Background: an optimization exercise with open tools, aiming at small area. Do not read the settings as production practice. RTL that was checked went through simulation tests only; none was proved equivalent to the original. The series may have gaps, and a smaller design here may also do less where the tests do not look. No functional check of the RTL was part of runs 3 to 10. Power figures rest on the tool's default switching activity, not on a simulated workload.

===== run.sh =====
#!/bin/bash
# synth_recipe.tcl (not shown) runs the flow's synth.tcl, then flattens the netlist and writes it again
# the make line also repeats each setting of config.mk as NAME=value (left out here)
make -C /OpenROAD-flow-scripts/flow DESIGN_CONFIG=/design/flow/config.mk WORK_HOME=/design/flow/orfs CLKGATE_MAP_FILE= SYNTH_SCRIPT=/design/flow/synth_recipe.tcl finish

===== config.mk =====
export PLATFORM = sky130hd
export DESIGN_NAME = lab3_pixgen
export DESIGN_NICKNAME = lab3_pixgen
export VERILOG_FILES = /design/flow/design.v
export SDC_FILE = /design/flow/constraint.sdc
export NUM_CORES = 4
export LEC_CHECK = 0
export CAP_MARGIN = 20
export CORE_MARGIN = 2
export CORE_UTILIZATION = 40
export SLEW_MARGIN = 20

===== constraint.sdc =====
create_clock -name core_clock -period 5.0 [get_ports {clk}]
set_input_delay 1.0000 -clock core_clock [delete_from_list [all_inputs] [get_ports {clk}]]
set_output_delay 1.0000 -clock core_clock [all_outputs]
set_load 0.01 [all_outputs]

===== design.v =====
module DataGen(
input             i_clk,
input             i_rst,
input             i_buffon_up,
input             i_buffon_down,
input             i_buffon_left,
input             i_buffon_right,
input      [5:0]  i_color,
output reg [8:0]  o_x,
output reg [7:0]  o_y,
output reg [5:0]  o_data,
output reg        o_done
);
reg done;
reg [8:0]  x_min;
reg [8:0]  x_max;
reg [7:0]  y_min;
reg [7:0]  y_max;
reg [15:0] color_count;
always @(posedge i_clk)
begin
    if(i_rst)
    begin
        o_x     <= 0;
        o_y     <= 0;
		  o_done  <= 0;
    end
    else
    begin 
	 o_x <= (o_x+1) % 400;  
	 if(o_x == 0)
	 o_y <= (o_y+1) % 225;
	 if((o_x == 399) && (o_y == 224))
	 o_done <= 1;
	end			
end
always @(posedge i_clk)
begin
    if(i_rst)
	 begin
	     o_data  <=  6'b111_111;
	 end
	 else
	 begin
	    if(o_x > x_min & o_x < x_max & o_y > y_min & o_y < y_max)
          o_data <= i_color[0]?color_count[15:10]:i_color;
       else
          o_data <= 6'b000000;
	 end
end
always @(posedge i_clk)
begin
    if(i_rst)
	 begin
	     x_min  <=  100;
	     x_max  <=  150;
	     y_min  <=  100;
	     y_max  <=  150;
	 end
	 else
	 begin
		  if(i_buffon_left)
		  begin
		      if(x_min >= 1)
				begin
				    x_min <= x_min - 1;
				    x_max <= x_max - 1;
				end	 
		  end
		  if(i_buffon_right)
		  begin
		      if(x_max <= 398)
				begin
				    x_min <= x_min + 1;
				    x_max <= x_max + 1;
				end	 
		  end
		  if(i_buffon_up)
		  begin
		      if(y_min >= 1)
				begin
				    y_min <= y_min - 1;
				    y_max <= y_max - 1;
				end	 
		  end
		  if(i_buffon_down)
		  begin
		      if(y_max <= 223)
				begin
				    y_min <= y_min + 1;
				    y_max <= y_max + 1;
				end	 
		  end
	 end
end
always @(posedge i_clk)
begin
if(i_rst)
color_count <= 0;
else if(i_color[0])
color_count <= color_count+1;
end
endmodule
module FBCtl(
output        o_rdy,
input         i_enc,
input         i_rst,
input         i_vsync,
output [15:0] o_data,
input         i_clk,
input  [8:0]  i_x,
input  [7:0]  i_y,
input  [5:0]  i_data,
input         i_done,
output        o_fb_we,
output [16:0] o_fb_waddr,
output [5:0]  o_fb_wdata,
output [16:0] o_fb_raddr,
input  [5:0]  i_fb_rdata
);
reg [16:0] rd_addr;
reg [16:0] wr_addr;
reg        frame_buffer_wr_en;
wire[5:0] buff_data;
reg [5:0]  wr_data;
reg [10:0] X;
reg [9:0]  Y;
assign o_rdy   = i_done;
assign o_data     = {buff_data[4],{2{buff_data[5:4]}},{3{buff_data[3:2]}},buff_data[0],{2{buff_data[1:0]}}};
assign o_fb_we    = frame_buffer_wr_en;
assign o_fb_waddr = wr_addr;
assign o_fb_wdata = wr_data;
assign o_fb_raddr = rd_addr;
assign buff_data  = i_fb_rdata;
always @(posedge i_clk)
begin
    if(i_rst|i_vsync)
    begin
        X <= 0;
		  Y <= 0;
    end
    else
    begin
        if(i_enc)
	     begin
		      if (X == 1599)
            begin
                X  <= 0;
                if(Y == 899)
                    Y  <= 0;
                else
                    Y  <= Y + 1;    
            end
            else
                X <= X + 1;
		  rd_addr <= X[10:2]+400*Y[9:2];
		  end		
    end
end
always @(posedge i_clk)
begin
    if(i_rst)
    begin
        frame_buffer_wr_en <= 1'b0;
        wr_addr <= 0;
    end
    else
    begin
        frame_buffer_wr_en <= 1'b1;
        wr_addr  <= i_x + 400*i_y;
		  wr_data  <= i_data;	  
    end
end
endmodule
module debouncer(
input    i_clk,
input    i_rst,
input    i_button,
output   o_pulse
);
reg [9:0] counter;
always @(posedge i_clk)
begin
    if(i_rst)
	     counter <= 0;
    else if(i_button)
	     counter <= counter +1'b1;
end
assign o_pulse = (counter ==100) ? 1'b1 : 1'b0;
endmodule
module lab3_pixgen(
    input         clk,
    input         rst,
    input  [5:0]  color,
    input         btn_left,
    input         btn_right,
    input         btn_up,
    input         btn_down,
    input         enc,
    input         vsync,
    input  [5:0]  fb_rdata,
    output        rdy,
    output        fb_we,
    output [16:0] fb_waddr,
    output [5:0]  fb_wdata,
    output [16:0] fb_raddr,
    output [15:0] rgb
);
wire [8:0]  w_x_coordinate;
wire [7:0]  w_y_coordinate;
wire [5:0]  w_video_data;
wire        w_done;
wire        left_pulse, right_pulse, up_pulse, down_pulse;
FBCtl Inst_FBCtl(
    .o_rdy(rdy),
    .i_enc(enc),
    .i_vsync(vsync),
    .i_rst(rst),
    .o_data(rgb),
    .i_clk(clk),
    .i_x(w_x_coordinate),
    .i_y(w_y_coordinate),
    .i_data(w_video_data),
    .i_done(w_done),
    .o_fb_we(fb_we),
    .o_fb_waddr(fb_waddr),
    .o_fb_wdata(fb_wdata),
    .o_fb_raddr(fb_raddr),
    .i_fb_rdata(fb_rdata)
);
DataGen Inst_DataGen(
    .i_clk(clk),
    .i_rst(rst),
    .i_color(color),
    .i_buffon_up(up_pulse),
    .i_buffon_down(down_pulse),
    .i_buffon_left(left_pulse),
    .i_buffon_right(right_pulse),
    .o_x(w_x_coordinate),
    .o_y(w_y_coordinate),
    .o_data(w_video_data),
    .o_done(w_done)
);
debouncer d1(.i_clk(clk), .i_rst(rst), .i_button(btn_left),  .o_pulse(left_pulse));
debouncer d2(.i_clk(clk), .i_rst(rst), .i_button(btn_right), .o_pulse(right_pulse));
debouncer d3(.i_clk(clk), .i_rst(rst), .i_button(btn_up),    .o_pulse(up_pulse));
debouncer d4(.i_clk(clk), .i_rst(rst), .i_button(btn_down),  .o_pulse(down_pulse));
endmodule

==> results.txt, run 1 <==
transition at the pin with the smallest max-transition slack just under 1 ns; cell seen most often among critical-path stages sky130_fd_sc_hd__ha_1; layout cell share with drive strength beyond 1 0.0440; final clock period utilization by the worst path 0.802; cell at the root of the clock tree sky130_fd_sc_hd__clkbuf_16; worst min-delay path category reg2reg; status no timing/DRC/antenna violations; total length of routed wires between 20,000 and 25,000 um; initial antenna violation count 0; final core utilization 0.459; total standard cell area after synthesis 11,100 um2; placed cell area between 10,000 and 15,000 um2; highest achievable clock rate 0.249 GHz; mean instance size in the synthesized netlist between 8 and 9 um2; startpoint kind of the worst setup timing path flop; Bufs on Longest Clock Path 2; number of flops mapped to enable cells by yosys 23; TNS Setup 0 ns; cell count after synthesis 1,256; synthesis-stage register bit count about 180; critical path required time 5.34 ns; top flip-flop cell by instance count after synthesis sky130_fd_sc_hd__dfxtp_1; register area 3750 um2; Clock Sink Count approximately 180; peak ir drop on the vdd network roughly 0.22 mV; routed len/inst between 10 and 15 um; synthesized netlist net count around 1,400; Leakage Power about 5.3 nW; Total GRT Usage 0.155; latest clock arrival within the worst-skew pair between 0.4 and 0.5 ns; peak fanout along the critical path 12; count of antenna diodes in the layout 0; endpoint type of the worst setup path flop; Fillers between 2,000 and 3,000; slowest CP cell sky130_fd_sc_hd__dfxtp_1; critical setup path kind reg2reg; global-route wire length before repair 37,300 um; worst-case setup slack after placement 1.08 ns; area taken by multi-input logic gates between 6000 and 7000 um2; placer congestion estimate between 0.8 and 0.9; Max Cap Violations 0; launch instance of the worst min-delay path Inst_DataGen.o_data[3]; non-filler cells, final around 1,700; Final Cell Area between 10,000 and 15,000 um2; number of violations reported at the end of detailed-routing iteration 0 about 300; remaining antenna violation count after routing 0; final hold violations 0; number of core rows 60; TritonRoute pass-1 iters 4; headroom to the max-slew limit 0.344; proportion of synthesized flip-flops having asynchronous set or reset 0; detailed-route vias per instance about 5; standard cell core area around 27,000 um2; setup repair bufs after CTS 0; yosys warns 3; maximum number of pins on one net before global-route repair slightly above 80; Total Die Area between 20,000 and 30,000 um2; Final Skew roughly 0.014 ns; HPWL reported at the end of detailed placement around 16,000 um; maximum level of the CTS H-tree 4; max-slew violation total from the final report 0; worst reg2reg setup slack between 0.9 and 1 ns; number of global-route vias before repair between 8,000 and 9,000; arrival time worst endpoint 4.35 ns; TritonCTS clock tree yes; number of buffers created by CTS 17; placed insts around 1,600; beginning of the worst register-to-register path Inst_DataGen.o_y[0]; Die Span Y 171 um; count of buffers inserted at the top-level ports 55; launching element of the worst setup path Inst_DataGen.o_y[0]; largest delay contributor family on the critical path adder cells; width of the die 171 um; RSZ-0062 raised after global routing no; PwrDens roughly 280 nW/um2; part of the Yosys area used for sequential elements 0.338; drt drc 0; post-cts repair resize count 0; Unique masters post-synth between 70 and 80; critical path, cell by cell ha_1, xor2_1, inv_1, ha_1, nor3_1, nand3_4, nand2_1, xnor2_1, ha_1, o2111ai_2, a31oi_4, nor2b_2, xor2_1, a211oi_2; final hold slack between 0.4 and 0.5 ns; Via Count about 8,400; initial cell density of the core 0.409; crit path setup slack, layout between 0.9 and 1 ns; Net count, final 1,448; total of endpoints with negative setup slack in the final report 0; Layout area overhead 12.1%; CP bufs+invs 1; overall power consumption 3.44 mW; final global-route overflow total 0; clock transition time at the flip-flop clock pins of the worst setup and hold paths roughly 0.07 ns; final worst path period need about 4 ns; hold buffer count at cts 0; I/O pins 78; CP max stage delay ~0.63 ns
## run 1: cell families after synthesis
family | share of synthesized area
buf+inv | 0.0588
flops | 0.338
simple gates | 0.196
xor+xnor | 0.115
fa+ha+maj | 0.169
mux | 0.0136
compound gates | 0.109
## run 1: worst paths after layout
check,to,cells past startpoint
worst max register to register,Inst_DataGen.o_y[2],14
worst min-delay path,Inst_FBCtl.wr_data[3],0
worst min register to register,Inst_FBCtl.wr_data[3],0
worst max-delay path,Inst_DataGen.o_y[2],14
## run 1: registers in the layout (all words and copies together) (netlist names)
| register | flops |
|---|---|
| Inst_DataGen.y_min | 8 |
| Inst_FBCtl.rd_addr | 17 |
| Inst_DataGen.o_data | 6 |
| d4.counter | 10 |
| Inst_FBCtl.Y | 10 |
| d2.counter | 10 |
| Inst_DataGen.x_max | 9 |
| Inst_DataGen.color_count | 16 |
| d1.counter | 10 |
| Inst_DataGen.o_y | 8 |
| Inst_DataGen.y_max | 8 |
| Inst_DataGen.x_min | 9 |
| Inst_FBCtl.wr_addr | 17 |
| Inst_FBCtl.frame_buffer_wr_en | 1 |
| Inst_FBCtl.X | 11 |
| Inst_DataGen.o_done | 1 |
| Inst_FBCtl.wr_data | 6 |
| Inst_DataGen.o_x | 9 |
| d3.counter | 10 |
## run 1: cell usage in the layout (no fill, tap or decap), types with 5 or more instances in the layout
cell / n
sky130_fd_sc_hd__nand3_1: 40
sky130_fd_sc_hd__and3_1: 17
sky130_fd_sc_hd__nor3b_1: 6
sky130_fd_sc_hd__edfxtp_1: 23
sky130_fd_sc_hd__a21oi_1: 46
sky130_fd_sc_hd__nor2b_1: 16
sky130_fd_sc_hd__a21o_1: 21
sky130_fd_sc_hd__ha_1: 137
sky130_fd_sc_hd__mux2i_1: 14
sky130_fd_sc_hd__nand4_1: 32
sky130_fd_sc_hd__clkdlybuf4s50_1: 54
sky130_fd_sc_hd__nand2_1: 81
sky130_fd_sc_hd__o21ai_0: 37
sky130_fd_sc_hd__xor2_1: 61
sky130_fd_sc_hd__a31oi_1: 8
sky130_fd_sc_hd__or3_1: 7
sky130_fd_sc_hd__a211oi_1: 6
sky130_fd_sc_hd__o211ai_1: 5
sky130_fd_sc_hd__and2_1: 6
sky130_fd_sc_hd__fa_1: 8
sky130_fd_sc_hd__nand2b_1: 6
sky130_fd_sc_hd__o21bai_1: 5
sky130_fd_sc_hd__nor2_1: 165
sky130_fd_sc_hd__inv_1: 108
sky130_fd_sc_hd__and4_1: 6
sky130_fd_sc_hd__clkbuf_16: 17
sky130_fd_sc_hd__clkinv_4: 5
sky130_fd_sc_hd__dfxtp_1: 153
sky130_fd_sc_hd__xnor2_1: 85
sky130_fd_sc_hd__nor4b_1: 5
sky130_fd_sc_hd__nor3_1: 24
## run 1: layout make-up
| class | count | area share |
|---|---|---|
| inverters | 108 | 0.0326 |
| well taps | 372 | 0.0374 |
| multi-input cells | 923 | 0.538 |
| repair buffers | 57 | 0.0453 |
| clock buffers | 17 | 0.0342 |
| clock inverters | 15 | 0.0112 |
| flip-flops and latches | 176 | 0.302 |
## run 1: Yosys cell counts, drive strengths merged (17+ instances only)
cell    instances  area share
and3           17      0.0096
dfxtp         153        0.28
edfxtp         23       0.062
xor2           61       0.048
buf            23       0.013
inv           108       0.037
a21o           21       0.014
nand2          81       0.027
nand4          33       0.019
a21oi          47       0.022
nor3           26       0.013
xnor2          85       0.067
o21ai          38       0.017
clkbuf         26      0.0088
nor2b          18       0.011
nand3          41       0.020
nor2          166       0.056
ha            137        0.15
## run 1: worst register-to-register path, delay by kind of cell (launching register included)
family | cells | cell delay, ns
AOI/OAI and AO/OA | 3 | 0.70
xor gates and xnor gates | 3 | 0.72
adders and majority gates | 3 | 0.88
buffers and inverters | 1 | 0.15
DFF | 1 | 0.63
and+or+nand+nor | 4 | 0.85
## run 1: power breakdown
| group | total (mW) | leakage (nW) | internal (mW) | switching (mW) |
|---|---|---|---|---|
| clock network | 1.30 | 0.280 | 0.693 | 0.610 |
| logic | 0.597 | 3.55 | 0.269 | 0.328 |
| registers | 1.54 | 1.46 | 1.48 | 0.0554 |
## run 1: metal layers
layer  GRT usage  part of all wire
met5           0                 0
met4      0.0398             0.012
met3      0.0305             0.024
met2       0.267              0.47
met1       0.200              0.49
Run 1, metal layers overlaid:
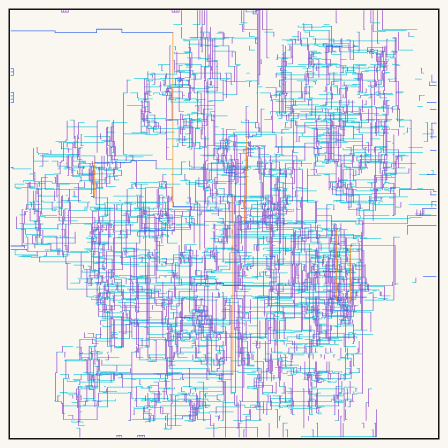
| layer | colour | wire length |
|---|---|---|
| M1 | cyan | 10,700 um |
| M4 | orange | 253 um |
| M2 | purple | 10,300 um |
| M3 | blue | 526 um |

Run 1, M2 wires:
The bar under the picture is 50 um long.
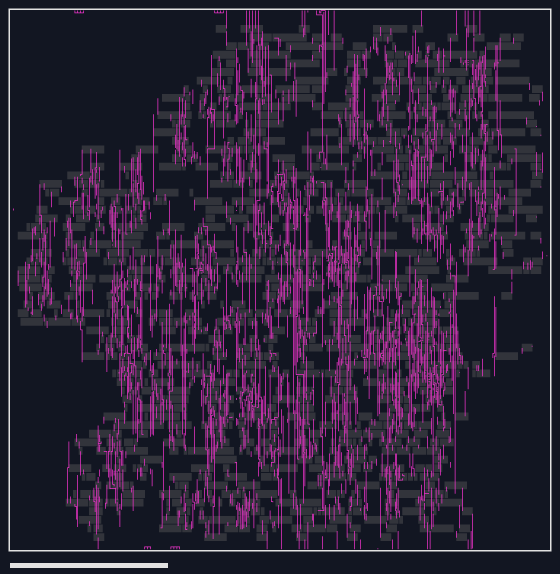
nets with wire on the layer: 1,151
wire length on this layer: 10,300 um

Run 1, zoomed window:
Window x 115 to 140, y 30 to 55 um. Cells in grey, sequential cells in the stronger grey; small squares are vias.
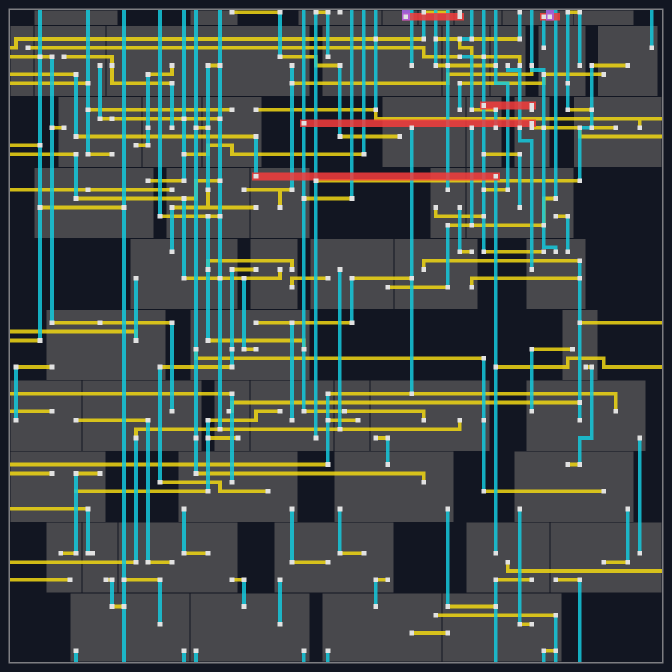
| layer | colour |
|---|---|
| M4 | purple |
| M2 | cyan |
| M3 | red |
| M1 | yellow |
cells with their middle in the window: 48
sequential cells in the window: 0
most frequent: ha_1 (17), inv_1 (5), xnor2_1 (4)

--- run 2 (changed files replaced; the others as in run 1) ---
==> design.v <==
module DataGen(
input             i_clk,
input             i_rst,
input             i_first,
input             i_buffon_up,
input             i_buffon_down,
input             i_buffon_left,
input             i_buffon_right,
input      [5:0]  i_color,
output reg [8:0]  o_px,
output reg [7:0]  o_py,
output reg [5:0]  o_data,
output reg        o_done
);
reg [8:0]  x_min;
reg [7:0]  y_min;
reg [15:0] color_count;
wire       x_wrap = (o_px == 9'd399);
wire       y_step = (o_px == 9'd0);
wire [8:0] x = (i_first | x_wrap) ? 9'd0 : o_px + 9'd1;
wire [7:0] y = (i_first | (y_step & (o_py == 8'd224))) ? 8'd0 : o_py + y_step;
wire [9:0] dx = {1'b0, x} - {1'b0, x_min} - 10'd1;
wire [8:0] dy = {1'b0, y} - {1'b0, y_min} - 9'd1;
wire       in_rect = (dx < 10'd49) & (dy < 9'd49);
always @(posedge i_clk) begin
    o_px <= x;
    o_py <= y;
    if (i_rst) begin
        o_done <= 1'b0;
        o_data <= 6'b111111;
    end else begin
        if (x == 9'd399 && y == 8'd224)
            o_done <= 1'b1;
        o_data <= in_rect ? (i_color[0] ? color_count[15:10] : i_color) : 6'd0;
    end
end
always @(posedge i_clk) begin
    if (i_rst) begin
        x_min <= 9'd100;
        y_min <= 8'd100;
    end else begin
        if (i_buffon_right & (x_min <= 9'd348))
            x_min <= x_min + 9'd1;
        else if (i_buffon_left & (x_min != 9'd0))
            x_min <= x_min - 9'd1;
        if (i_buffon_down & (y_min <= 8'd173))
            y_min <= y_min + 8'd1;
        else if (i_buffon_up & (y_min != 8'd0))
            y_min <= y_min - 8'd1;
    end
end
always @(posedge i_clk)
    if (i_rst)
        color_count <= 16'd0;
    else
        color_count <= color_count + i_color[0];
endmodule
module FBCtl(
output        o_rdy,
input         i_enc,
input         i_rst,
input         i_vsync,
output [15:0] o_data,
input         i_clk,
input  [8:0]  i_px,
input  [7:0]  i_py,
input  [5:0]  i_data,
input         i_done,
output        o_fb_we,
output [16:0] o_fb_waddr,
output [5:0]  o_fb_wdata,
output [16:0] o_fb_raddr,
input  [5:0]  i_fb_rdata
);
reg        we;
reg [5:0]  wr_data;
reg [10:0] PX;
reg [9:0]  PY;
reg        z;
assign o_rdy      = i_done;
assign o_data     = {i_fb_rdata[4],{2{i_fb_rdata[5:4]}},{3{i_fb_rdata[3:2]}},i_fb_rdata[0],{2{i_fb_rdata[1:0]}}};
assign o_fb_we    = we;
assign o_fb_waddr = i_px + 17'd400 * i_py;
assign o_fb_wdata = wr_data;
assign o_fb_raddr = PX[10:2] + 17'd400 * PY[9:2];
wire        x_wrap = (PX == 11'd1599);
wire [10:0] X = (z | x_wrap) ? 11'd0 : PX + 11'd1;
wire [9:0]  Y = (z | (x_wrap & (PY == 10'd899))) ? 10'd0 : PY + x_wrap;
always @(posedge i_clk) begin
    if (i_rst | i_vsync)
        z <= 1'b1;
    else if (i_enc) begin
        z  <= 1'b0;
        PX <= X;
        PY <= Y;
    end
end
always @(posedge i_clk) begin
    we      <= ~i_rst;
    wr_data <= i_data;
end
endmodule
module debouncer(
input    i_clk,
input    i_rst,
input    i_button,
output   o_pulse
);
reg [9:0] counter;
always @(posedge i_clk)
    if (i_rst)
        counter <= 0;
    else
        counter <= counter + i_button;
assign o_pulse = (counter == 10'd100);
endmodule
module lab3_pixgen(
    input         clk,
    input         rst,
    input  [5:0]  color,
    input         btn_left,
    input         btn_right,
    input         btn_up,
    input         btn_down,
    input         enc,
    input         vsync,
    input  [5:0]  fb_rdata,
    output        rdy,
    output        fb_we,
    output [16:0] fb_waddr,
    output [5:0]  fb_wdata,
    output [16:0] fb_raddr,
    output [15:0] rgb
);
wire [8:0]  w_px;
wire [7:0]  w_py;
wire [5:0]  w_video_data;
wire        w_done;
wire        left_pulse, right_pulse, up_pulse, down_pulse;
FBCtl Inst_FBCtl(
    .o_rdy(rdy),
    .i_enc(enc),
    .i_vsync(vsync),
    .i_rst(rst),
    .o_data(rgb),
    .i_clk(clk),
    .i_px(w_px),
    .i_py(w_py),
    .i_data(w_video_data),
    .i_done(w_done),
    .o_fb_we(fb_we),
    .o_fb_waddr(fb_waddr),
    .o_fb_wdata(fb_wdata),
    .o_fb_raddr(fb_raddr),
    .i_fb_rdata(fb_rdata)
);
DataGen Inst_DataGen(
    .i_clk(clk),
    .i_rst(rst),
    .i_first(~fb_we),
    .i_color(color),
    .i_buffon_up(up_pulse),
    .i_buffon_down(down_pulse),
    .i_buffon_left(left_pulse),
    .i_buffon_right(right_pulse),
    .o_px(w_px),
    .o_py(w_py),
    .o_data(w_video_data),
    .o_done(w_done)
);
debouncer d1(.i_clk(clk), .i_rst(rst), .i_button(btn_left),  .o_pulse(left_pulse));
debouncer d2(.i_clk(clk), .i_rst(rst), .i_button(btn_right), .o_pulse(right_pulse));
debouncer d3(.i_clk(clk), .i_rst(rst), .i_button(btn_up),    .o_pulse(up_pulse));
debouncer d4(.i_clk(clk), .i_rst(rst), .i_button(btn_down),  .o_pulse(down_pulse));
endmodule
==> run 2 against run 1 <==
Compared with the run above: still clean; first-iteration DRC count shrank 19%; clock-buffer cell count grew 3; register-to-register slack lost 0.16 ns; total power shrank 23%; synthesized cell count shrank 18%; final cell count shrank 18%.
==> results.txt, run 2 <==
status no timing/DRC/antenna violations; routed len/inst 12.6 um (-4.0%); placed insts 1,332 (-19%); final clock period utilization by the worst path 0.969 (+0.167); synthesized netlist net count 1,186 (-17%); Fillers 2,159 (-18%); worst reg2reg setup slack 0.83 ns (-0.16 ns); Total GRT Usage 0.147 (-0.00854); endpoint type of the worst setup path output pin; number of violations reported at the end of detailed-routing iteration 0 237 (-19%); final core utilization 0.474 (+0.0146); number of global-route vias before repair 6,491 (-19%); Total Die Area 23,600 um2 (-19%); Unique masters post-synth 62 (-18%); terminus of the critical flop-to-flop path Inst_DataGen.o_data[0]; remaining antenna violation count after routing 0 (unchanged); launch instance of the worst min-delay path Inst_DataGen.o_data[3]; part of the Yosys area used for sequential elements 0.305 (-0.0335); number of buffers created by CTS 17 (unchanged); yosys warns 3 (unchanged); launching element of the worst setup path Inst_DataGen.o_py[3]; clock transition time at the flip-flop clock pins of the worst setup and hold paths 0.06 ns (about the same); Top reg by flops Inst_DataGen.color_count; drt drc 0 (unchanged); Leakage Power 4.43 nW (-16%); Layout area overhead 15.7%; HPWL reported at the end of detailed placement 13,200 um (-17%); Post-synth top cells sky130_fd_sc_hd__nor2_1, sky130_fd_sc_hd__ha_1, sky130_fd_sc_hd__dfxtp_1; initial cell density of the core 0.409 (about the same); initial antenna violation count 0 (unchanged); cell type with the largest total area after synthesis sky130_fd_sc_hd__dfxtp_1; standard cell core area 21,900 um2 (-19%); Final Skew 0.00998 ns (-0.00439 ns); worst-case setup slack after placement 0.0684 ns (-1.01 ns); TNS Setup 0 ns (unchanged); cell depth of the worst flop-to-flop path 13 (-1); worst min-delay path category reg2reg; peak ir drop on the vdd network 0.227 mV (+3.0%); highest achievable clock rate 0.206 GHz (-17%); final worst path period need 4.84 ns (+0.834 ns); number of flip-flops in the largest register 16; crit path setup slack, layout 0.155 ns (-0.834 ns); final global-route overflow total 0 (unchanged); number of flops mapped to enable cells by yosys 21 (-8.7%); synthesis-stage register bit count 126 (-28%); mean instance size in the synthesized netlist 8.68 um2 (-1.7%); detailed-route vias per instance 5.06 (+0.94%); final hold slack 0.330 ns (-0.0724 ns); Via Count 6,929 (-17%); peak fanout along the critical path 4 (-8); Clock Sink Count 126 (-28%); total standard cell area after synthesis 8960 um2 (-19%); cell count after synthesis 1,032 (-18%); Largest regs Inst_DataGen.color_count: 16 flops, Inst_FBCtl.PX: 11 flops; width of the die 154 um (-9.9%); Final Cell Area 10,400 um2 (-17%); Bufs on Longest Clock Path 2 (unchanged); arrival time worst endpoint 3.84 ns (-0.51 ns); latest clock arrival within the worst-skew pair 0.41 ns (-0.02 ns); TritonCTS clock tree yes; count leader, synth sky130_fd_sc_hd__nor2_1; count of antenna diodes in the layout 0 (unchanged); PwrDens 255 nW/um2 (-7.7%); most frequent standard cell in the layout excluding fill and tap cells sky130_fd_sc_hd__nor2_1; highest-count cells in the layout ignoring fill and taps sky130_fd_sc_hd__nor2_1, sky130_fd_sc_hd__ha_1, sky130_fd_sc_hd__dfxtp_1; Net count, final 1,231 (-15%); startpoint kind of the worst setup timing path flop; area share of the largest cell type after synthesis 0.235 (-0.0416); transition at the pin with the smallest max-transition slack 0.980 ns (-0.00275 ns); TritonRoute pass-1 iters 6 (+2); critical setup path kind reg2out; overall power consumption 2.65 mW (-23%); headroom to the max-slew limit 0.347 (+0.00255); total length of routed wires 17,200 um (-21%); maximum number of pins on one net before global-route repair 45 (-45%); total of endpoints with negative setup slack in the final report 0 (unchanged); layout cell share with drive strength beyond 1 0.0716 (+0.0276); top cells by area, synth sky130_fd_sc_hd__dfxtp_1, sky130_fd_sc_hd__ha_1, sky130_fd_sc_hd__edfxtp_1, sky130_fd_sc_hd__xnor2_1, sky130_fd_sc_hd__nor2_1; Max Cap Violations 0 (unchanged); critical path required time 4.00 ns (-1.34 ns); I/O pins 78 (unchanged); final hold violations 0 (unchanged); number of stages on the worst hold path 0 (unchanged); global-route wire length before repair 29,400 um (-21%); cell at the root of the clock tree sky130_fd_sc_hd__clkbuf_16; maximum level of the CTS H-tree 4 (unchanged); destination of the worst hold path Inst_FBCtl.wr_data[3]; number of core rows 54 (-10%); placed cell area 9660 um2 (-19%); placer congestion estimate 0.794 (-4.3%); proportion of synthesized flip-flops having asynchronous set or reset 0 (unchanged); beginning of the worst register-to-register path Inst_DataGen.o_px[5]; top flip-flop cell by instance count after synthesis sky130_fd_sc_hd__dfxtp_1; max-slew violation total from the final report 0 (unchanged); Die Span Y 154 um (-9.9%); count of buffers inserted at the top-level ports 55 (unchanged)
run 2: cell count changes after synthesis, sizes merged, moves of 11 or more:
cell,previous run,this run
dfxtp,153,105
nand2,81,43
xnor2,85,65
nor2,166,147
nand4,33,16
ha,137,122
inv,108,95
o21ai,38,26
a21o,21,10
clkbuf,26,15
run 2: worst max path at each step:
stage / endpoint / cells past startpoint
finish: fb_waddr[16] / 16
global route: fb_waddr[16] / 16
CTS: fb_raddr[16] / 15
detailed placement: fb_raddr[16] / 15
global placement: fb_raddr[16] / 15
floorplan: fb_waddr[16] / 14
run 2: what timing repair did:
action	CTS	global route
pin swaps	1	5
setup buffers	3	3
resized for setup	15	21
hold endpoints to repair	0	0
hold buffers	0	0
endpoints found under the setup margin	7	8
run 2: where the power goes:
group | internal [mW] | total (mW) | switching (mW)
clock | 0.766 | 1.22 | 0.454
combinational | 0.177 | 0.350 | 0.173
sequential | 1.06 | 1.08 | 0.0206
run 2: cell families after synthesis:
| group | Yosys count | share of synthesized area |
|---|---|---|
| AO/OA/AOI/OAI | 155 | 0.114 |
| XOR/XNOR | 122 | 0.119 |
| adder cells (fa/ha/maj) | 134 | 0.197 |
| buffers and inverters | 140 | 0.0698 |
| flip-flops | 126 | 0.305 |
| multiplexers | 9 | 0.0101 |
| AND/OR/NAND/NOR | 346 | 0.184 |
run 2: area by class of cell:
cell class	count	area [um2]	area share
clock inverters	12	130	0.0126
clock buffers	20	458	0.0442
repair buffers	71	646	0.0623
flip-flops and latches	126	2740	0.264
inverters	95	357	0.0344
multi-input cells	766	5690	0.549
well taps	280	350	0.0338
run 2: critical path: stages (launching register included):
cell and delay, ns:
sky130_fd_sc_hd__dfxtp_2 0.36, sky130_fd_sc_hd__inv_1 0.07, sky130_fd_sc_hd__ha_1 0.28, sky130_fd_sc_hd__ha_1 0.28
sky130_fd_sc_hd__inv_1 0.05, sky130_fd_sc_hd__fa_1 0.49, sky130_fd_sc_hd__inv_1 0.04, sky130_fd_sc_hd__ha_1 0.33
sky130_fd_sc_hd__nor2b_1 0.16, sky130_fd_sc_hd__o31a_1 0.28, sky130_fd_sc_hd__nor3_2 0.25, sky130_fd_sc_hd__buf_4 0.15
sky130_fd_sc_hd__o21bai_1 0.06, sky130_fd_sc_hd__a21oi_1 0.18, sky130_fd_sc_hd__xor2_1 0.19, sky130_fd_sc_hd__xnor2_1 0.13
sky130_fd_sc_hd__clkbuf_2 0.15
run 2: per-layer routing:
layer,global-route usage,vias to the layer above,part of all wire
met4,0.0389,0,0.0096
li1,-,3647,-
met3,0.0259,16,0.027
met2,0.237,82,0.45
met1,0.204,3184,0.52
met5,0,-,0
Run 2, gate-type map:
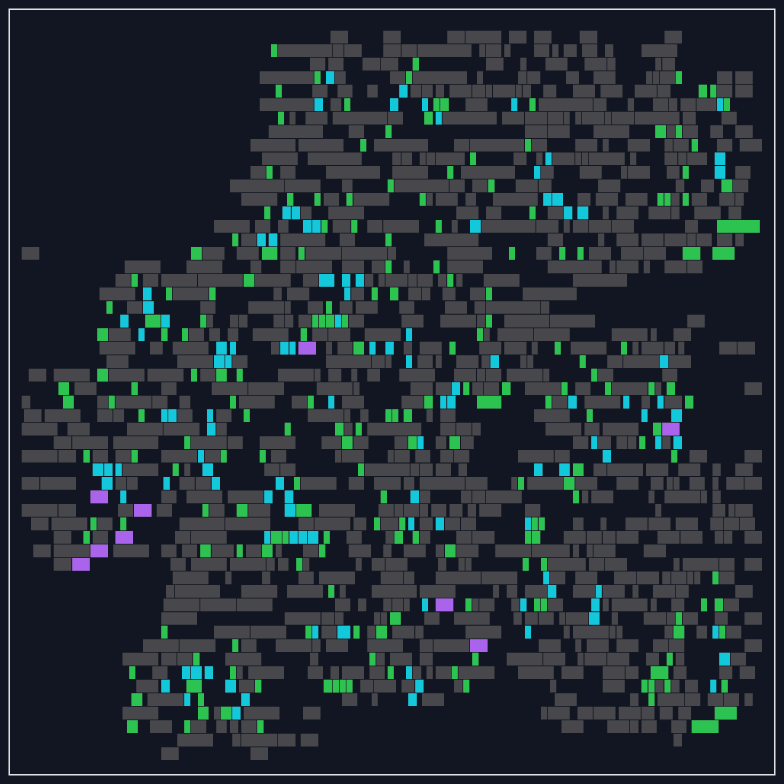
| family | colour | cells |
|---|---|---|
| nor cells | green | 200 |
| nand cells | cyan | 110 |
| mux cells | purple | 9 |
multi-input gate share of total cell area: 0.549
non-filler cells, final: 1,370

Run 2, congestion heat map:
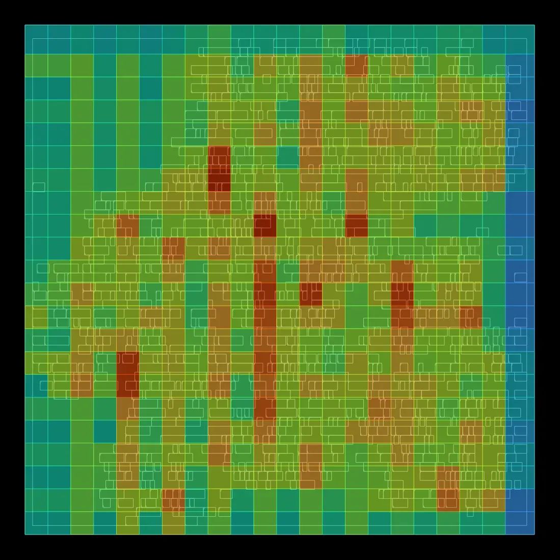
GR Layer Usage met3: 0.0259
met2 Track Usage GR: 0.237

## Run 3: files that changed since run 2, shown whole
removed: run.sh
==> design.v <==
module lab3_pixgen(
    input         clk,
    input         rst,
    input  [5:0]  color,
    input         btn_left,
    input         btn_right,
    input         btn_up,
    input         btn_down,
    input         enc,
    input         vsync,
    input  [5:0]  fb_rdata,
    output        rdy,
    output        fb_we,
    output [16:0] fb_waddr,
    output [5:0]  fb_wdata,
    output [16:0] fb_raddr,
    output [15:0] rgb
);
reg  [9:0] cnt_l, cnt_r, cnt_u, cnt_d;
wire       left_pulse  = (cnt_l == 10'd100);
wire       right_pulse = (cnt_r == 10'd100);
wire       up_pulse    = (cnt_u == 10'd100);
wire       down_pulse  = (cnt_d == 10'd100);
always @(posedge clk) begin
    if (rst) begin
        cnt_l <= 10'd0;
        cnt_r <= 10'd0;
        cnt_u <= 10'd0;
        cnt_d <= 10'd0;
    end else begin
        cnt_l <= cnt_l + btn_left;
        cnt_r <= cnt_r + btn_right;
        cnt_u <= cnt_u + btn_up;
        cnt_d <= cnt_d + btn_down;
    end
end
reg  [8:0]  px;
reg  [7:0]  py;
reg         we;
reg         done;
reg  [5:0]  data;
reg  [5:0]  wdata;
reg  [8:0]  x_min;
reg  [7:0]  y_min;
reg  [15:0] cc;
wire       x_wrap = (px == 9'd399);
wire       y_step = (px == 9'd0);
wire [8:0] x = (~we | x_wrap) ? 9'd0 : px + 9'd1;
wire [7:0] y = (~we | (y_step & (py == 8'd224))) ? 8'd0 : py + y_step;
wire [9:0] dx = {1'b0, x} - {1'b0, x_min} - 10'd1;
wire [8:0] dy = {1'b0, y} - {1'b0, y_min} - 9'd1;
wire       in_rect = (dx < 10'd49) & (dy < 9'd49);
always @(posedge clk) begin
    px    <= x;
    py    <= y;
    we    <= ~rst;
    wdata <= data;
    if (rst) begin
        done <= 1'b0;
        data <= 6'b111111;
    end else begin
        if (x == 9'd399 && y == 8'd224)
            done <= 1'b1;
        data <= in_rect ? (color[0] ? cc[15:10] : color) : 6'd0;
    end
end
always @(posedge clk) begin
    if (rst) begin
        x_min <= 9'd100;
        y_min <= 8'd100;
    end else begin
        if (right_pulse & (x_min <= 9'd348))
            x_min <= x_min + 9'd1;
        else if (left_pulse & (x_min != 9'd0))
            x_min <= x_min - 9'd1;
        if (down_pulse & (y_min <= 8'd173))
            y_min <= y_min + 8'd1;
        else if (up_pulse & (y_min != 8'd0))
            y_min <= y_min - 8'd1;
    end
end
always @(posedge clk)
    if (rst)
        cc <= 16'd0;
    else
        cc <= cc + color[0];
reg [10:0] PX;
reg [9:0]  PY;
reg        z;
wire        X_wrap = (PX == 11'd1599);
wire [10:0] X = (z | X_wrap) ? 11'd0 : PX + 11'd1;
wire [9:0]  Y = (z | (X_wrap & (PY == 10'd899))) ? 10'd0 : PY + X_wrap;
always @(posedge clk) begin
    if (rst | vsync)
        z <= 1'b1;
    else if (enc) begin
        z  <= 1'b0;
        PX <= X;
        PY <= Y;
    end
end
assign rdy      = done;
assign fb_we    = we;
assign fb_waddr = px + 17'd400 * py;
assign fb_wdata = wdata;
assign fb_raddr = PX[10:2] + 17'd400 * PY[9:2];
assign rgb      = {fb_rdata[4], {2{fb_rdata[5:4]}}, {3{fb_rdata[3:2]}}, fb_rdata[0], {2{fb_rdata[1:0]}}};
endmodule
==> flow/run.sh <==
#!/bin/bash
# Own layout flow: the standard layout, with a synthesis script that
# maps all logic with ABC (no half/full adder cell extraction) using an
# area-oriented ABC script. Registers are inferred and mapped exactly as in
# the standard synthesis. Tool output goes to flow_make.log (make) and to
# ORFS's own per-step logs under orfs/logs/.
set -euo pipefail
W=$PWD
sed "s#@FLOWDIR@#$W/flow#g" flow/synth.tcl > my_synth.tcl
sed "s#SYNTH_SCRIPT=[^ ]*#SYNTH_SCRIPT=$W/my_synth.tcl#" standard.sh > my_standard.sh
bash my_standard.sh finish > flow_make.log 2>&1
==> flow/area.abc <==
strash
&get -n
&deepsyn -T 30
&put
&get -n
&dch -f
&nf -R 1000
&put
==> flow/synth.tcl <==
# The standard synthesis script (synth_recipe.tcl), with two steps replaced:
# no extraction of half/full adder cells, and the final ABC mapping run
# with flow/area.abc instead of ORFS's speed script.
proc synth {args} { yosys synth -nofsm -noshare {*}$args }
proc extract_fa {args} { puts "extract_fa skipped" }
proc abc {args} {
  set i [lsearch -exact $args -script]
  if { $i >= 0 } {
    set args [lreplace $args $i [expr { $i + 1 }] -script @FLOWDIR@/area.abc]
  }
  yosys abc {*}$args
}
source $::env(SCRIPTS_DIR)/synth.tcl
# left out here: clear keep_hierarchy, flatten, clean up, hide names made inside functions, write 1_2_yosys.v
==> standard.sh <==
#!/bin/bash
# synth_recipe.tcl (not shown) runs the flow's synth.tcl, then flattens the netlist and writes it again
# the make line also repeats each setting of config.mk as NAME=value (left out here)
make -C /OpenROAD-flow-scripts/flow DESIGN_CONFIG=/design/flow/config.mk WORK_HOME=/design/flow/orfs CLKGATE_MAP_FILE= SYNTH_SCRIPT=/design/flow/synth_recipe.tcl "${@:-finish}"
==> run 3 against run 2 <==
Compared with the run above: die area shrank 26%; worst hold slack worse by 0.0042 ns; global-route usage grew 1.5 points; largest power group unchanged; core utilization up 3.1 points; total power is 6.8% lower; sequential power is essentially flat; clock-buffer cell count fell by 2; critical path depth grew 2; design area decreased by 22%; first-iteration DRC count grew 5.5%.
==> results.txt, run 3 <==
portion of total power attributed to combinational logic 0.108 (-0.024); Unique masters post-synth 46 (-26%); area share of the largest cell type after synthesis 0.322 (+0.0872); remaining antenna violation count after routing 0 (unchanged); Final Skew 0.00784 ns (-0.00214 ns); hold buffer count at cts 0 (unchanged); arrival time worst endpoint 3.81 ns (-0.03 ns); Top reg by flops cc; Net count, final 888 (-28%); number of core rows 46 (-15%); initial antenna violation count 0 (unchanged); count leader, synth sky130_fd_sc_hd__dfxtp_1; Clock Sink Count 126 (unchanged); status no timing/DRC/antenna violations; top cells by area, synth sky130_fd_sc_hd__dfxtp_1, sky130_fd_sc_hd__edfxtp_1, sky130_fd_sc_hd__a21oi_1, sky130_fd_sc_hd__xnor2_1, sky130_fd_sc_hd__nor2_1; standard cell core area 15,900 um2 (-27%); critical setup path kind reg2out; endpoint type of the worst setup path output pin; placer congestion estimate 0.802 (+1.0%); HPWL reported at the end of detailed placement 9900 um (-25%); Post-synth top cells sky130_fd_sc_hd__dfxtp_1, sky130_fd_sc_hd__a21oi_1, sky130_fd_sc_hd__nor2_1; RSZ-0062 raised after global routing yes; Die Span Y 132 um (-14%); width of the die 132 um (-14%); TritonRoute pass-1 iters 4 (-2); part of the Yosys area used for sequential elements 0.418 (+0.113); cell at the root of the clock tree sky130_fd_sc_hd__clkbuf_16; clock group share of total power 0.457 (-0.004); number of global-route vias before repair 5,280 (-19%); PwrDens 307 nW/um2 (+20%); detailed-route vias per instance 5.20 (+2.8%); number of buffers created by CTS 17 (unchanged); max-slew violation total from the final report 0 (unchanged); worst min-delay path category reg2reg; cell internal pwr 1.87 mW (-6.2%); Leakage Power 3.13 nW (-29%); initial cell density of the core 0.410 (about the same); maximum level of the CTS H-tree 4 (unchanged); cell count after synthesis 790 (-23%); global-route wire length before repair 23,400 um (-20%); count of antenna diodes in the layout 0 (unchanged); TritonCTS clock tree yes; drt drc 0 (unchanged); latest clock arrival within the worst-skew pair 0.41 ns (about the same); most frequent standard cell in the layout excluding fill and tap cells sky130_fd_sc_hd__dfxtp_1; placed insts 1,060 (-20%); number of flops mapped to enable cells by yosys 21 (unchanged); startpoint kind of the worst setup timing path flop; final hold violations 0 (unchanged); I/O pins 78 (unchanged); critical path required time 4.00 ns (about the same); mean instance size in the synthesized netlist 8.27 um2 (-4.8%); non-filler cells, final 1,096 (-20%); peak ir drop on the vdd network 0.265 mV (+17%); part of the power in registers 0.435 (+0.028); Via Count 5,696 (-18%); Net Sw Frac 0.240 (-0.00423); highest achievable clock rate 0.208 GHz (+0.81%); clock transition time at the flip-flop clock pins of the worst setup and hold paths 0.06 ns (about the same); cell type with the largest total area after synthesis sky130_fd_sc_hd__dfxtp_1; TNS Setup 0 ns (unchanged); count of buffers inserted at the top-level ports 55 (unchanged); Sw Pwr 593 uW (-8.4%); Bufs on Longest Clock Path 2 (unchanged); highest-count cells in the layout ignoring fill and taps sky130_fd_sc_hd__dfxtp_1, sky130_fd_sc_hd__a21oi_1, sky130_fd_sc_hd__nor2_1; total standard cell area after synthesis 6530 um2 (-27%); headroom to the max-slew limit 0.364 (+0.0168); transition at the pin with the smallest max-transition slack 0.948 ns (-0.0311 ns); final worst path period need 4.81 ns (-0.0391 ns); Max Cap Violations 0 (unchanged); Total Die Area 17,400 um2 (-26%); synthesized netlist net count 810 (-32%); total length of routed wires 13,900 um (-19%); Layout area overhead 23.1%; number of flip-flops in the largest register 16 (unchanged); proportion of synthesized flip-flops having asynchronous set or reset 0 (unchanged); final clock period utilization by the worst path 0.961 (-0.00781); maximum number of pins on one net before global-route repair 36 (-20%); yosys warns 1 (-2); top flip-flop cell by instance count after synthesis sky130_fd_sc_hd__dfxtp_1; Largest regs cc: 16 flops, PX: 11 flops; peak fanout along the critical path 5 (+1); total of endpoints with negative setup slack in the final report 0 (unchanged); layout cell share with drive strength beyond 1 0.101 (+0.0296); number of violations reported at the end of detailed-routing iteration 0 250 (+5.5%); synthesis-stage register bit count 126 (unchanged); final global-route overflow total 0 (unchanged)
-- run 3: changes by cell type in the layout (fill, tap and decap cells not counted), sizes merged, moves of 14 or more --
| cell | delta |
|---|---|
| nand3 | -31 |
| o21ai | +42 |
| ha | -122 |
| inv | -98 |
| nor3 | +30 |
| xor2 | -35 |
| nor2 | -53 |
| and3 | +22 |
| and2 | +18 |
| nand4 | -16 |
| buf | +14 |
| clkinv | +30 |
| a21oi | +45 |
-- run 3: per-layer routing --
layer | vias up | track usage | share of wire
met4 | 0 | 0.0694 | 0.014
met5 | - | 0 | 0
met3 | 15 | 0.0334 | 0.029
met2 | 68 | 0.273 | 0.48
met1 | 2657 | 0.201 | 0.47
li1 | 2956 | - | -
-- run 3: cell type report --
type                       count  area (um2)
fill                        1504        7900
multi-input combinational    612        3640
sequential                   126        2740
timing repair buffer          83         748
clock buffer                  18         429
tap                          216         270
clock inverter                13         120
inverter                      28         105
-- run 3: through the flow --
stage	power [mW]	cell area, um2	hold slack [ns]	utilization	setup slack, ns
finish	2.47	8040	0.326	0.505	0.194
global route	2.57	8040	0.336	0.505	-0.0918
CTS	2.48	7970	0.326	0.500	0.0120
detailed placement	1.35	7350	0.312	0.461	-0.0781
global placement	1.34	7350	0.321	0.461	0.0875
floorplan	1.24	6530	0.310	-	0.170
-- run 3: final timing paths --
| path | from | end | slack (ns) | depth (start not counted) |
|---|---|---|---|---|
| max | PY[3] | fb_raddr[16] | 0.19 | 18 |
| min reg2reg | data[5] | wdata[5] | 0.33 | 0 |
| min | data[5] | wdata[5] | 0.33 | 0 |
| max reg2reg | py[4] | data[5] | 0.47 | 28 |
-- run 3: kinds of logic (layout without fill, tap and decap cells) --
group / Yosys count / in the layout / share of synthesized area
xor gates and xnor gates: 74 / 74 / 0.0992
muxes: 3 / 3 / 0.00460
AOI/OAI and AO/OA: 207 / 207 / 0.179
adders and majority gates: 6 / 6 / 0.00919
and+or+nand+nor: 322 / 322 / 0.246
buffers and inverters: 52 / 142 / 0.0437
DFF: 126 / 126 / 0.418
-- run 3: power by group through the flow --
| stage | registers [mW] | clock network, mW | logic (mW) |
|---|---|---|---|
| final | 1.07 | 1.13 | 0.266 |
| after global routing | 1.08 | 1.20 | 0.292 |
| after CTS | 1.07 | 1.15 | 0.259 |
| after detailed placement | 1.09 | 0 | 0.253 |
| after global placement | 1.09 | 0 | 0.249 |
| after floorplan | 1.09 | 0 | 0.146 |
-- run 3: what timing repair did --
| item | 4_1_cts | 5_1_grt |
|---|---|---|
| resized for setup | 28 | 28 |
| pin swaps | 7 | 14 |
| buffers inserted | 3 | 2 |
| endpoints found under the setup margin | 8 | 14 |
-- run 3: worst max-delay path, stage by stage, from the launching register on --
cell and delay (ns):
sky130_fd_sc_hd__edfxtp_1 0.45, sky130_fd_sc_hd__xor2_2 0.25, sky130_fd_sc_hd__a21oi_2 0.11, sky130_fd_sc_hd__maj3_2 0.35
sky130_fd_sc_hd__xnor2_2 0.15, sky130_fd_sc_hd__nand2b_1 0.17, sky130_fd_sc_hd__a21o_1 0.19, sky130_fd_sc_hd__and3_1 0.21
sky130_fd_sc_hd__o21ai_2 0.17, sky130_fd_sc_hd__and2_4 0.17, sky130_fd_sc_hd__nor3_2 0.04, sky130_fd_sc_hd__o21ai_0 0.14
sky130_fd_sc_hd__nand2_1 0.12, sky130_fd_sc_hd__nand2b_4 0.10, sky130_fd_sc_hd__o21ai_1 0.07, sky130_fd_sc_hd__xnor2_1 0.13
sky130_fd_sc_hd__and2_1 0.18, sky130_fd_sc_hd__a21boi_2 0.15, sky130_fd_sc_hd__clkdlybuf4s15_2 0.24
Run 3, zoomed window:
Window x 86 to 111, y 20 to 45 um. Cells in grey, sequential cells in the stronger grey; small squares are vias.
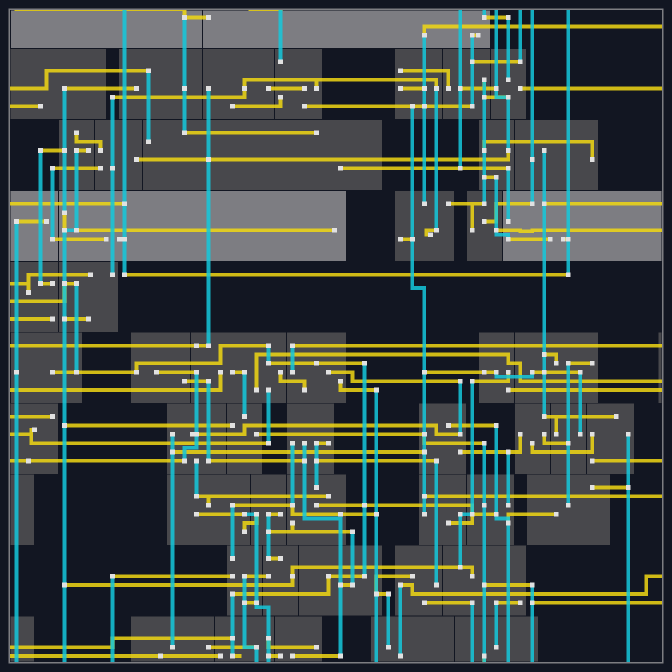
| layer | colour |
|---|---|
| M1 | yellow |
| M2 | cyan |
sequential cells in the window: 4
netlist names of flops here include: PY (3), y_min (1)
cells with their middle in the window: 49
most frequent: nor2_1 (7), xnor2_1 (5)

Run 3, congestion heat map:
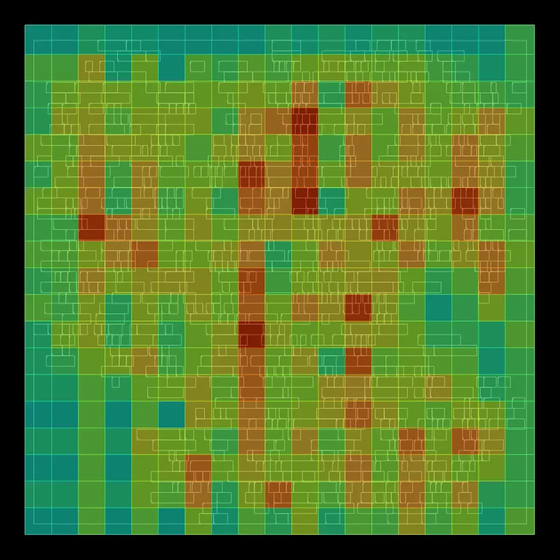
routed len/inst: 12.7 um
most crowded layer after global routing: met2
fraction of met1 tracks used by global routing: 0.201
Total GRT Usage: 0.162

==> run 4, diff against run 3 <==
==> flow/run.sh (replaced) <==
#!/bin/bash
# Own layout flow: the standard layout (standard.sh), with
#  - a synthesis script (flow/synth.tcl) that maps all logic with ABC using
#    flow/area.abc, without extracting half/full adder cells; registers are
#    inferred and mapped exactly as in the standard synthesis;
#  - extra make settings from flow/make_args (one VAR=value per line).
# make's output goes to flow_make.log; ORFS writes each step's log under
# orfs/logs/.
set -euo pipefail
W=$PWD
sed "s#@FLOWDIR@#$W/flow#g" flow/synth.tcl > my_synth.tcl
sed "s#SYNTH_SCRIPT=[^ ]*#SYNTH_SCRIPT=$W/my_synth.tcl#" standard.sh > my_standard.sh
ARGS=()
if [[ -f flow/make_args ]]; then
  while IFS= read -r l; do
    [[ -z "$l" || "$l" == \#* ]] || ARGS+=("$l")
  done < flow/make_args
fi
bash my_standard.sh "${ARGS[@]}" finish > flow_make.log 2>&1
--- a/config.mk
+++ b/config.mk
@@ -8,4 +8,5 @@
 export CAP_MARGIN = 20
 export CORE_MARGIN = 2
 export CORE_UTILIZATION = 40
+export CTS_BUF_LIST = sky130_fd_sc_hd__clkbuf_4
 export SLEW_MARGIN = 20
==> run 4 against run 3 <==
Compared with the run above: clock-buffer cell count stayed put; total power is 19% lower; first-iteration DRC count is 4.8% higher; largest power group is now sequential cells; highest routed layer unchanged.
==> results.txt, run 4 <==
cell depth of the worst flop-to-flop path 27 (-3.6%); final hold violations 0 (unchanged); Unique masters post-synth 46 (unchanged); peak ir drop on the vdd network 0.177 mV (-33%); total standard cell area after synthesis 6530 um2 (unchanged); width of the die 132 um (unchanged); number of global-route vias before repair 5,291 (+0.21%); final global-route overflow total 0 (unchanged); number of stages on the worst hold path 0 (unchanged); HPWL reported at the end of detailed placement 9900 um (unchanged); synthesis-stage register bit count 126 (unchanged); Max Cap Violations 0 (unchanged); count leader, synth sky130_fd_sc_hd__dfxtp_1; standard cell core area 15,900 um2 (unchanged); RSZ-0062 raised after global routing yes; remaining antenna violation count after routing 0 (unchanged); mean instance size in the synthesized netlist 8.27 um2 (unchanged); part of the Yosys area used for sequential elements 0.418 (unchanged); detailed-route vias per instance 5.19 (-0.14%); cell count after synthesis 790 (unchanged); initial antenna violation count 0 (unchanged); compound-cell area share of the yosys netlist 0.179 (unchanged); largest family of logic cells by synthesized area simple AND/OR/NAND/NOR gates; number of flip-flops in the largest register 16 (unchanged); worst-case setup slack after placement -0.0781 ns (unchanged); initial cell density of the core 0.410 (unchanged); hold buffer count at cts 0 (unchanged); Final Skew 0.0155 ns (+0.00763 ns); transition at the pin with the smallest max-transition slack 0.912 ns (-0.0360 ns); highest-count cells in the layout ignoring fill and taps sky130_fd_sc_hd__dfxtp_1, sky130_fd_sc_hd__a21oi_1, sky130_fd_sc_hd__nor2_1; maximum level of the CTS H-tree 4 (unchanged); headroom to the max-slew limit 0.388 (+0.0242); highest achievable clock rate 0.208 GHz (about the same); Bufs on Longest Clock Path 2 (unchanged); Via Count 5,735 (+0.68%); top cells by area, synth sky130_fd_sc_hd__dfxtp_1, sky130_fd_sc_hd__edfxtp_1, sky130_fd_sc_hd__a21oi_1, sky130_fd_sc_hd__xnor2_1, sky130_fd_sc_hd__nor2_1; TritonCTS clock tree yes; number of violations reported at the end of detailed-routing iteration 0 262 (+4.8%); number of core rows 46 (unchanged); arrival time worst endpoint 3.81 ns (about the same); Final Cell Area 7890 um2 (-1.9%); total of endpoints with negative setup slack in the final report 0 (unchanged); proportion of synthesized flip-flops having asynchronous set or reset 0 (unchanged); count of buffers inserted at the top-level ports 55 (unchanged); worst min-delay path category reg2reg; drt drc 0 (unchanged); number of buffers created by CTS 17 (unchanged); top flip-flop cell by instance count after synthesis sky130_fd_sc_hd__dfxtp_1; TNS Setup 0 ns (unchanged); area share of the largest cell type after synthesis 0.322 (unchanged); total length of routed wires 13,900 um (+0.37%); PwrDens 252 nW/um2 (-18%); layout cell share with drive strength beyond 1 0.127 (+0.0260); cell type with the largest total area after synthesis sky130_fd_sc_hd__dfxtp_1; clock transition time at the flip-flop clock pins of the worst setup and hold paths 0.12 ns (+0.06 ns); Die Span Y 132 um (unchanged); Top reg by flops cc; synthesized-area fraction occupied by and/or/nand/nor cells 0.246 (unchanged); area share of fa/ha/maj cells after synthesis 0.00919 (unchanged); number of flops mapped to enable cells by yosys 21 (unchanged); latest clock arrival within the worst-skew pair 0.53 ns (+0.12 ns); startpoint kind of the worst setup timing path flop; crit path setup slack, layout 0.194 ns (-0.000422 ns); Clock Sink Count 126 (unchanged); Layout area overhead 20.8%; Largest regs cc: 16 flops, PX: 11 flops; peak fanout along the critical path 4 (-1); Total GRT Usage 0.162 (about the same); most frequent standard cell in the layout excluding fill and tap cells sky130_fd_sc_hd__dfxtp_1; status no timing/DRC/antenna violations; TritonRoute pass-1 iters 4 (unchanged); endpoint type of the worst setup path output pin; placer congestion estimate 0.802 (unchanged); xor/xnor cell area share of the yosys netlist 0.0992 (unchanged); Post-synth top cells sky130_fd_sc_hd__dfxtp_1, sky130_fd_sc_hd__a21oi_1, sky130_fd_sc_hd__nor2_1; max-slew violation total from the final report 0 (unchanged); critical setup path kind reg2out; post-synthesis mux area share 0.00460 (unchanged); I/O pins 78 (unchanged); yosys warns 1 (unchanged); placed cell area 7350 um2 (unchanged); cell at the root of the clock tree sky130_fd_sc_hd__clkbuf_4; Total Die Area 17,400 um2 (unchanged); final worst path period need 4.81 ns (+0.000422 ns); Leakage Power 3.04 nW (-3.0%); Fillers 1,526 (+1.5%); critical path required time 4.00 ns (about the same); final clock period utilization by the worst path 0.961 (about the same); synthesized netlist net count 810 (unchanged)
## run 4: worst paths after layout
| path | startpoint | end | slack, ns |
|---|---|---|---|
| min reg2reg | data[5] | wdata[5] | 0.34 |
| max reg2reg | py[1] | data[0] | 0.45 |
| max | py[1] | fb_waddr[15] | 0.19 |
| min | data[5] | wdata[5] | 0.34 |
## run 4: final cells by class
type | instances | area (um2) | area share
repair buffers | 92 | 801 | 0.102
flip-flops and latches | 126 | 2740 | 0.348
well taps | 216 | 270 | 0.0343
multi-input cells | 612 | 3720 | 0.471
clock buffers | 18 | 135 | 0.0171
inverters | 28 | 105 | 0.0133
clock inverters | 13 | 120 | 0.0152
## run 4: critical path, stage by stage (launching register included)
cell and delay [ns]:
sky130_fd_sc_hd__dfxtp_4 0.37, sky130_fd_sc_hd__buf_4 0.15, sky130_fd_sc_hd__nand2b_4 0.07, sky130_fd_sc_hd__nand3_2 0.09, sky130_fd_sc_hd__buf_4 0.15, sky130_fd_sc_hd__or3_4 0.33, sky130_fd_sc_hd__nand2_2 0.09, sky130_fd_sc_hd__xnor2_2 0.12
sky130_fd_sc_hd__nor2_1 0.06, sky130_fd_sc_hd__maj3_2 0.33, sky130_fd_sc_hd__nor2_4 0.13, sky130_fd_sc_hd__xnor2_1 0.12, sky130_fd_sc_hd__a21oi_1 0.06, sky130_fd_sc_hd__o21ai_1 0.11, sky130_fd_sc_hd__nand2_1 0.12, sky130_fd_sc_hd__xnor2_2 0.17
sky130_fd_sc_hd__xnor2_2 0.14, sky130_fd_sc_hd__o21ai_1 0.17, sky130_fd_sc_hd__and2_1 0.16, sky130_fd_sc_hd__o22ai_1 0.08, sky130_fd_sc_hd__a21oi_1 0.11, sky130_fd_sc_hd__buf_2 0.14
## run 4: logic make-up (layout without fill, tap and decap cells)
group,after synthesis,after routing
simple gates,322,322
compound gates,207,207
flops,126,126
xor+xnor,74,74
buf+inv,52,151
fa+ha+maj,6,6
mux,3,3
## run 4: repair_timing
item,4_1_cts,5_1_grt
endpoints found under the setup margin,8,15
setup buffers,7,7
pin swaps,8,31
gates resized for setup,39,44
## run 4: per-stage QoR
step,power (mW),hold slack [ns],cells
after global placement,1.34,0.321,1060
after global routing,2.09,0.350,1105
final,1.99,0.340,1105
after detailed placement,1.35,0.312,1060
after floorplan,1.24,0.310,790
after CTS,2.00,0.342,1098
## run 4: power breakdown
part / total (mW) / internal, mW / switching [mW]
sequential: 1.07 / 1.05 / 0.0202
clock: 0.635 / 0.250 / 0.385
combinational: 0.282 / 0.150 / 0.132
## run 4: routing by layer
metal | global-route usage | wire, um | vias to the layer above
met3 | 0.0384 | 362 | 13
met4 | 0.0586 | 153 | 0
met1 | 0.200 | 6550 | 2679
met5 | 0 | 0 | -
li1 | - | - | 2982
met2 | 0.277 | 6880 | 61
Run 4, gate-type map:
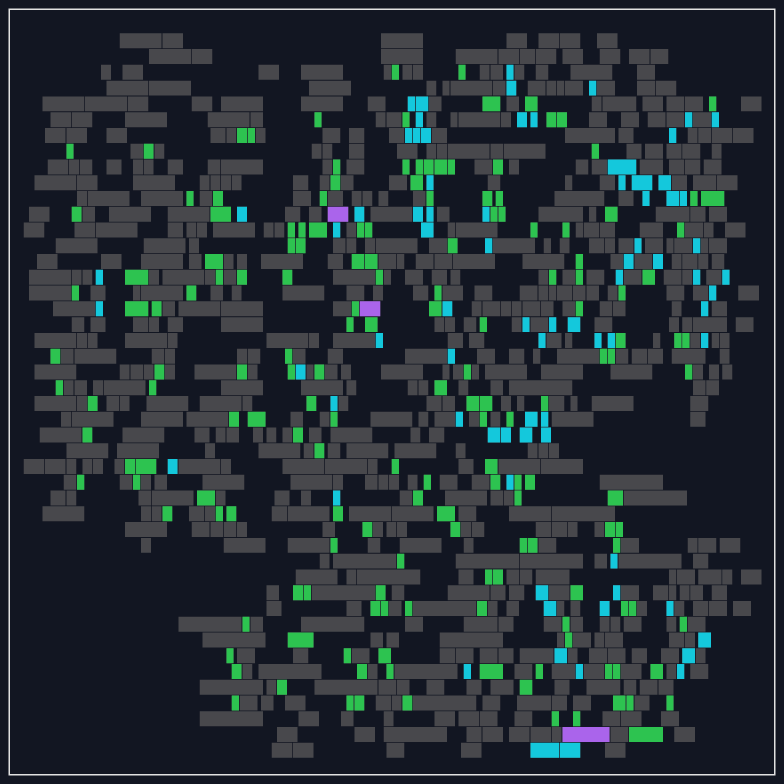
| family | colour | cells |
|---|---|---|
| nor cells | green | 168 |
| nand cells | cyan | 77 |
| mux cells | purple | 3 |

Run 4, congestion heat map:
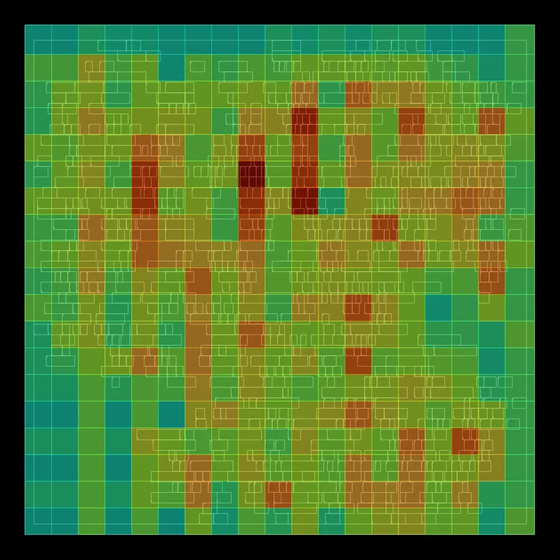
routed len/inst: 12.6 um
GR Layer Usage met3: 0.0384
final core utilization: 0.495
met2 Track Usage GR: 0.277

==> run 5, diff against run 4 <==
==> flow/make_args (new file) <==
BUFFER_PORTS_ARGS=-buffer_cell sky130_fd_sc_hd__buf_1
--- a/config.mk
+++ b/config.mk
@@ -8,5 +8,4 @@
 export CAP_MARGIN = 20
 export CORE_MARGIN = 2
 export CORE_UTILIZATION = 40
-export CTS_BUF_LIST = sky130_fd_sc_hd__clkbuf_4
 export SLEW_MARGIN = 20
Run 5, metal layers overlaid:
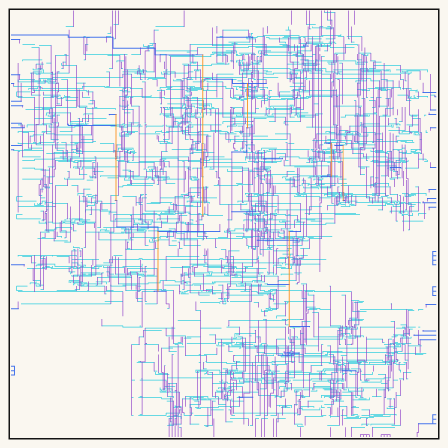
| layer | colour | wire length |
|---|---|---|
| M1 | cyan | 6,780 um |
| M2 | purple | 6,090 um |
| M4 | orange | 165 um |
| M3 | blue | 324 um |

==> run 5 against run 4 <==
Compared with the run above: still clean; combinational power decreased by about 20%; non-clock buffer count decreased by 10; die area unchanged; clock skew decreased by 0.0069 ns; clock power increased by 97%; largest power group is now the clock network.
==> results.txt, run 5 <==
non-filler cells, final 1,095 (-0.90%); peak fanout along the critical path 3 (-1); largest family of logic cells by synthesized area simple AND/OR/NAND/NOR gates; status no timing/DRC/antenna violations; Layout area overhead 19.2%; width of the die 132 um (unchanged); routed len/inst 12.2 um (-3.4%); number of global-route vias before repair 4,920 (-7.0%); area taken by multi-input logic gates 3650 um2 (-1.9%); crit path setup slack, layout 0.277 ns (+0.0830 ns); Bufs on Longest Clock Path 2 (unchanged); final clock period utilization by the worst path 0.945 (-0.0166); TritonRoute pass-1 iters 4 (unchanged); TritonCTS clock tree yes; layout cell share with drive strength beyond 1 0.101 (-0.0259); Fillers 1,591 (+4.3%); Top reg by flops cc; number of flops mapped to enable cells by yosys 21 (unchanged); number of core rows 46 (unchanged); critical path, cell by cell clkinv_1, nor2_2, nand2_1, nand3_2, o21ai_2, maj3_2, nand2_2, nand2_2, xnor2_2, nor2_1, maj3_2, nor2_4, xnor2_2, a21oi_1, o21ai_1, nand2_1, xnor2_2, xnor2_1, o21ai_1, and2_1, o22ai_1, a21oi_1, buf_2; Unique masters post-synth 46 (unchanged); count of buffers inserted at the top-level ports 55 (unchanged); maximum level of the CTS H-tree 4 (unchanged); PwrDens 328 nW/um2 (+30%); critical path required time 4.00 ns (about the same); standard cell core area 15,900 um2 (unchanged); drt drc 0 (unchanged); Total GRT Usage 0.156 (-0.00628); initial antenna violation count 0 (unchanged); total length of routed wires 13,400 um (-4.3%); latest clock arrival within the worst-skew pair 0.41 ns (-0.12 ns); most frequent standard cell in the layout excluding fill and tap cells sky130_fd_sc_hd__dfxtp_1; transition at the pin with the smallest max-transition slack 0.928 ns (+0.0153 ns); startpoint kind of the worst setup timing path flop; max-slew violation total from the final report 0 (unchanged); compound-cell area share of the yosys netlist 0.179 (unchanged); clock transition time at the flip-flop clock pins of the worst setup and hold paths 0.06 ns (-0.06 ns); arrival time worst endpoint 3.72 ns (-0.09 ns); xor/xnor cell area share of the yosys netlist 0.0992 (unchanged); I/O pins 78 (unchanged); Final Skew 0.00857 ns (-0.00690 ns); initial cell density of the core 0.410 (unchanged); detailed-route vias per instance 5.09 (-1.9%); hold buffer count at cts 0 (unchanged); proportion of synthesized flip-flops having asynchronous set or reset 0 (unchanged); register area 2740 um2 (-0.18%); count leader, synth sky130_fd_sc_hd__dfxtp_1; peak ir drop on the vdd network 0.234 mV (+32%); placer congestion estimate 0.770 (-4.0%); number of violations reported at the end of detailed-routing iteration 0 258 (-1.5%); final global-route overflow total 0 (unchanged); number of flip-flops in the largest register 16 (unchanged); yosys warns 1 (unchanged); Post-synth top cells sky130_fd_sc_hd__dfxtp_1, sky130_fd_sc_hd__a21oi_1, sky130_fd_sc_hd__nor2_1; total of endpoints with negative setup slack in the final report 0 (unchanged); cell count after synthesis 790 (unchanged); slowest CP cell sky130_fd_sc_hd__maj3_2; Via Count 5,573 (-2.8%); Max Cap Violations 0 (unchanged); worst-case setup slack after placement 0.145 ns (+0.223 ns); total standard cell area after synthesis 6530 um2 (unchanged); CP max stage delay 0.33 ns (-0.04 ns); cell seen most often among critical-path stages sky130_fd_sc_hd__xnor2_2; CP bufs+invs 2 (-1); cell type with the largest total area after synthesis sky130_fd_sc_hd__dfxtp_1; mean instance size in the synthesized netlist 8.27 um2 (unchanged); number of buffers created by CTS 17 (unchanged); Largest regs cc: 16 flops, PX: 11 flops; placed insts 1,051 (-0.85%); Leakage Power 3.00 nW (-1.2%); post-synthesis mux area share 0.00460 (unchanged); synthesis-stage register bit count 126 (unchanged); Total Die Area 17,400 um2 (unchanged); HPWL reported at the end of detailed placement 9210 um (-7.0%); part of the Yosys area used for sequential elements 0.418 (unchanged); Die Span Y 132 um (unchanged); largest delay contributor family on the critical path simple AND/OR/NAND/NOR gates; synthesized netlist net count 810 (unchanged); final core utilization 0.488 (-0.00636); Clock Sink Count 126 (unchanged); remaining antenna violation count after routing 0 (unchanged); endpoint type of the worst setup path output pin; top cells by area, synth sky130_fd_sc_hd__dfxtp_1, sky130_fd_sc_hd__edfxtp_1, sky130_fd_sc_hd__a21oi_1, sky130_fd_sc_hd__xnor2_1, sky130_fd_sc_hd__nor2_1; highest achievable clock rate 0.212 GHz (+1.8%); highest-count cells in the layout ignoring fill and taps sky130_fd_sc_hd__dfxtp_1, sky130_fd_sc_hd__a21oi_1, sky130_fd_sc_hd__nor2_1; cell at the root of the clock tree sky130_fd_sc_hd__clkbuf_16; top flip-flop cell by instance count after synthesis sky130_fd_sc_hd__dfxtp_1; headroom to the max-slew limit 0.378 (-0.0103); final hold violations 0 (unchanged); critical setup path kind reg2out
Run 5, M2 wires:
The bar under the picture is 50 um long.
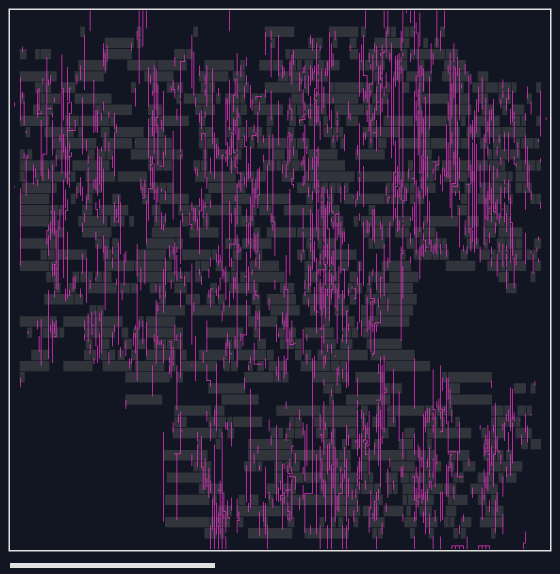
nets with wire on the layer: 709
main direction: vertical

[run 5: cell count changes in the layout (fill, tap and decap cells not counted), sizes merged]
| cell | before | now |
|---|---|---|
| buf | 41 | 80 |
| bufinv | 1 | 2 |
| clkbuf | 19 | 25 |
| clkdlybuf4s15 | 2 | 0 |
| clkdlybuf4s50 | 46 | 0 |
| clkinv | 34 | 31 |
| clkinvlp | 4 | 2 |
| dlygate4sd2 | 2 | 0 |
| inv | 2 | 1 |
[run 5: worst reg2reg max path, cell delays in order, from the launching register on]
cell and delay [ns]:
sky130_fd_sc_hd__dfxtp_2 0.32, sky130_fd_sc_hd__clkinv_1 0.09, sky130_fd_sc_hd__nor2_2 0.14, sky130_fd_sc_hd__nand2_1 0.08, sky130_fd_sc_hd__nand3_2 0.09, sky130_fd_sc_hd__o21ai_2 0.07
sky130_fd_sc_hd__maj3_2 0.31, sky130_fd_sc_hd__nand2_2 0.07, sky130_fd_sc_hd__nand2_2 0.06, sky130_fd_sc_hd__xnor2_2 0.15, sky130_fd_sc_hd__nor2_1 0.07, sky130_fd_sc_hd__maj3_2 0.34
sky130_fd_sc_hd__nor2_4 0.14, sky130_fd_sc_hd__buf_4 0.13, sky130_fd_sc_hd__nand3_1 0.09, sky130_fd_sc_hd__o21ai_0 0.23, sky130_fd_sc_hd__buf_4 0.19, sky130_fd_sc_hd__or3_1 0.15
sky130_fd_sc_hd__nand2_1 0.08, sky130_fd_sc_hd__a31o_1 0.24, sky130_fd_sc_hd__o21ai_0 0.11, sky130_fd_sc_hd__a21oi_1 0.09, sky130_fd_sc_hd__o22ai_1 0.18, sky130_fd_sc_hd__a21oi_1 0.06
sky130_fd_sc_hd__nor4_1 0.26, sky130_fd_sc_hd__nand3_1 0.20, sky130_fd_sc_hd__nor2_1 0.35, sky130_fd_sc_hd__a221o_1 0.21
[run 5: final timing paths]
path                 from      endpoint  slack (ns)  cells past startpoint
hold reg to reg   data[3]      wdata[3]        0.32                      0
setup / recovery    py[0]  fb_waddr[15]        0.28                     23
hold / removal    data[3]      wdata[3]        0.32                      0
setup reg to reg    py[0]       data[4]        0.43                     27
[run 5: area by class of cell]
type,count,area share
multi-input cells,612,0.468
flip-flops and latches,126,0.351
well taps,216,0.0347
clock buffers,23,0.0657
inverters,28,0.0135
clock inverters,8,0.0129
repair buffers,82,0.0537
[run 5: power by group]
group	internal [mW]	leakage (nW)	switching, mW
clock	0.819	0.295	0.433
combinational	0.0995	1.65	0.126
sequential	1.05	1.05	0.0204
total	1.97	3.00	0.579
[run 5: kinds of logic (layout without fill, tap and decap cells)]
| kind of cell | count (synthesis) | after routing |
|---|---|---|
| adder cells (fa/ha/maj) | 6 | 6 |
| AO/OA/AOI/OAI | 207 | 207 |
| AND/OR/NAND/NOR | 322 | 322 |
| multiplexers | 3 | 3 |
| XOR/XNOR | 74 | 74 |
| flip-flops | 126 | 126 |
| buffers and inverters | 52 | 141 |
[run 5: timing repair]
| item | in CTS | in global routing |
|---|---|---|
| hold endpoints to repair | 0 | 0 |
| endpoints found under the setup margin | 4 | 12 |
| pin swaps | 2 | 22 |
| gates resized for setup | 12 | 36 |
| buffers inserted | 4 | 9 |
[run 5: stage by stage]
stage                     hold slack [ns]  cell area [um2]  setup TNS [ns]  total power [mW]
after floorplan                     0.310             6530               0              1.24
after global placement              0.314             6940               0              1.29
after detailed placement            0.313             6940               0              1.29
after CTS                           0.327             7610               0              2.56
after global routing                0.328             7790         -0.0488              2.65
final                               0.325             7790               0              2.55
[run 5: routing by layer]
layer / up-vias / track usage / wire [um]
li1: 2969 / - / -
met5: - / 0 / 0
met2: 67 / 0.250 / 6090
met1: 2521 / 0.205 / 6780
met4: 0 / 0.0604 / 164
met3: 16 / 0.0342 / 324
==> run 6, diff against run 5 <==
--- a/config.mk
+++ b/config.mk
@@ -7,5 +7,5 @@
 export LEC_CHECK = 0
 export CAP_MARGIN = 20
 export CORE_MARGIN = 2
-export CORE_UTILIZATION = 40
+export CORE_UTILIZATION = 65
 export SLEW_MARGIN = 20
removed: flow/make_args
==> run 6 against run 5 <==
Compared with the run above: still clean on timing, DRC and antenna; combinational power rose by 24%; first-iteration DRC count rose by 26%; register-to-register slack got worse by 0.24 ns; critical path depth unchanged; flip-flop and latch count is the same; non-clock buffer count up 11; sequential power about the same; synthesized area is the same; final cell count fell by 6.6%; setup slack lost 0.18 ns; critical path type unchanged.
==> results.txt, run 6 <==
placer congestion estimate 0.824 (+7.0%); status no timing/DRC/antenna violations; highest-count cells in the layout ignoring fill and taps sky130_fd_sc_hd__dfxtp_1, sky130_fd_sc_hd__a21oi_1, sky130_fd_sc_hd__nor2_1; TritonCTS clock tree yes; Total GRT Usage 0.267 (+0.112); final worst path period need a little under 5 ns; Clock Sink Count 126 (unchanged); total length of routed wires 14,900 um (+12%); Via Count 5,996 (+7.6%); latest clock arrival within the worst-skew pair 0.51 ns (+0.10 ns); number of violations reported at the end of detailed-routing iteration 0 324 (+26%); number of core rows 36 (-22%); peak ir drop on the vdd network 0.253 mV (+8.1%); part of the Yosys area used for sequential elements 0.418 (unchanged); cell seen most often among critical-path stages sky130_fd_sc_hd__xnor2_2; cell count after synthesis 790 (unchanged); worst min-delay path category reg2reg; top cells by area, synth sky130_fd_sc_hd__dfxtp_1, sky130_fd_sc_hd__edfxtp_1, sky130_fd_sc_hd__a21oi_1, sky130_fd_sc_hd__xnor2_1, sky130_fd_sc_hd__nor2_1; peak fanout along the critical path 3 (unchanged); area share of the largest cell type after synthesis 0.322; Fillers 593 (-63%); cell at the root of the clock tree sky130_fd_sc_hd__clkbuf_8; Final Skew 0.00809 ns (-0.000474 ns); number of global-route vias before repair 5,667 (+15%); Layout area overhead 23.8%; top flip-flop cell by instance count after synthesis sky130_fd_sc_hd__dfxtp_1; layout cell share with drive strength beyond 1 0.125 (+0.0235); Bufs on Longest Clock Path 2 (unchanged); synthesized netlist net count 810 (unchanged); overall power consumption 2.49 mW (-2.2%); Largest regs cc: 16 flops, PX: 11 flops; detailed-route vias per instance 5.86 (+15%); largest delay contributor family on the critical path simple AND/OR/NAND/NOR gates; headroom to the max-slew limit 0.412 (+0.0343); highest achievable clock rate 0.204 GHz (-3.6%); yosys warns 1 (unchanged); arrival time worst endpoint 3.90 ns (+0.18 ns); count of antenna diodes in the layout 0; PwrDens 308 nW/um2 (-5.9%); number of flops mapped to enable cells by yosys 21 (unchanged); initial antenna violation count 0 (unchanged); final hold violations 0 (unchanged); mean instance size in the synthesized netlist 8.27 um2 (unchanged); CP max stage delay 0.36 ns (+0.03 ns); RSZ-0062 raised after global routing yes; critical path required time 4.00 ns (about the same); global-route wire length before repair between 20,000 and 25,000 um; maximum level of the CTS H-tree 4 (unchanged); initial cell density of the core 0.668 (+0.259); HPWL reported at the end of detailed placement 9460 um (+2.6%); critical path, cell by cell xnor2_2, nand2_1, nand3_2, o21ai_2, maj3_2, nand2_2, nand2_2, xnor2_2, nor2_1, maj3_2, nor2_4, buf_6, buf_4, buf_4, nand2_1, nand2_2, xnor2_2, xnor2_2, o21ai_2, nand2_1, o21ai_1, xnor2_1, buf_2; transition at the pin with the smallest max-transition slack 0.877 ns (-0.0511 ns); startpoint kind of the worst setup timing path flop; final clock period utilization by the worst path 0.980 (+0.0357); Unique masters post-synth 46 (unchanged); proportion of synthesized flip-flops having asynchronous set or reset 0 (unchanged); count leader, synth sky130_fd_sc_hd__dfxtp_1; standard cell core area 9770 um2 (-39%); clock transition time at the flip-flop clock pins of the worst setup and hold paths 0.05 ns (about the same); TritonRoute pass-1 iters 5 (+1); Die Span Y 104 um (-21%); width of the die 104 um (-21%); placed insts 974 (-7.3%); total standard cell area after synthesis 6530 um2 (unchanged); final global-route overflow total 0 (unchanged); critical setup path kind reg2out; max-slew violation total from the final report 0 (unchanged); I/O pins 78 (unchanged); number of buffers created by CTS 17 (unchanged); Net count, final 898; number of flip-flops in the largest register 16 (unchanged); count of buffers inserted at the top-level ports 55 (unchanged); final hold slack 0.327 ns (+0.00233 ns); synthesis-stage register bit count 126 (unchanged); Max Cap Violations 0 (unchanged); Post-synth top cells sky130_fd_sc_hd__dfxtp_1, sky130_fd_sc_hd__a21oi_1, sky130_fd_sc_hd__nor2_1; non-filler cells, final 1,023 (-6.6%); Total Die Area 10,900 um2 (-37%); maximum number of pins on one net before global-route repair 49; cell type with the largest total area after synthesis sky130_fd_sc_hd__dfxtp_1; remaining antenna violation count after routing 0 (unchanged); final core utilization 0.828 (+0.339); routed len/inst 14.6 um (+20%); endpoint type of the worst setup path output pin; most frequent standard cell in the layout excluding fill and tap cells sky130_fd_sc_hd__dfxtp_1; Top reg by flops cc; Leakage Power 3.22 nW (+7.4%); slowest CP cell sky130_fd_sc_hd__maj3_2; drt drc 0 (unchanged); total of endpoints with negative setup slack in the final report 0 (unchanged); TNS Setup 0 ns (unchanged); CP bufs+invs 4 (+2)
[run 6: what timing repair did]
action | 4_1_cts | 5_1_grt
setup endpoints to repair | 14 | 16
hold buffers | 0 | 0
setup buffers | 13 | 5
gates resized for setup | 27 | 47
pin swaps | 6 | 21
[run 6: cell type report]
class	count	area [um2]	share of cell area
Tap cell	133	166	0.0206
Multi-Input combinational cell	612	3690	0.457
Sequential cell	126	2740	0.338
Clock inverter	3	18.8	0.00232
Timing Repair Buffer	93	821	0.101
Inverter	28	105	0.0130
Clock buffer	28	548	0.0677
[run 6: metrics by stage]
stage               instance area [um2]  worst slack, ns
finish                             8090           0.0985
global route                       8090           -0.164
CTS                                7930           -0.123
detailed placement                 7220           -0.126
global placement                   7220           0.0909
floorplan                          6530            0.170
[run 6: cells by family (layout without fill, tap and decap cells)]
kind of cell / after synthesis / count (layout) / share of synthesized area
adders and majority gates: 6 / 6 / 0.00919
and+or+nand+nor: 322 / 322 / 0.246
buffers and inverters: 52 / 152 / 0.0437
DFF: 126 / 126 / 0.418
muxes: 3 / 3 / 0.00460
xor gates and xnor gates: 74 / 74 / 0.0992
AOI/OAI and AO/OA: 207 / 207 / 0.179
[run 6: final timing paths]
| check | start | end | slack [ns] | cells after the start |
|---|---|---|---|---|
| max | py[4] | fb_waddr[14] | 0.1 | 23 |
| min | data[2] | wdata[2] | 0.33 | 0 |
| max reg2reg | py[3] | data[1] | 0.19 | 26 |
| min reg2reg | data[2] | wdata[2] | 0.33 | 0 |
[run 6: power breakdown]
part | total, mW | leakage [nW] | internal, mW | switching (mW)
Sequential | 1.07 | 1.05 | 1.05 | 0.0212
Clock | 1.14 | 0.282 | 0.732 | 0.411
Combinational | 0.278 | 1.88 | 0.144 | 0.134
[run 6: worst reg2reg max path, delay by kind of cell, from the launching register on]
family          cells  cell delay (ns)
compound gates     10             1.87
simple gates        8             1.07
buf+inv             7             1.01
xor+xnor            1             0.40
flops               1             0.35
[run 6: routing by layer]
| layer | global-route usage | part of all wire | up-vias |
|---|---|---|---|
| met5 | 0 | 0 | - |
| li1 | - | - | 2993 |
| met2 | 0.494 | 0.52 | 137 |
| met3 | 0.0533 | 0.038 | 29 |
| met4 | 0.0917 | 0.016 | 0 |
| met1 | 0.307 | 0.42 | 2837 |
Run 6, zoomed window:
Window x 66 to 91, y 14 to 39 um. Cells in grey, sequential cells in the stronger grey; small squares are vias.
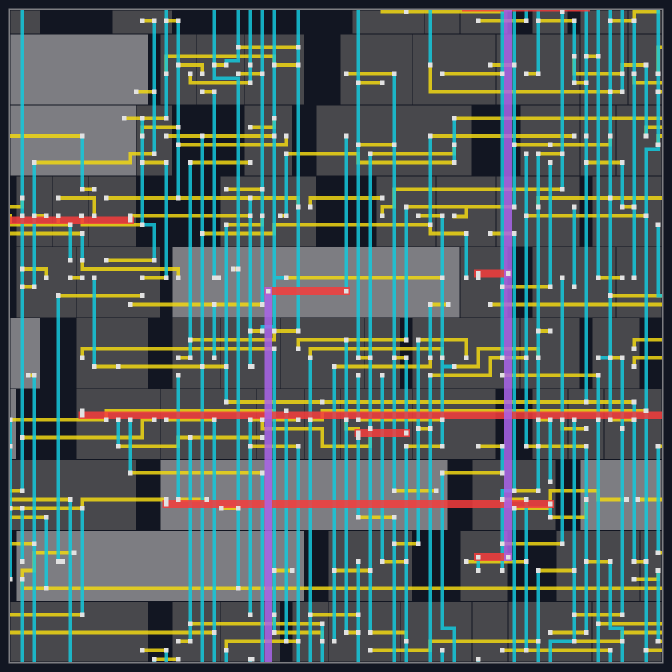
| layer | colour |
|---|---|
| M1 | yellow |
| M4 | purple |
| M2 | cyan |
| M3 | red |
cells with their middle in the window: 62
netlist names of flops here include: PY (3)
most frequent: nor2_1 (8), xnor2_1 (8), buf_4 (5)
sequential cells in the window: 3

Run 6, metal layers overlaid:
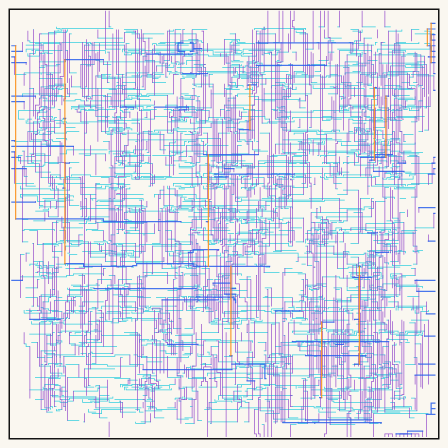
| layer | colour | wire length |
|---|---|---|
| M4 | orange | 240 um |
| M3 | blue | 572 um |
| M2 | purple | 7,820 um |
| M1 | cyan | 6,300 um |

Run 6, M2 wires:
The bar under the picture is 20 um long.
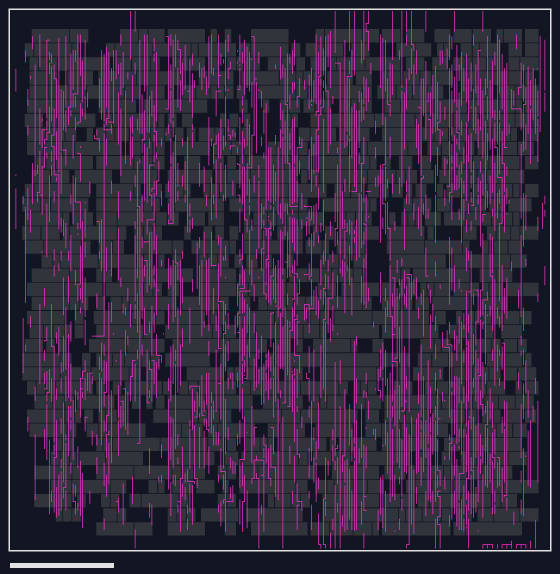

==> run 7, diff against run 6 <==
==> flow/make_args (new file) <==
BUFFER_PORTS_ARGS=-buffer_cell sky130_fd_sc_hd__buf_1
MIN_BUF_CELL_AND_PORTS=sky130_fd_sc_hd__buf_1 A X
CTS_ARGS=-sink_clustering_enable -repair_clock_nets -dont_use_dummy_load -sink_clustering_size 30 -buf_list sky130_fd_sc_hd__clkbuf_8
--- a/config.mk
+++ b/config.mk
@@ -7,5 +7,5 @@
 export LEC_CHECK = 0
 export CAP_MARGIN = 20
 export CORE_MARGIN = 2
-export CORE_UTILIZATION = 65
+export CORE_UTILIZATION = 40
 export SLEW_MARGIN = 20
Run 7, M2 wires:
The bar under the picture is 50 um long.
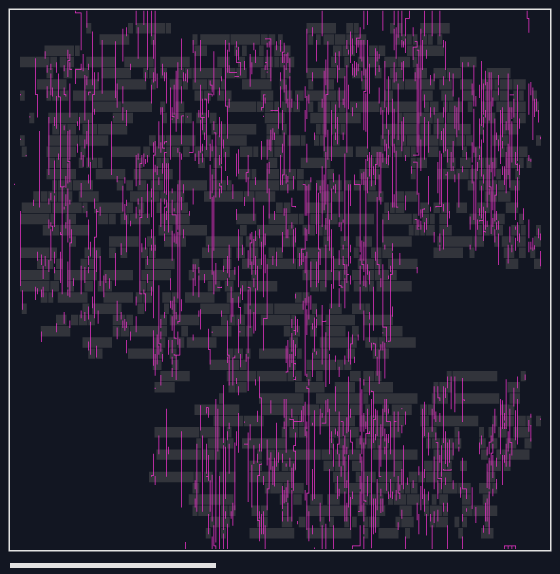
share of all routed wire: 45%
main direction: vertical
total length of routed wires: 12,900 um
met2 Track Usage GR: 0.250

==> run 7 against run 6 <==
Compared with the run above: first-iteration DRC count decreased by 13%; design area decreased by 8.9%; register-to-register slack improved by 0.28 ns; setup slack improved by 0.11 ns; critical endpoint is now fb_waddr[15]; clock-buffer cell count decreased by 11; largest cell class unchanged; routed wire length decreased by 13%; sequential share of layout area increased by 3.3 points; flip-flop and latch count unchanged; combinational power decreased by 21%; worst hold slack got worse by 0.010 ns.
==> results.txt, run 7 <==
status no timing/DRC/antenna violations; latest clock arrival within the worst-skew pair 0.43 ns (-0.08 ns); Post-synth top cells sky130_fd_sc_hd__dfxtp_1, sky130_fd_sc_hd__a21oi_1, sky130_fd_sc_hd__nor2_1; worst min-delay path category reg2reg; Net count, final 885 (-1.4%); synthesized netlist net count 810 (unchanged); headroom to the max-slew limit 0.559 (+0.148); clock transition time at the flip-flop clock pins of the worst setup and hold paths 0.08 ns (+0.03 ns); number of flip-flops in the largest register 16 (unchanged); Total GRT Usage 0.154 (-0.114); layout cell share with drive strength beyond 1 0.0834 (-0.0413); transition at the pin with the smallest max-transition slack 0.652 ns (-0.225 ns); remaining antenna violation count after routing 0 (unchanged); synthesis-stage register bit count 126 (unchanged); Total Die Area 17,100 um2 (+58%); WL met1 6550 um (+4.0%); global-route wire length before repair 21,200 um (-13%); top flip-flop cell by instance count after synthesis sky130_fd_sc_hd__dfxtp_1; HPWL reported at the end of detailed placement 9080 um (-4.0%); terminus of the critical flop-to-flop path data[2]; placer congestion estimate 0.773 (-6.2%); PwrDens 260 nW/um2 (-16%); total of endpoints with negative setup slack in the final report 0 (unchanged); final hold slack 0.317 ns (-0.0104 ns); yosys warns 1 (unchanged); standard cell core area 15,800 um2 (+62%); drt drc 0 (unchanged); Unique masters post-synth 46 (unchanged); Die Span Y 131 um (+26%); total standard cell area after synthesis 6440 um2 (-1.4%); cell depth of the worst flop-to-flop path 26 (unchanged); highest achievable clock rate 0.209 GHz (+2.4%); mean instance size in the synthesized netlist 8.15 um2 (-1.4%); top cells by area, synth sky130_fd_sc_hd__dfxtp_1, sky130_fd_sc_hd__edfxtp_1, sky130_fd_sc_hd__a21oi_1, sky130_fd_sc_hd__xnor2_1, sky130_fd_sc_hd__nor2_1; arrival time worst endpoint 3.79 ns (-0.11 ns); critical setup path kind reg2out; part of the Yosys area used for sequential elements 0.424 (+0.00585); width of the die 131 um (+26%); Final Skew 0.0313 ns (+0.0232 ns); number of violations reported at the end of detailed-routing iteration 0 281 (-13%); maximum level of the CTS H-tree 4 (unchanged); destination of the worst hold path wdata[2]; max-slew violation total from the final report 0 (unchanged); Clock Sink Count 126 (unchanged); critical path required time 4.00 ns (about the same); count of buffers inserted at the top-level ports 55 (unchanged); area share of the largest cell type after synthesis 0.326 (+0.00450); proportion of synthesized flip-flops having asynchronous set or reset 0 (unchanged); TritonCTS clock tree yes; Largest regs cc: 16 flops, PX: 11 flops; routed len/inst 12.0 um (-18%); Layout area overhead 14.4%; final clock period utilization by the worst path 0.957 (-0.0229); peak fanout along the critical path 3 (unchanged); Leakage Power 2.80 nW (-13%); startpoint kind of the worst setup timing path flop; cell count after synthesis 790 (unchanged); crit path setup slack, layout 0.213 ns (+0.114 ns); CP bufs+invs 1 (-3); count of cell instances traversed by the critical path 22 (-4.3%); number of flops mapped to enable cells by yosys 21 (unchanged); launch instance of the worst min-delay path data[2]; final global-route overflow total 0 (unchanged); maximum number of pins on one net before global-route repair 49 (unchanged); number of stages on the worst hold path 0 (unchanged); count leader, synth sky130_fd_sc_hd__dfxtp_1; most frequent standard cell in the layout excluding fill and tap cells sky130_fd_sc_hd__dfxtp_1; initial antenna violation count 0 (unchanged); TritonRoute pass-1 iters 5 (unchanged); beginning of the worst register-to-register path py[1]; cell at the root of the clock tree sky130_fd_sc_hd__clkbuf_8; top layer in use met4; final hold violations 0 (unchanged); count of antenna diodes in the layout 0 (unchanged); number of core rows 46 (+28%); number of buffers created by CTS 17 (unchanged); CP max stage delay 0.36 ns (about the same); Top reg by flops cc; endpoint type of the worst setup path output pin; worst-case setup slack after placement 0.165 ns (+0.292 ns); critical path, cell by cell xnor2_2, nand2_1, nand3_2, o21ai_2, maj3_2, nand2_1, nand2_2, xnor2_2, nor2_1, maj3_2, nor2_4, xnor2_1, a21oi_1, o21ai_1, nand2_1, xnor2_1, xnor2_1, o21ai_1, and2_1, o22ai_1, a21oi_1, buf_2; Max Cap Violations 0 (unchanged); Bufs on Longest Clock Path 2 (unchanged); highest-count cells in the layout ignoring fill and taps sky130_fd_sc_hd__dfxtp_1, sky130_fd_sc_hd__a21oi_1, sky130_fd_sc_hd__nor2_1; Fillers 1,564 (+160%); number of global-route vias before repair 4,820 (-15%); detailed-routed wire length on met3 378 um (-34%); largest delay contributor family on the critical path XOR/XNOR gates; cell type with the largest total area after synthesis sky130_fd_sc_hd__dfxtp_1; slowest CP cell sky130_fd_sc_hd__dfxtp_4; final worst path period need 4.79 ns (-0.114 ns); Via Count 5,513 (-8.1%); overall power consumption 1.92 mW (-23%); detailed-route vias per instance 5.11 (-13%); I/O pins 78 (unchanged); worst reg2reg setup slack 0.47 ns (+0.28 ns); initial cell density of the core 0.407 (-0.261); peak ir drop on the vdd network 0.214 mV (-16%); hold buffer count at cts 0 (unchanged); amount of wire on met2 after detailed routing 5860 um (-25%)
Run 7, metal layers overlaid:
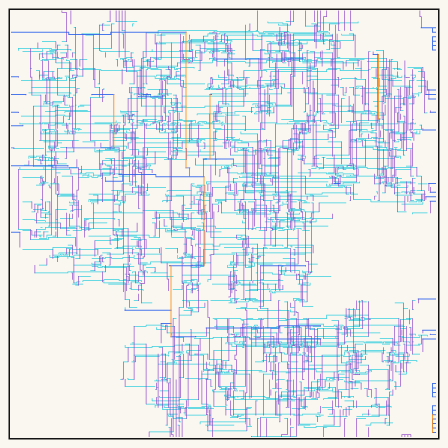
| layer | colour | wire length |
|---|---|---|
| M1 | cyan | 6,550 um |
| M4 | orange | 152 um |
| M2 | purple | 5,860 um |
| M3 | blue | 379 um |

[run 7: cell types whose count changed in the layout (fill, tap and decap cells not counted), moves of 4 or more]
cell	delta
sky130_fd_sc_hd__buf_1	+51
sky130_fd_sc_hd__buf_4	-13
sky130_fd_sc_hd__clkbuf_1	-4
sky130_fd_sc_hd__clkbuf_16	-18
sky130_fd_sc_hd__clkbuf_8	+11
sky130_fd_sc_hd__clkdlybuf4s50_1	-45
sky130_fd_sc_hd__nor2_1	+4
[run 7: worst max-delay path by stage]
stage | from | endpoint | slack (ns)
after detailed placement | PX[7] | fb_raddr[16] | 0.17
after global placement | PY[3] | fb_raddr[16] | 0.28
after CTS | PX[7] | fb_raddr[16] | 0.007
after floorplan | py[0] | data[1] | 0.17
final | py[1] | fb_waddr[15] | 0.21
after global routing | py[1] | fb_waddr[15] | -0.03
[run 7: per-stage QoR]
step	setup TNS, ns	cell area, um2	util	instances
4_1_cts	0	7260	0.459	1075
2_1_floorplan	0	6440	-	790
5_1_grt	-0.0335	7370	0.466	1079
3_3_place_gp	0	6960	0.440	1054
3_5_place_dp	0	6960	0.440	1054
6_report	0	7370	0.466	1079
[run 7: kinds of logic (layout without fill, tap and decap cells)]
logic type      count (synthesis)  after routing  synth area share
simple gates                  322            322             0.250
compound gates                207            207             0.181
flops                         126            126             0.424
xor+xnor                       74             74             0.101
buf+inv                        52            125            0.0303
fa+ha+maj                       6              6           0.00932
mux                             3              3           0.00466
[run 7: cell type report]
type                    count  area, um2  area share
flip-flops and latches    126       2740       0.372
clock buffers              17        234      0.0317
repair buffers             80        403      0.0547
inverters                  28        105      0.0143
well taps                 216        270      0.0367
multi-input cells         612       3620       0.491
[run 7: worst register-to-register path, stage by stage (launching register included)]
cell,delay (ns)
sky130_fd_sc_hd__dfxtp_4,0.36
sky130_fd_sc_hd__xnor2_2,0.18
sky130_fd_sc_hd__nand2_1,0.08
sky130_fd_sc_hd__nand3_2,0.08
sky130_fd_sc_hd__o21ai_2,0.07
sky130_fd_sc_hd__maj3_2,0.30
sky130_fd_sc_hd__nand2_1,0.09
sky130_fd_sc_hd__nand2_2,0.07
sky130_fd_sc_hd__xnor2_2,0.15
sky130_fd_sc_hd__nor2_1,0.06
sky130_fd_sc_hd__maj3_2,0.34
sky130_fd_sc_hd__nor2_4,0.13
sky130_fd_sc_hd__buf_4,0.12
sky130_fd_sc_hd__nand3_1,0.10
sky130_fd_sc_hd__o21ai_0,0.22
sky130_fd_sc_hd__nor2_1,0.13
sky130_fd_sc_hd__xnor2_1,0.15
sky130_fd_sc_hd__o21bai_1,0.18
sky130_fd_sc_hd__a31o_1,0.21
sky130_fd_sc_hd__o21ai_0,0.11
sky130_fd_sc_hd__a21oi_1,0.09
sky130_fd_sc_hd__o22ai_1,0.18
sky130_fd_sc_hd__a21oi_1,0.06
sky130_fd_sc_hd__nor4_1,0.27
sky130_fd_sc_hd__nand3_1,0.18
sky130_fd_sc_hd__nor2_1,0.33
sky130_fd_sc_hd__a221o_1,0.20
[run 7: repair_timing]
item                                    CTS  global route
buffers inserted                          4             4
pin swaps                                 1            20
hold endpoints to repair                  0             0
gates resized for setup                  12            30
endpoints found under the setup margin    4            12
[run 7: layer usage]
metal	GRT usage	up-vias
met3	0.0387	16
li1	-	2945
met2	0.250	54
met1	0.201	2498
met4	0.0469	0
met5	0	-
[run 7: power by group]
| group | switching, mW | leakage, nW | total, mW | internal (mW) |
|---|---|---|---|---|
| Sequential | 0.0203 | 1.05 | 1.07 | 1.05 |
| Clock | 0.326 | 0.122 | 0.624 | 0.298 |
| Combinational | 0.123 | 1.63 | 0.219 | 0.0957 |
| Total | 0.469 | 2.80 | 1.92 | 1.45 |
Run 7, zoomed window:
Window x 86 to 111, y 20 to 45 um. Cells in grey, sequential cells in the stronger grey; small squares are vias.
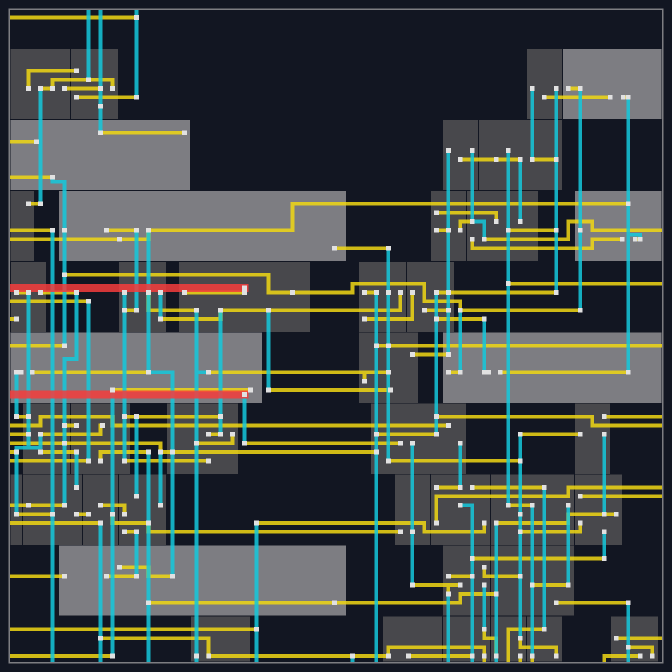

==> run 8, diff against run 7 <==
==> design.v (replaced) <==
module lab3_pixgen(
    input         clk,
    input         rst,
    input  [5:0]  color,
    input         btn_left,
    input         btn_right,
    input         btn_up,
    input         btn_down,
    input         enc,
    input         vsync,
    input  [5:0]  fb_rdata,
    output        rdy,
    output        fb_we,
    output [16:0] fb_waddr,
    output [5:0]  fb_wdata,
    output [16:0] fb_raddr,
    output [15:0] rgb
);
reg  [9:0] cnt_l, cnt_r, cnt_u, cnt_d;
wire       left_pulse  = (cnt_l == 10'd100);
wire       right_pulse = (cnt_r == 10'd100);
wire       up_pulse    = (cnt_u == 10'd100);
wire       down_pulse  = (cnt_d == 10'd100);
always @(posedge clk) begin
    if (rst) begin
        cnt_l <= 10'd0;
        cnt_r <= 10'd0;
        cnt_u <= 10'd0;
        cnt_d <= 10'd0;
    end else begin
        cnt_l <= cnt_l + btn_left;
        cnt_r <= cnt_r + btn_right;
        cnt_u <= cnt_u + btn_up;
        cnt_d <= cnt_d + btn_down;
    end
end
reg  [8:0] x_min;
reg  [7:0] y_min;
wire x_inc = right_pulse & (x_min <= 9'd348);
wire x_dec = ~x_inc & left_pulse & (x_min != 9'd0);
wire y_inc = down_pulse & (y_min <= 8'd173);
wire y_dec = ~y_inc & up_pulse & (y_min != 8'd0);
always @(posedge clk) begin
    if (rst) begin
        x_min <= 9'd100;
        y_min <= 8'd100;
    end else begin
        x_min <= x_min + {{8{x_dec}}, x_inc | x_dec};
        y_min <= y_min + {{7{y_dec}}, y_inc | y_dec};
    end
end
reg [15:0] cc;
always @(posedge clk)
    if (rst)
        cc <= 16'd0;
    else
        cc <= cc + color[0];
reg  [8:0] px;
reg  [7:0] py;
reg        we;
reg        done;
reg  [5:0] data;
reg  [5:0] wdata;
wire       x_wrap = (px == 9'd399);
wire       y_step = (px == 9'd0);
wire [8:0] x = (~we | x_wrap) ? 9'd0 : px + 9'd1;
wire [7:0] y = (~we | (y_step & (py == 8'd224))) ? 8'd0 : py + y_step;
wire [8:0] dx = px - x_min;
wire [7:0] dy = py + ~y_min + y_step;
wire       in_rect = we & (dx < 9'd49) & (dy < 8'd49);
always @(posedge clk) begin
    px    <= x;
    py    <= y;
    we    <= ~rst;
    wdata <= data;
    if (rst) begin
        done <= 1'b0;
        data <= 6'b111111;
    end else begin
        if (we & (px == 9'd398) & (py == 8'd224))
            done <= 1'b1;
        data <= in_rect ? (color[0] ? cc[15:10] : color) : 6'd0;
    end
end
reg [10:0] PX;
reg [1:0]  Yl;
reg [12:0] T;
reg        z;
wire        X_wrap  = (PX == 11'd1599);
wire        Yl_wrap = X_wrap & (Yl == 2'd3);
wire        Y_wrap  = Yl_wrap & (T == 13'd5624);
wire        c16     = (PX[5:0] == 6'd63);
wire [10:0] X   = (z | X_wrap) ? 11'd0 : PX + 11'd1;
wire [1:0]  Yln = (z | Yl_wrap) ? 2'd0 : Yl + X_wrap;
wire [12:0] Tn  = (z | Y_wrap) ? 13'd0 : T + ((X_wrap & ~Yl_wrap) ? -13'd24 : {12'd0, c16});
always @(posedge clk) begin
    if (rst | vsync)
        z <= 1'b1;
    else if (enc) begin
        z  <= 1'b0;
        PX <= X;
        Yl <= Yln;
        T  <= Tn;
    end
end
assign rdy      = done;
assign fb_we    = we;
assign fb_waddr = px + 17'd400 * py;
assign fb_wdata = wdata;
assign fb_raddr = {T, PX[5:2]};
assign rgb      = {fb_rdata[4], {2{fb_rdata[5:4]}}, {3{fb_rdata[3:2]}}, fb_rdata[0], {2{fb_rdata[1:0]}}};
endmodule
Run 8, zoomed window:
Window x 84 to 109, y 20 to 45 um. Cells in grey, sequential cells in the stronger grey; small squares are vias.
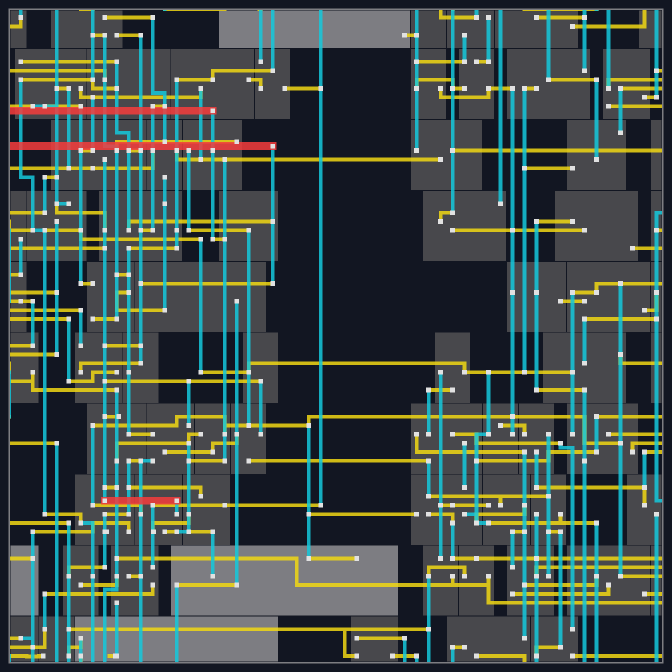
| layer | colour |
|---|---|
| M3 | red |
| M2 | cyan |
| M1 | yellow |
sequential cells in the window: 3
cells with their middle in the window: 61
most frequent: nand2_1 (8), nor2_1 (8), xnor2_1 (7)
netlist names of flops here include: py (3)

==> run 8 against run 7 <==
Compared with the run above: still clean on timing, DRC and antenna; design area decreased by 5.3%; routed wire length is 2.2% higher; final cell count fell by 7.5%; clock skew shrank 0.0020 ns; synthesized area is 2.9% lower; combinational power shrank 27%; via count decreased by 2.1%; worst hold slack gained 0.011 ns; sequential share of layout area increased by 4.3 points; first-iteration DRC count fell by 21%; synthesized cell count down 7.1%; critical path type unchanged; critical endpoint unchanged.
==> results.txt, run 8 <==
Layout area overhead 11.6%; highest achievable clock rate 0.214 GHz (+2.6%); maximum level of the CTS H-tree 4 (unchanged); Net Sw Frac 0.239 (-0.00588); total length of routed wires 13,200 um (+2.2%); cell count after synthesis 734 (-7.1%); standard cell core area 15,300 um2 (-3.6%); number of stages on the worst hold path 0 (unchanged); routed len/inst 13.2 um (+10%); number of core rows 45 (-2.2%); Clock Sink Count 131 (+4.0%); Fillers 1,469 (-6.1%); top cells by area, synth sky130_fd_sc_hd__dfxtp_1, sky130_fd_sc_hd__edfxtp_1, sky130_fd_sc_hd__a21oi_1, sky130_fd_sc_hd__o21ai_0, sky130_fd_sc_hd__xnor2_1; slowest CP cell sky130_fd_sc_hd__dfxtp_2; final hold violations 0 (unchanged); worst min-delay path category reg2reg; top flip-flop cell by instance count after synthesis sky130_fd_sc_hd__dfxtp_1; CP bufs+invs 2 (+1); Bufs on Longest Clock Path 2 (unchanged); endpoint type of the worst setup path output pin; count leader, synth sky130_fd_sc_hd__dfxtp_1; Largest regs cc: 16 flops, T: 13 flops, PX: 11 flops; most crowded layer after global routing met2; placed cell area 6660 um2 (-4.3%); number of global-route vias before repair 4,915 (+2.0%); Total Die Area 16,700 um2 (-2.8%); part of the power in registers 0.585 (+0.025); Die Span Y 129 um (-1.4%); worst-case setup slack after placement 0.426 ns (+0.261 ns); critical path required time 4.00 ns (about the same); transition at the pin with the smallest max-transition slack 0.854 ns (+0.203 ns); most frequent standard cell in the layout excluding fill and tap cells sky130_fd_sc_hd__dfxtp_1; max-slew violation total from the final report 0 (unchanged); width of the die 129 um (-1.4%); number of flip-flops in the largest register 16 (unchanged); peak ir drop on the vdd network 0.136 mV (-36%); Max Cap Violations 0 (unchanged); cell depth of the worst flop-to-flop path 13 (-50%); count of antenna diodes in the layout 0 (unchanged); final worst path period need 4.67 ns (-0.122 ns); Sw Pwr 460 uW (-1.9%); final clock period utilization by the worst path 0.933 (-0.0243); final hold slack 0.328 ns (+0.0110 ns); critical setup path kind reg2out; proportion of synthesized flip-flops having asynchronous set or reset 0 (unchanged); cell internal pwr 1.46 mW (+1.3%); hold buffer count at cts 0 (unchanged); headroom to the max-slew limit 0.424 (-0.135); latest clock arrival within the worst-skew pair 0.45 ns (+0.02 ns); met2 Track Usage GR 0.266 (+0.0155); clock transition time at the flip-flop clock pins of the worst setup and hold paths 0.06 ns (-0.02 ns); count of cell instances traversed by the critical path 17 (-23%); Leakage Power 2.50 nW (-11%); placed insts 979 (-7.1%); initial cell density of the core 0.410 (+0.00289); TNS Setup 0 ns (unchanged); count of buffers inserted at the top-level ports 55 (unchanged); mean instance size in the synthesized netlist 8.52 um2 (+4.5%); fraction of met1 tracks used by global routing 0.208 (+0.00653); startpoint kind of the worst setup timing path flop; Via Count 5,399 (-2.1%); status no timing/DRC/antenna violations; GR Layer Usage met3 0.0351 (-0.00359); total standard cell area after synthesis 6250 um2 (-2.9%); Final Skew 0.0293 ns (-0.00202 ns); I/O pins 78 (unchanged); PwrDens 276 nW/um2 (+6.1%); Final Cell Area 6980 um2 (-5.3%); arrival time worst endpoint 3.67 ns (-0.12 ns); final global-route overflow total 0 (unchanged); Post-synth top cells sky130_fd_sc_hd__dfxtp_1, sky130_fd_sc_hd__a21oi_1, sky130_fd_sc_hd__nor2_1; Net count, final 809 (-8.6%); crit path setup slack, layout 0.334 ns (+0.122 ns); TritonCTS clock tree yes; non-filler cells, final 998 (-7.5%); number of violations reported at the end of detailed-routing iteration 0 222 (-21%); detailed-route vias per instance 5.41 (+5.9%); part of the Yosys area used for sequential elements 0.461 (+0.0367); initial antenna violation count 0 (unchanged); layout cell share with drive strength beyond 1 0.0445 (-0.0390); yosys warns 1 (unchanged); largest delay contributor family on the critical path compound AO/OA/AOI/OAI gates; peak fanout along the critical path 8 (+5); HPWL reported at the end of detailed placement 9220 um (+1.5%); Top reg by flops cc; CP max stage delay 0.41 ns (+0.05 ns); remaining antenna violation count after routing 0 (unchanged); clock group share of total power 0.333 (+0.007); Unique masters post-synth 48 (+4.3%); area taken by multi-input logic gates 3260 um2 (-10%); TritonRoute pass-1 iters 5 (unchanged); maximum number of pins on one net before global-route repair 44 (-10%); number of buffers created by CTS 17 (unchanged); synthesis-stage register bit count 131 (+4.0%); portion of total power attributed to combinational logic 0.082 (-0.032); cell at the root of the clock tree sky130_fd_sc_hd__clkbuf_8; synthesized netlist net count 754 (-6.9%); critical path, cell by cell nand2_1, o21ai_1, nor2b_2, o21ai_0, a211oi_1, a21oi_1, xnor2_1, buf_4, a21oi_1, o21ai_0, nand2b_2, nor3_4, a31oi_4, a21oi_2, nor2_1, a22o_1, buf_1; total of endpoints with negative setup slack in the final report 0 (unchanged); placer congestion estimate 0.773 (about the same); highest-count cells in the layout ignoring fill and taps sky130_fd_sc_hd__dfxtp_1, sky130_fd_sc_hd__a21oi_1, sky130_fd_sc_hd__nor2_1; drt drc 0 (unchanged); register area 2890 um2 (+5.6%); number of flops mapped to enable cells by yosys 26 (+24%); cell type with the largest total area after synthesis sky130_fd_sc_hd__dfxtp_1; global-route wire length before repair 22,100 um (+4.2%); Total GRT Usage 0.163 (+0.00940); area share of the largest cell type after synthesis 0.336 (+0.00979)
Run 8, gate-type map:
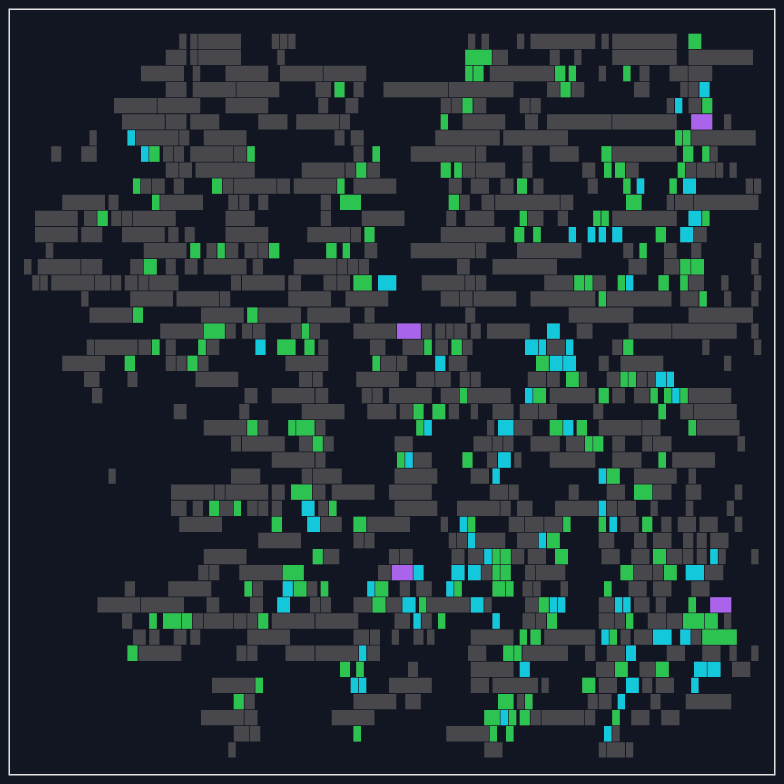
| family | colour | cells |
|---|---|---|
| mux cells | purple | 4 |
| nor cells | green | 169 |
| nand cells | cyan | 73 |

==> run 8: changes by cell type after synthesis, sizes merged, moves of 8 or more <==
cell,before,now
clkinv,28,18
nand2,48,40
nand4,0,8
nor2,94,76
nor2b,7,15
nor3,49,57
xnor2,52,34
xor2,22,14
==> run 8: power groups by stage <==
| stage | Combinational [mW] | Sequential [mW] | Clock [mW] |
|---|---|---|---|
| 3_5_place_dp | 0.154 | 1.15 | 0 |
| 6_report | 0.159 | 1.13 | 0.640 |
| 5_1_grt | 0.180 | 1.13 | 0.706 |
| 3_3_place_gp | 0.150 | 1.15 | 0 |
| 4_1_cts | 0.154 | 1.13 | 0.663 |
| 2_1_floorplan | 0.107 | 1.15 | 0 |
==> run 8: path summary, 6_finish.rpt <==
path              slack (ns)           end     from
hold reg to reg         0.33      wdata[3]  data[3]
setup reg to reg        1.31         py[6]    py[4]
hold / removal          0.33      wdata[3]  data[3]
setup / recovery        0.33  fb_waddr[15]    px[4]
==> run 8: worst register-to-register path, stage by stage (launching register included) <==
cell,delay (ns)
sky130_fd_sc_hd__dfxtp_2,0.41
sky130_fd_sc_hd__xnor2_1,0.36
sky130_fd_sc_hd__a21oi_1,0.14
sky130_fd_sc_hd__xnor2_1,0.26
sky130_fd_sc_hd__o211ai_1,0.13
sky130_fd_sc_hd__o21ai_0,0.15
sky130_fd_sc_hd__o21a_1,0.26
sky130_fd_sc_hd__mux2i_1,0.12
sky130_fd_sc_hd__nand2_1,0.11
sky130_fd_sc_hd__nand3_1,0.09
sky130_fd_sc_hd__xnor2_1,0.38
sky130_fd_sc_hd__nand4b_1,0.24
sky130_fd_sc_hd__o21ai_0,0.74
sky130_fd_sc_hd__nor3b_1,0.14
==> run 8: metrics by stage <==
stage	power, mW	utilization
3_5_place_dp	1.30	0.437
3_3_place_gp	1.30	0.437
6_report	1.92	0.458
2_1_floorplan	1.26	-
5_1_grt	2.02	0.458
4_1_cts	1.94	0.453
==> run 8: final cells by class <==
type                    count  area share
clock buffers              17      0.0335
inverters                  18     0.00968
multi-input cells         561       0.467
flip-flops and latches    131       0.414
well taps                 211      0.0378
repair buffers             60      0.0380
==> run 8: cell families after synthesis <==
family	count (synthesis)	share of synthesized area
AO/OA/AOI/OAI	204	0.188
adder cells (fa/ha/maj)	1	0.00160
flip-flops	131	0.461
AND/OR/NAND/NOR	304	0.251
XOR/XNOR	48	0.0672
multiplexers	4	0.00660
buffers and inverters	42	0.0252
==> run 8: repair_timing <==
item | in CTS | in global routing
gates resized for setup | 3 | 12
setup endpoints to repair | 2 | 3
cloned | 0 | 0
pin swaps | 0 | 3
buffers inserted | 0 | 1
==> run 8: per-layer routing <==
| metal | wire length, um | part of all wire | up-vias |
|---|---|---|---|
| met2 | 6050 | 0.46 | 95 |
| met4 | 197 | 0.015 | 0 |
| li1 | - | - | 2773 |
| met1 | 6420 | 0.49 | 2512 |
| met5 | 0 | 0 | - |
| met3 | 554 | 0.042 | 19 |
==> run 9, diff against run 8 <==
--- a/design.v
+++ b/design.v
@@ -61,16 +61,21 @@
 reg        done;
 reg  [5:0] data;
 reg  [5:0] wdata;
+reg  [12:0] Tw;
 wire       x_wrap = (px == 9'd399);
 wire       y_step = (px == 9'd0);
 wire [8:0] x = (~we | x_wrap) ? 9'd0 : px + 9'd1;
-wire [7:0] y = (~we | (y_step & (py == 8'd224))) ? 8'd0 : py + y_step;
+wire       y_wrap = y_step & (py == 8'd224);
+wire [7:0] y = (~we | y_wrap) ? 8'd0 : py + y_step;
+wire [12:0] Twn = (~we | y_wrap) ? 13'd0 :
+                  Tw + (x_wrap ? -13'd24 : y_step ? 13'd25 : {12'd0, &px[3:0]});
 wire [8:0] dx = px - x_min;
 wire [7:0] dy = py + ~y_min + y_step;
 wire       in_rect = we & (dx < 9'd49) & (dy < 8'd49);
 always @(posedge clk) begin
     px    <= x;
     py    <= y;
+    Tw    <= Twn;
     we    <= ~rst;
     wdata <= data;
     if (rst) begin
@@ -105,7 +110,7 @@
 end
 assign rdy      = done;
 assign fb_we    = we;
-assign fb_waddr = px + 17'd400 * py;
+assign fb_waddr = {Tw, px[3:0]};
 assign fb_wdata = wdata;
 assign fb_raddr = {T, PX[5:2]};
 assign rgb      = {fb_rdata[4], {2{fb_rdata[5:4]}}, {3{fb_rdata[3:2]}}, fb_rdata[0], {2{fb_rdata[1:0]}}};
==> run 9 against run 8 <==
Compared with the run above: still clean; clock skew grew 0.0039 ns; clock-buffer cell count unchanged; register-to-register slack improved by 0.09 ns; synthesized cell count shrank 0.82%; flip-flop and latch count rose by 13; clock power up 3%; global-route usage is 0.30 points lower; largest cell class is now registers; highest routed layer unchanged.
==> results.txt, run 9 <==
number of flops mapped to enable cells by yosys 26 (unchanged); final worst path period need 3.60 ns (-1.06 ns); headroom to the max-slew limit 0.397 (-0.0276); non-filler cells, final 996 (-0.20%); peak ir drop on the vdd network 0.146 mV (+7.3%); Final Skew 0.0332 ns (+0.00388 ns); TNS Setup 0 ns (unchanged); drt drc 0 (unchanged); arrival time worst endpoint 3.96 ns (+0.29 ns); Total Die Area 16,900 um2 (+1.4%); Net count, final 802 (-0.87%); remaining antenna violation count after routing 0 (unchanged); HPWL reported at the end of detailed placement 9340 um (+1.4%); CP max stage delay 0.36 ns (-0.05 ns); setup repair bufs after CTS 0 (unchanged); critical path required time 5.36 ns (+1.36 ns); detailed-route vias per instance 5.42 (+0.16%); count of antenna diodes in the layout 0 (unchanged); count of buffers inserted at the top-level ports 55 (unchanged); Leakage Power 2.54 nW (+1.5%); Top reg by flops cc; clock transition time at the flip-flop clock pins of the worst setup and hold paths 0.07 ns (about the same); crit path setup slack, layout 1.40 ns (+1.06 ns); startpoint kind of the worst setup timing path flop; transition at the pin with the smallest max-transition slack 0.892 ns (+0.0379 ns); beginning of the worst register-to-register path px[6]; clock group share of total power 0.320 (-0.013); Fillers 1,508 (+2.7%); Net Sw Frac 0.236 (-0.00259); portion of total power attributed to combinational logic 0.071 (-0.011); initial antenna violation count 0 (unchanged); width of the die 130 um (+0.70%); latest clock arrival within the worst-skew pair 0.45 ns (about the same); layout cell share with drive strength beyond 1 0.0282 (-0.0163); top flip-flop cell by instance count after synthesis sky130_fd_sc_hd__dfxtp_1; count leader, synth sky130_fd_sc_hd__dfxtp_1; placer congestion estimate 0.813 (+5.1%); synthesis-stage register bit count 144 (+9.9%); destination of the worst hold path wdata[0]; Clock Sink Count 144 (+9.9%); Layout area overhead 10.3%; number of violations reported at the end of detailed-routing iteration 0 231 (+4.1%); critical path, cell by cell nor2_1, nand3_1, nor4_1, nand2_1, clkinv_1, a21oi_1, and3_1, and2_0, o211ai_1, o21ai_0, nor3_1, nand2b_1, nor2_1, nor2_1, a21oi_1, nand3_1, mux2i_1, nor2_1, a211oi_1; Post-synth top cells sky130_fd_sc_hd__dfxtp_1, sky130_fd_sc_hd__a21oi_1, sky130_fd_sc_hd__nor2_1; endpoint type of the worst setup path flop; area share of the largest cell type after synthesis 0.372 (+0.0362); Bufs on Longest Clock Path 2 (unchanged); post-cts repair resize count 0 (-3); max-slew violation total from the final report 0 (unchanged); maximum number of pins on one net before global-route repair 46 (+4.5%); critical setup path kind reg2reg; hold buffer count at cts 0 (unchanged); maximum level of the CTS H-tree 4 (unchanged); total of endpoints with negative setup slack in the final report 0 (unchanged); Largest regs cc: 16 flops, T: 13 flops, Tw: 13 flops; number of buffers created by CTS 17 (unchanged); Die Span Y 130 um (+0.70%); PwrDens 294 nW/um2 (+6.7%); TritonCTS clock tree yes; top cells by area, synth sky130_fd_sc_hd__dfxtp_1, sky130_fd_sc_hd__edfxtp_1, sky130_fd_sc_hd__a21oi_1, sky130_fd_sc_hd__o21ai_0, sky130_fd_sc_hd__nor3_1; highest-count cells in the layout ignoring fill and taps sky130_fd_sc_hd__dfxtp_1, sky130_fd_sc_hd__a21oi_1, sky130_fd_sc_hd__nor2_1; cell internal pwr 1.57 mW (+7.3%); part of the Yosys area used for sequential elements 0.495 (+0.0345); final hold violations 0 (unchanged); status no timing/DRC/antenna violations; number of flip-flops in the largest register 16 (unchanged); final clock period utilization by the worst path 0.720 (-0.213); part of the power in registers 0.608 (+0.023); I/O pins 78 (unchanged); Sw Pwr 487 uW (+5.8%); cell count after synthesis 728 (-0.82%); global-route wire length before repair 21,900 um (-1.2%); synthesized netlist net count 748 (-0.80%); placed insts 979 (unchanged); worst reg2reg setup slack 1.40 ns (+0.09 ns); highest achievable clock rate 0.278 GHz (+30%)
-- run 9: cell count changes after synthesis, moves of 6 or more --
cell,before,now
sky130_fd_sc_hd__xnor2_1,34,12
sky130_fd_sc_hd__xor2_1,14,8
sky130_fd_sc_hd__dfxtp_1,105,118
sky130_fd_sc_hd__a21oi_1,88,107
-- run 9: routing by layer --
metal,part of all wire,track usage,vias up
met5,0,0,-
met4,0.016,0.0639,0
met3,0.042,0.0463,21
met2,0.46,0.261,122
met1,0.48,0.200,2477
li1,-,-,2777
-- run 9: power by group through the flow --
stage / registers, mW / logic, mW / clock network (mW)
after CTS: 1.25 / 0.148 / 0.687
after detailed placement: 1.28 / 0.148 / 0
after global placement: 1.28 / 0.143 / 0
after global routing: 1.26 / 0.166 / 0.726
final: 1.25 / 0.147 / 0.660
after floorplan: 1.28 / 0.0974 / 0
-- run 9: cell type report --
cell class / count / area, um2 / area share
well taps: 216 / 270 / 0.0386
inverters: 14 / 52.6 / 0.00751
clock buffers: 17 / 234 / 0.0334
flip-flops and latches: 144 / 3140 / 0.449
repair buffers: 59 / 238 / 0.0340
multi-input cells: 546 / 3060 / 0.437
-- run 9: cells by family (layout without fill, tap and decap cells) --
logic type | after synthesis | count (layout) | synth area share
mux | 2 | 2 | 0.00316
simple gates | 293 | 293 | 0.242
xor+xnor | 20 | 20 | 0.0276
buf+inv | 38 | 90 | 0.0225
compound gates | 231 | 231 | 0.209
flops | 144 | 144 | 0.495
-- run 9: worst max-delay path by stage --
stage | startpoint | endpoint | cells after the start
detailed placement | color[0] | cc[15] | 12
global route | px[6] | Tw[12] | 19
finish | px[6] | Tw[12] | 19
global placement | color[0] | cc[15] | 12
CTS | px[6] | Tw[12] | 19
floorplan | PX[0] | T[12] | 14
-- run 9: critical path, delay by kind of cell (launching register included) --
kind	cells	cell delay, ns
flops	1	0.36
simple gates	12	1.97
buf+inv	1	0.11
mux	1	0.19
compound gates	5	0.88
-- run 9: through the flow --
step / util / instance area (um2) / power, mW
3_3_place_gp: 0.430 / 6760 / 1.42
3_5_place_dp: 0.430 / 6760 / 1.43
6_report: 0.445 / 7000 / 2.06
4_1_cts: 0.445 / 7000 / 2.09
2_1_floorplan: - / 6340 / 1.38
5_1_grt: 0.445 / 7000 / 2.15
Run 9, metal layers overlaid:
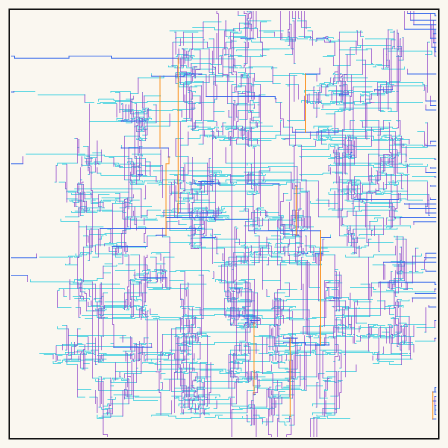
| layer | colour | wire length |
|---|---|---|
| M3 | blue | 548 um |
| M4 | orange | 214 um |
| M2 | purple | 6,050 um |
| M1 | cyan | 6,240 um |
total length of routed wires: 13,100 um
routed len/inst: 13.1 um
Via Count: 5,397

Run 9, zoomed window:
Window x 85 to 110, y 20 to 45 um. Cells in grey, sequential cells in the stronger grey; small squares are vias.
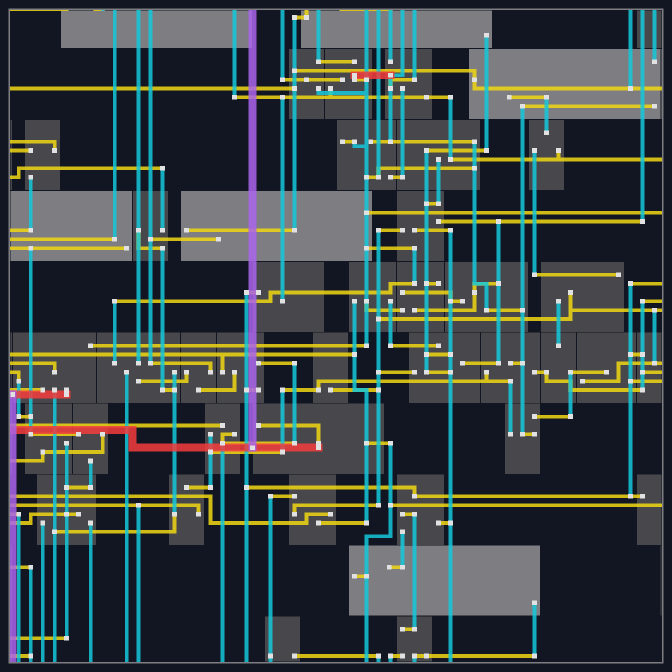
| layer | colour |
|---|---|
| M4 | purple |
| M3 | red |
| M1 | yellow |
| M2 | cyan |
sequential cells in the window: 6
most frequent: dfxtp_1 (6), nand2_1 (6), nor2_1 (6)
cells with their middle in the window: 41
netlist names of flops here include: Tw (3)

==> run 10, diff against run 9 <==
--- a/config.mk
+++ b/config.mk
@@ -7,5 +7,5 @@
 export LEC_CHECK = 0
 export CAP_MARGIN = 20
 export CORE_MARGIN = 2
-export CORE_UTILIZATION = 40
+export CORE_UTILIZATION = 70
 export SLEW_MARGIN = 20
==> run 10 against run 9 <==
Compared with the run above: clock skew is 0.0029 ns lower; design area is 1.9% lower; still clean; clock power is 1% lower; core utilization is 34 points higher; clock-buffer cell count stayed put; global-route usage is 10 points higher; via count is 1.9% higher; sequential share of layout area is 0.88 points higher.
==> results.txt, run 10 <==
Top reg by flops cc; Fillers 636 (-58%); global-route wire length before repair 21,400 um (-2.3%); Net count, final 802 (unchanged); number of buffers created by CTS 17 (unchanged); layout cell share with drive strength beyond 1 0.0282 (unchanged); mean instance size in the synthesized netlist 8.72 um2; Total Die Area 9840 um2 (-42%); Sw Pwr 477 uW (-2.0%); Net Sw Frac 0.233 (-0.00372); top cells by area, synth sky130_fd_sc_hd__dfxtp_1, sky130_fd_sc_hd__edfxtp_1, sky130_fd_sc_hd__a21oi_1, sky130_fd_sc_hd__o21ai_0, sky130_fd_sc_hd__nor3_1; cell internal pwr 1.57 mW (about the same); RSZ-0062 raised after global routing no; I/O pins 78 (unchanged); max-slew violation total from the final report 0 (unchanged); top flip-flop cell by instance count after synthesis sky130_fd_sc_hd__dfxtp_1; count of buffers inserted at the top-level ports 55 (unchanged); synthesized netlist net count 748 (unchanged); count leader, synth sky130_fd_sc_hd__dfxtp_1; part of the Yosys area used for sequential elements 0.495 (unchanged); highest-count cells in the layout ignoring fill and taps sky130_fd_sc_hd__dfxtp_1, sky130_fd_sc_hd__a21oi_1, sky130_fd_sc_hd__nor2_1; placed cell area 6630 um2 (-2.0%); status no timing/DRC/antenna violations; number of violations reported at the end of detailed-routing iteration 0 222 (-3.9%); endpoint type of the worst setup path flop; headroom to the max-slew limit 0.381 (-0.0161); standard cell core area between 8000 and 9000 um2; PwrDens 299 nW/um2 (+1.5%); Largest regs cc: 16 flops, T: 13 flops, Tw: 13 flops; area share of the largest cell type after synthesis 0.372 (unchanged); detailed-route vias per instance 6.19 (+14%); final hold violations 0 (unchanged); Leakage Power 2.54 nW (unchanged); non-filler cells, final 888 (-11%); count of antenna diodes in the layout 0 (unchanged); Layout area overhead 8.14%; TNS Setup 0 ns (unchanged); latest clock arrival within the worst-skew pair 0.43 ns (-0.02 ns); critical path required time 5.17 ns (-0.19 ns); width of the die 99.2 um (-24%); hold buffer count at cts 0 (unchanged); startpoint kind of the worst setup timing path flop; worst min-delay path category reg2reg; maximum level of the CTS H-tree 4 (unchanged); drt drc 0 (unchanged); overall power consumption 2.05 mW (-0.43%); portion of total power attributed to combinational logic 0.071 (about the same); TritonCTS clock tree yes; total of endpoints with negative setup slack in the final report 0 (unchanged); yosys warns 1; transition at the pin with the smallest max-transition slack 0.916 ns (+0.0238 ns); Clock Sink Count 144 (unchanged); placed insts 871 (-11%); placer congestion estimate 0.843 (+3.7%); peak ir drop on the vdd network 0.194 mV (+33%); Bufs on Longest Clock Path 2 (unchanged); final worst path period need 3.70 ns (+0.0967 ns); setup repair bufs after CTS 0 (unchanged); number of flip-flops in the largest register 16 (unchanged); final clock period utilization by the worst path 0.740 (+0.0193); maximum number of pins on one net before global-route repair 26 (-43%); Post-synth top cells sky130_fd_sc_hd__dfxtp_1, sky130_fd_sc_hd__a21oi_1, sky130_fd_sc_hd__nor2_1; synthesis-stage register bit count 144 (unchanged); critical setup path kind reg2reg; part of the power in registers 0.611 (+0.003); HPWL reported at the end of detailed placement 8980 um (-3.9%); clock group share of total power 0.318 (-0.002); Final Skew 0.0303 ns (-0.00293 ns); Max Cap Violations 0; Final Cell Area 6860 um2 (-1.9%); initial antenna violation count 0 (unchanged); peak fanout along the critical path 8; final hold slack roughly 0.31 ns; arrival time worst endpoint 3.87 ns (-0.09 ns); cell count after synthesis 728 (unchanged); highest achievable clock rate 0.270 GHz (-2.6%); post-cts repair resize count 0 (unchanged); Die Span Y 99.2 um (-24%); number of flops mapped to enable cells by yosys 26 (unchanged); clock transition time at the flip-flop clock pins of the worst setup and hold paths 0.08 ns (about the same); number of global-route vias before repair ~5,000; remaining antenna violation count after routing 0 (unchanged)
==> run 10: cell counts in the layout (fill, tap and decap cells not counted) <==
Identical to the previous run, type by type.
==> run 10: cell type report <==
cell class,count,area [um2],share of cell area
sequential,144,3140,0.458
multi-input combinational,546,3060,0.446
clock buffer,17,234,0.0341
inverter,14,52.6,0.00766
timing repair buffer,59,238,0.0346
tap,108,135,0.0197
==> run 10: critical path, stage by stage (launching register included) <==
cell                       delay (ns)
sky130_fd_sc_hd__edfxtp_1        0.45
sky130_fd_sc_hd__and3_1          0.26
sky130_fd_sc_hd__and3_1          0.22
sky130_fd_sc_hd__and2_0          0.28
sky130_fd_sc_hd__and4_1          0.31
sky130_fd_sc_hd__nand2_1         0.15
sky130_fd_sc_hd__and3_1          0.26
sky130_fd_sc_hd__and3_1          0.23
sky130_fd_sc_hd__and2_0          0.25
sky130_fd_sc_hd__and3_1          0.25
sky130_fd_sc_hd__and3_1          0.19
sky130_fd_sc_hd__nand3_1         0.10
sky130_fd_sc_hd__mux2i_1         0.22
sky130_fd_sc_hd__a21oi_1         0.11
sky130_fd_sc_hd__o21a_1          0.15
==> run 10: routing by layer <==
metal	global-route usage	up-vias	wire, um
met3	0.0548	20	581
met2	0.467	151	6390
li1	-	2773	-
met4	0.0917	0	146
met5	0	-	0
met1	0.318	2557	5580
==> run 10: power groups by stage <==
stage	sequential, mW	clock, mW	combinational, mW
after floorplan	1.28	0	0.0974
after global placement	1.27	0	0.138
after detailed placement	1.28	0	0.145
after CTS	1.25	0.665	0.146
after global routing	1.26	0.707	0.162
final	1.25	0.652	0.145
==> run 10: metrics by stage <==
stage,utilization,setup WS [ns]
5_1_grt,0.783,0.948
2_1_floorplan,-,1.84
4_1_cts,0.783,1.36
3_5_place_dp,0.756,1.40
6_report,0.783,1.30
3_3_place_gp,0.756,1.56
==> run 10: kinds of logic after synthesis <==
family / synth area share
AO/OA/AOI/OAI: 0.209
XOR/XNOR: 0.0276
buffers and inverters: 0.0225
flip-flops: 0.495
multiplexers: 0.00316
AND/OR/NAND/NOR: 0.242
==> run 10: worst paths after layout <==
path	slack, ns	to	cells after the start	from
worst max-delay path	1.30	T[12]	14	PX[0]
worst min-delay path	0.31	wdata[5]	0	data[5]
worst max register to register	1.30	T[12]	14	PX[0]
worst min register to register	0.31	wdata[5]	0	data[5]
Run 10, metal layers overlaid:
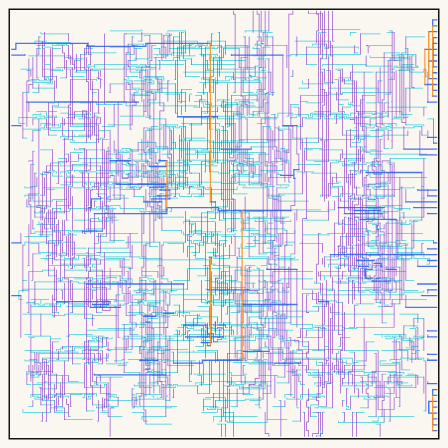
| layer | colour | wire length |
|---|---|---|
| M4 | orange | 146 um |
| M1 | cyan | 5,580 um |
| M3 | blue | 582 um |
| M2 | purple | 6,390 um |
total length of routed wires: 12,700 um
Via Count: 5,501
Total GRT Usage: 0.263
routed len/inst: 14.3 um

Run 10, gate-type map:
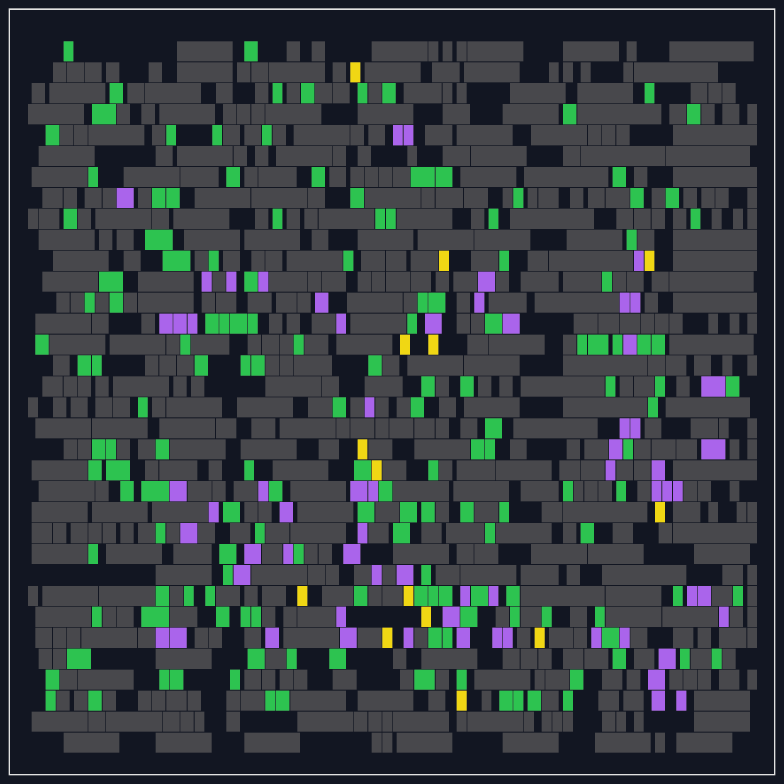
| family | colour | cells |
|---|---|---|
| nand cells | purple | 65 |
| nor cells | green | 154 |
| inv cells | yellow | 14 |

static timing again, ports no longer ideal:
The flow's constraints put no driver on any port. The routed layouts listed below were extracted and timed again, unchanged, in two steps. Step 1 (the two cells are an assumption about what drives the block):
set clk [get_ports {clk}]
set_driving_cell -lib_cell sky130_fd_sc_hd__clkbuf_16 $clk
set_driving_cell -lib_cell sky130_fd_sc_hd__buf_2 [delete_from_list [all_inputs] $clk]
Step 2 adds t to the input delays and takes it off the output delays; t is the mean of the earliest and latest rising clock arrival at the registers after step 1. Input paths then give back, and output paths get back, about the clock's delay inside the block. Three values: ideal, step 1, step 2; two values: the first two.
| run | t (ns) | setup WS [ns] | hold slack, ns | slew at the worst register clock pin (ns) |
|---|---|---|---|---|
| run 1 | 0.472 | 0.990 / 0.990 / 0.990 | 0.403 / 0.403 / 0.403 | 0.08 / 0.08 |
| run 2 | 0.451 | 0.155 / 0.114 / 0.565 | 0.330 / 0.330 / 0.330 | 0.06 / 0.06 |
| run 3 | 0.451 | 0.194 / 0.154 / 0.468 | 0.326 / 0.326 / 0.326 | 0.06 / 0.06 |
| run 4 | 0.555 | 0.194 / 0.160 / 0.451 | 0.340 / 0.340 / 0.340 | 0.12 / 0.12 |
| run 5 | 0.448 | 0.277 / 0.236 / 0.430 | 0.325 / 0.325 / 0.325 | 0.06 / 0.06 |
| run 6 | 0.540 | 0.098 / 0.068 / 0.187 | 0.327 / 0.327 / 0.327 | 0.06 / 0.06 |
| run 7 | 0.451 | 0.213 / 0.181 / 0.475 | 0.317 / 0.317 / 0.317 | 0.08 / 0.08 |
| run 8 | 0.468 | 0.334 / 0.297 / 0.765 | 0.328 / 0.328 / 0.328 | 0.08 / 0.08 |
| run 9 | 0.467 | 1.399 / 1.399 / 1.338 | 0.331 / 0.331 / 0.331 | 0.08 / 0.08 |
| run 10 | 0.452 | 1.302 / 1.302 / 1.302 | 0.314 / 0.314 / 0.314 | 0.08 / 0.08 |
After both steps setup and hold are still met in every run listed. For run 9, which loses most, drivers alone change the setup slack by 0.000 ns; drivers and shift together by -0.061 ns.
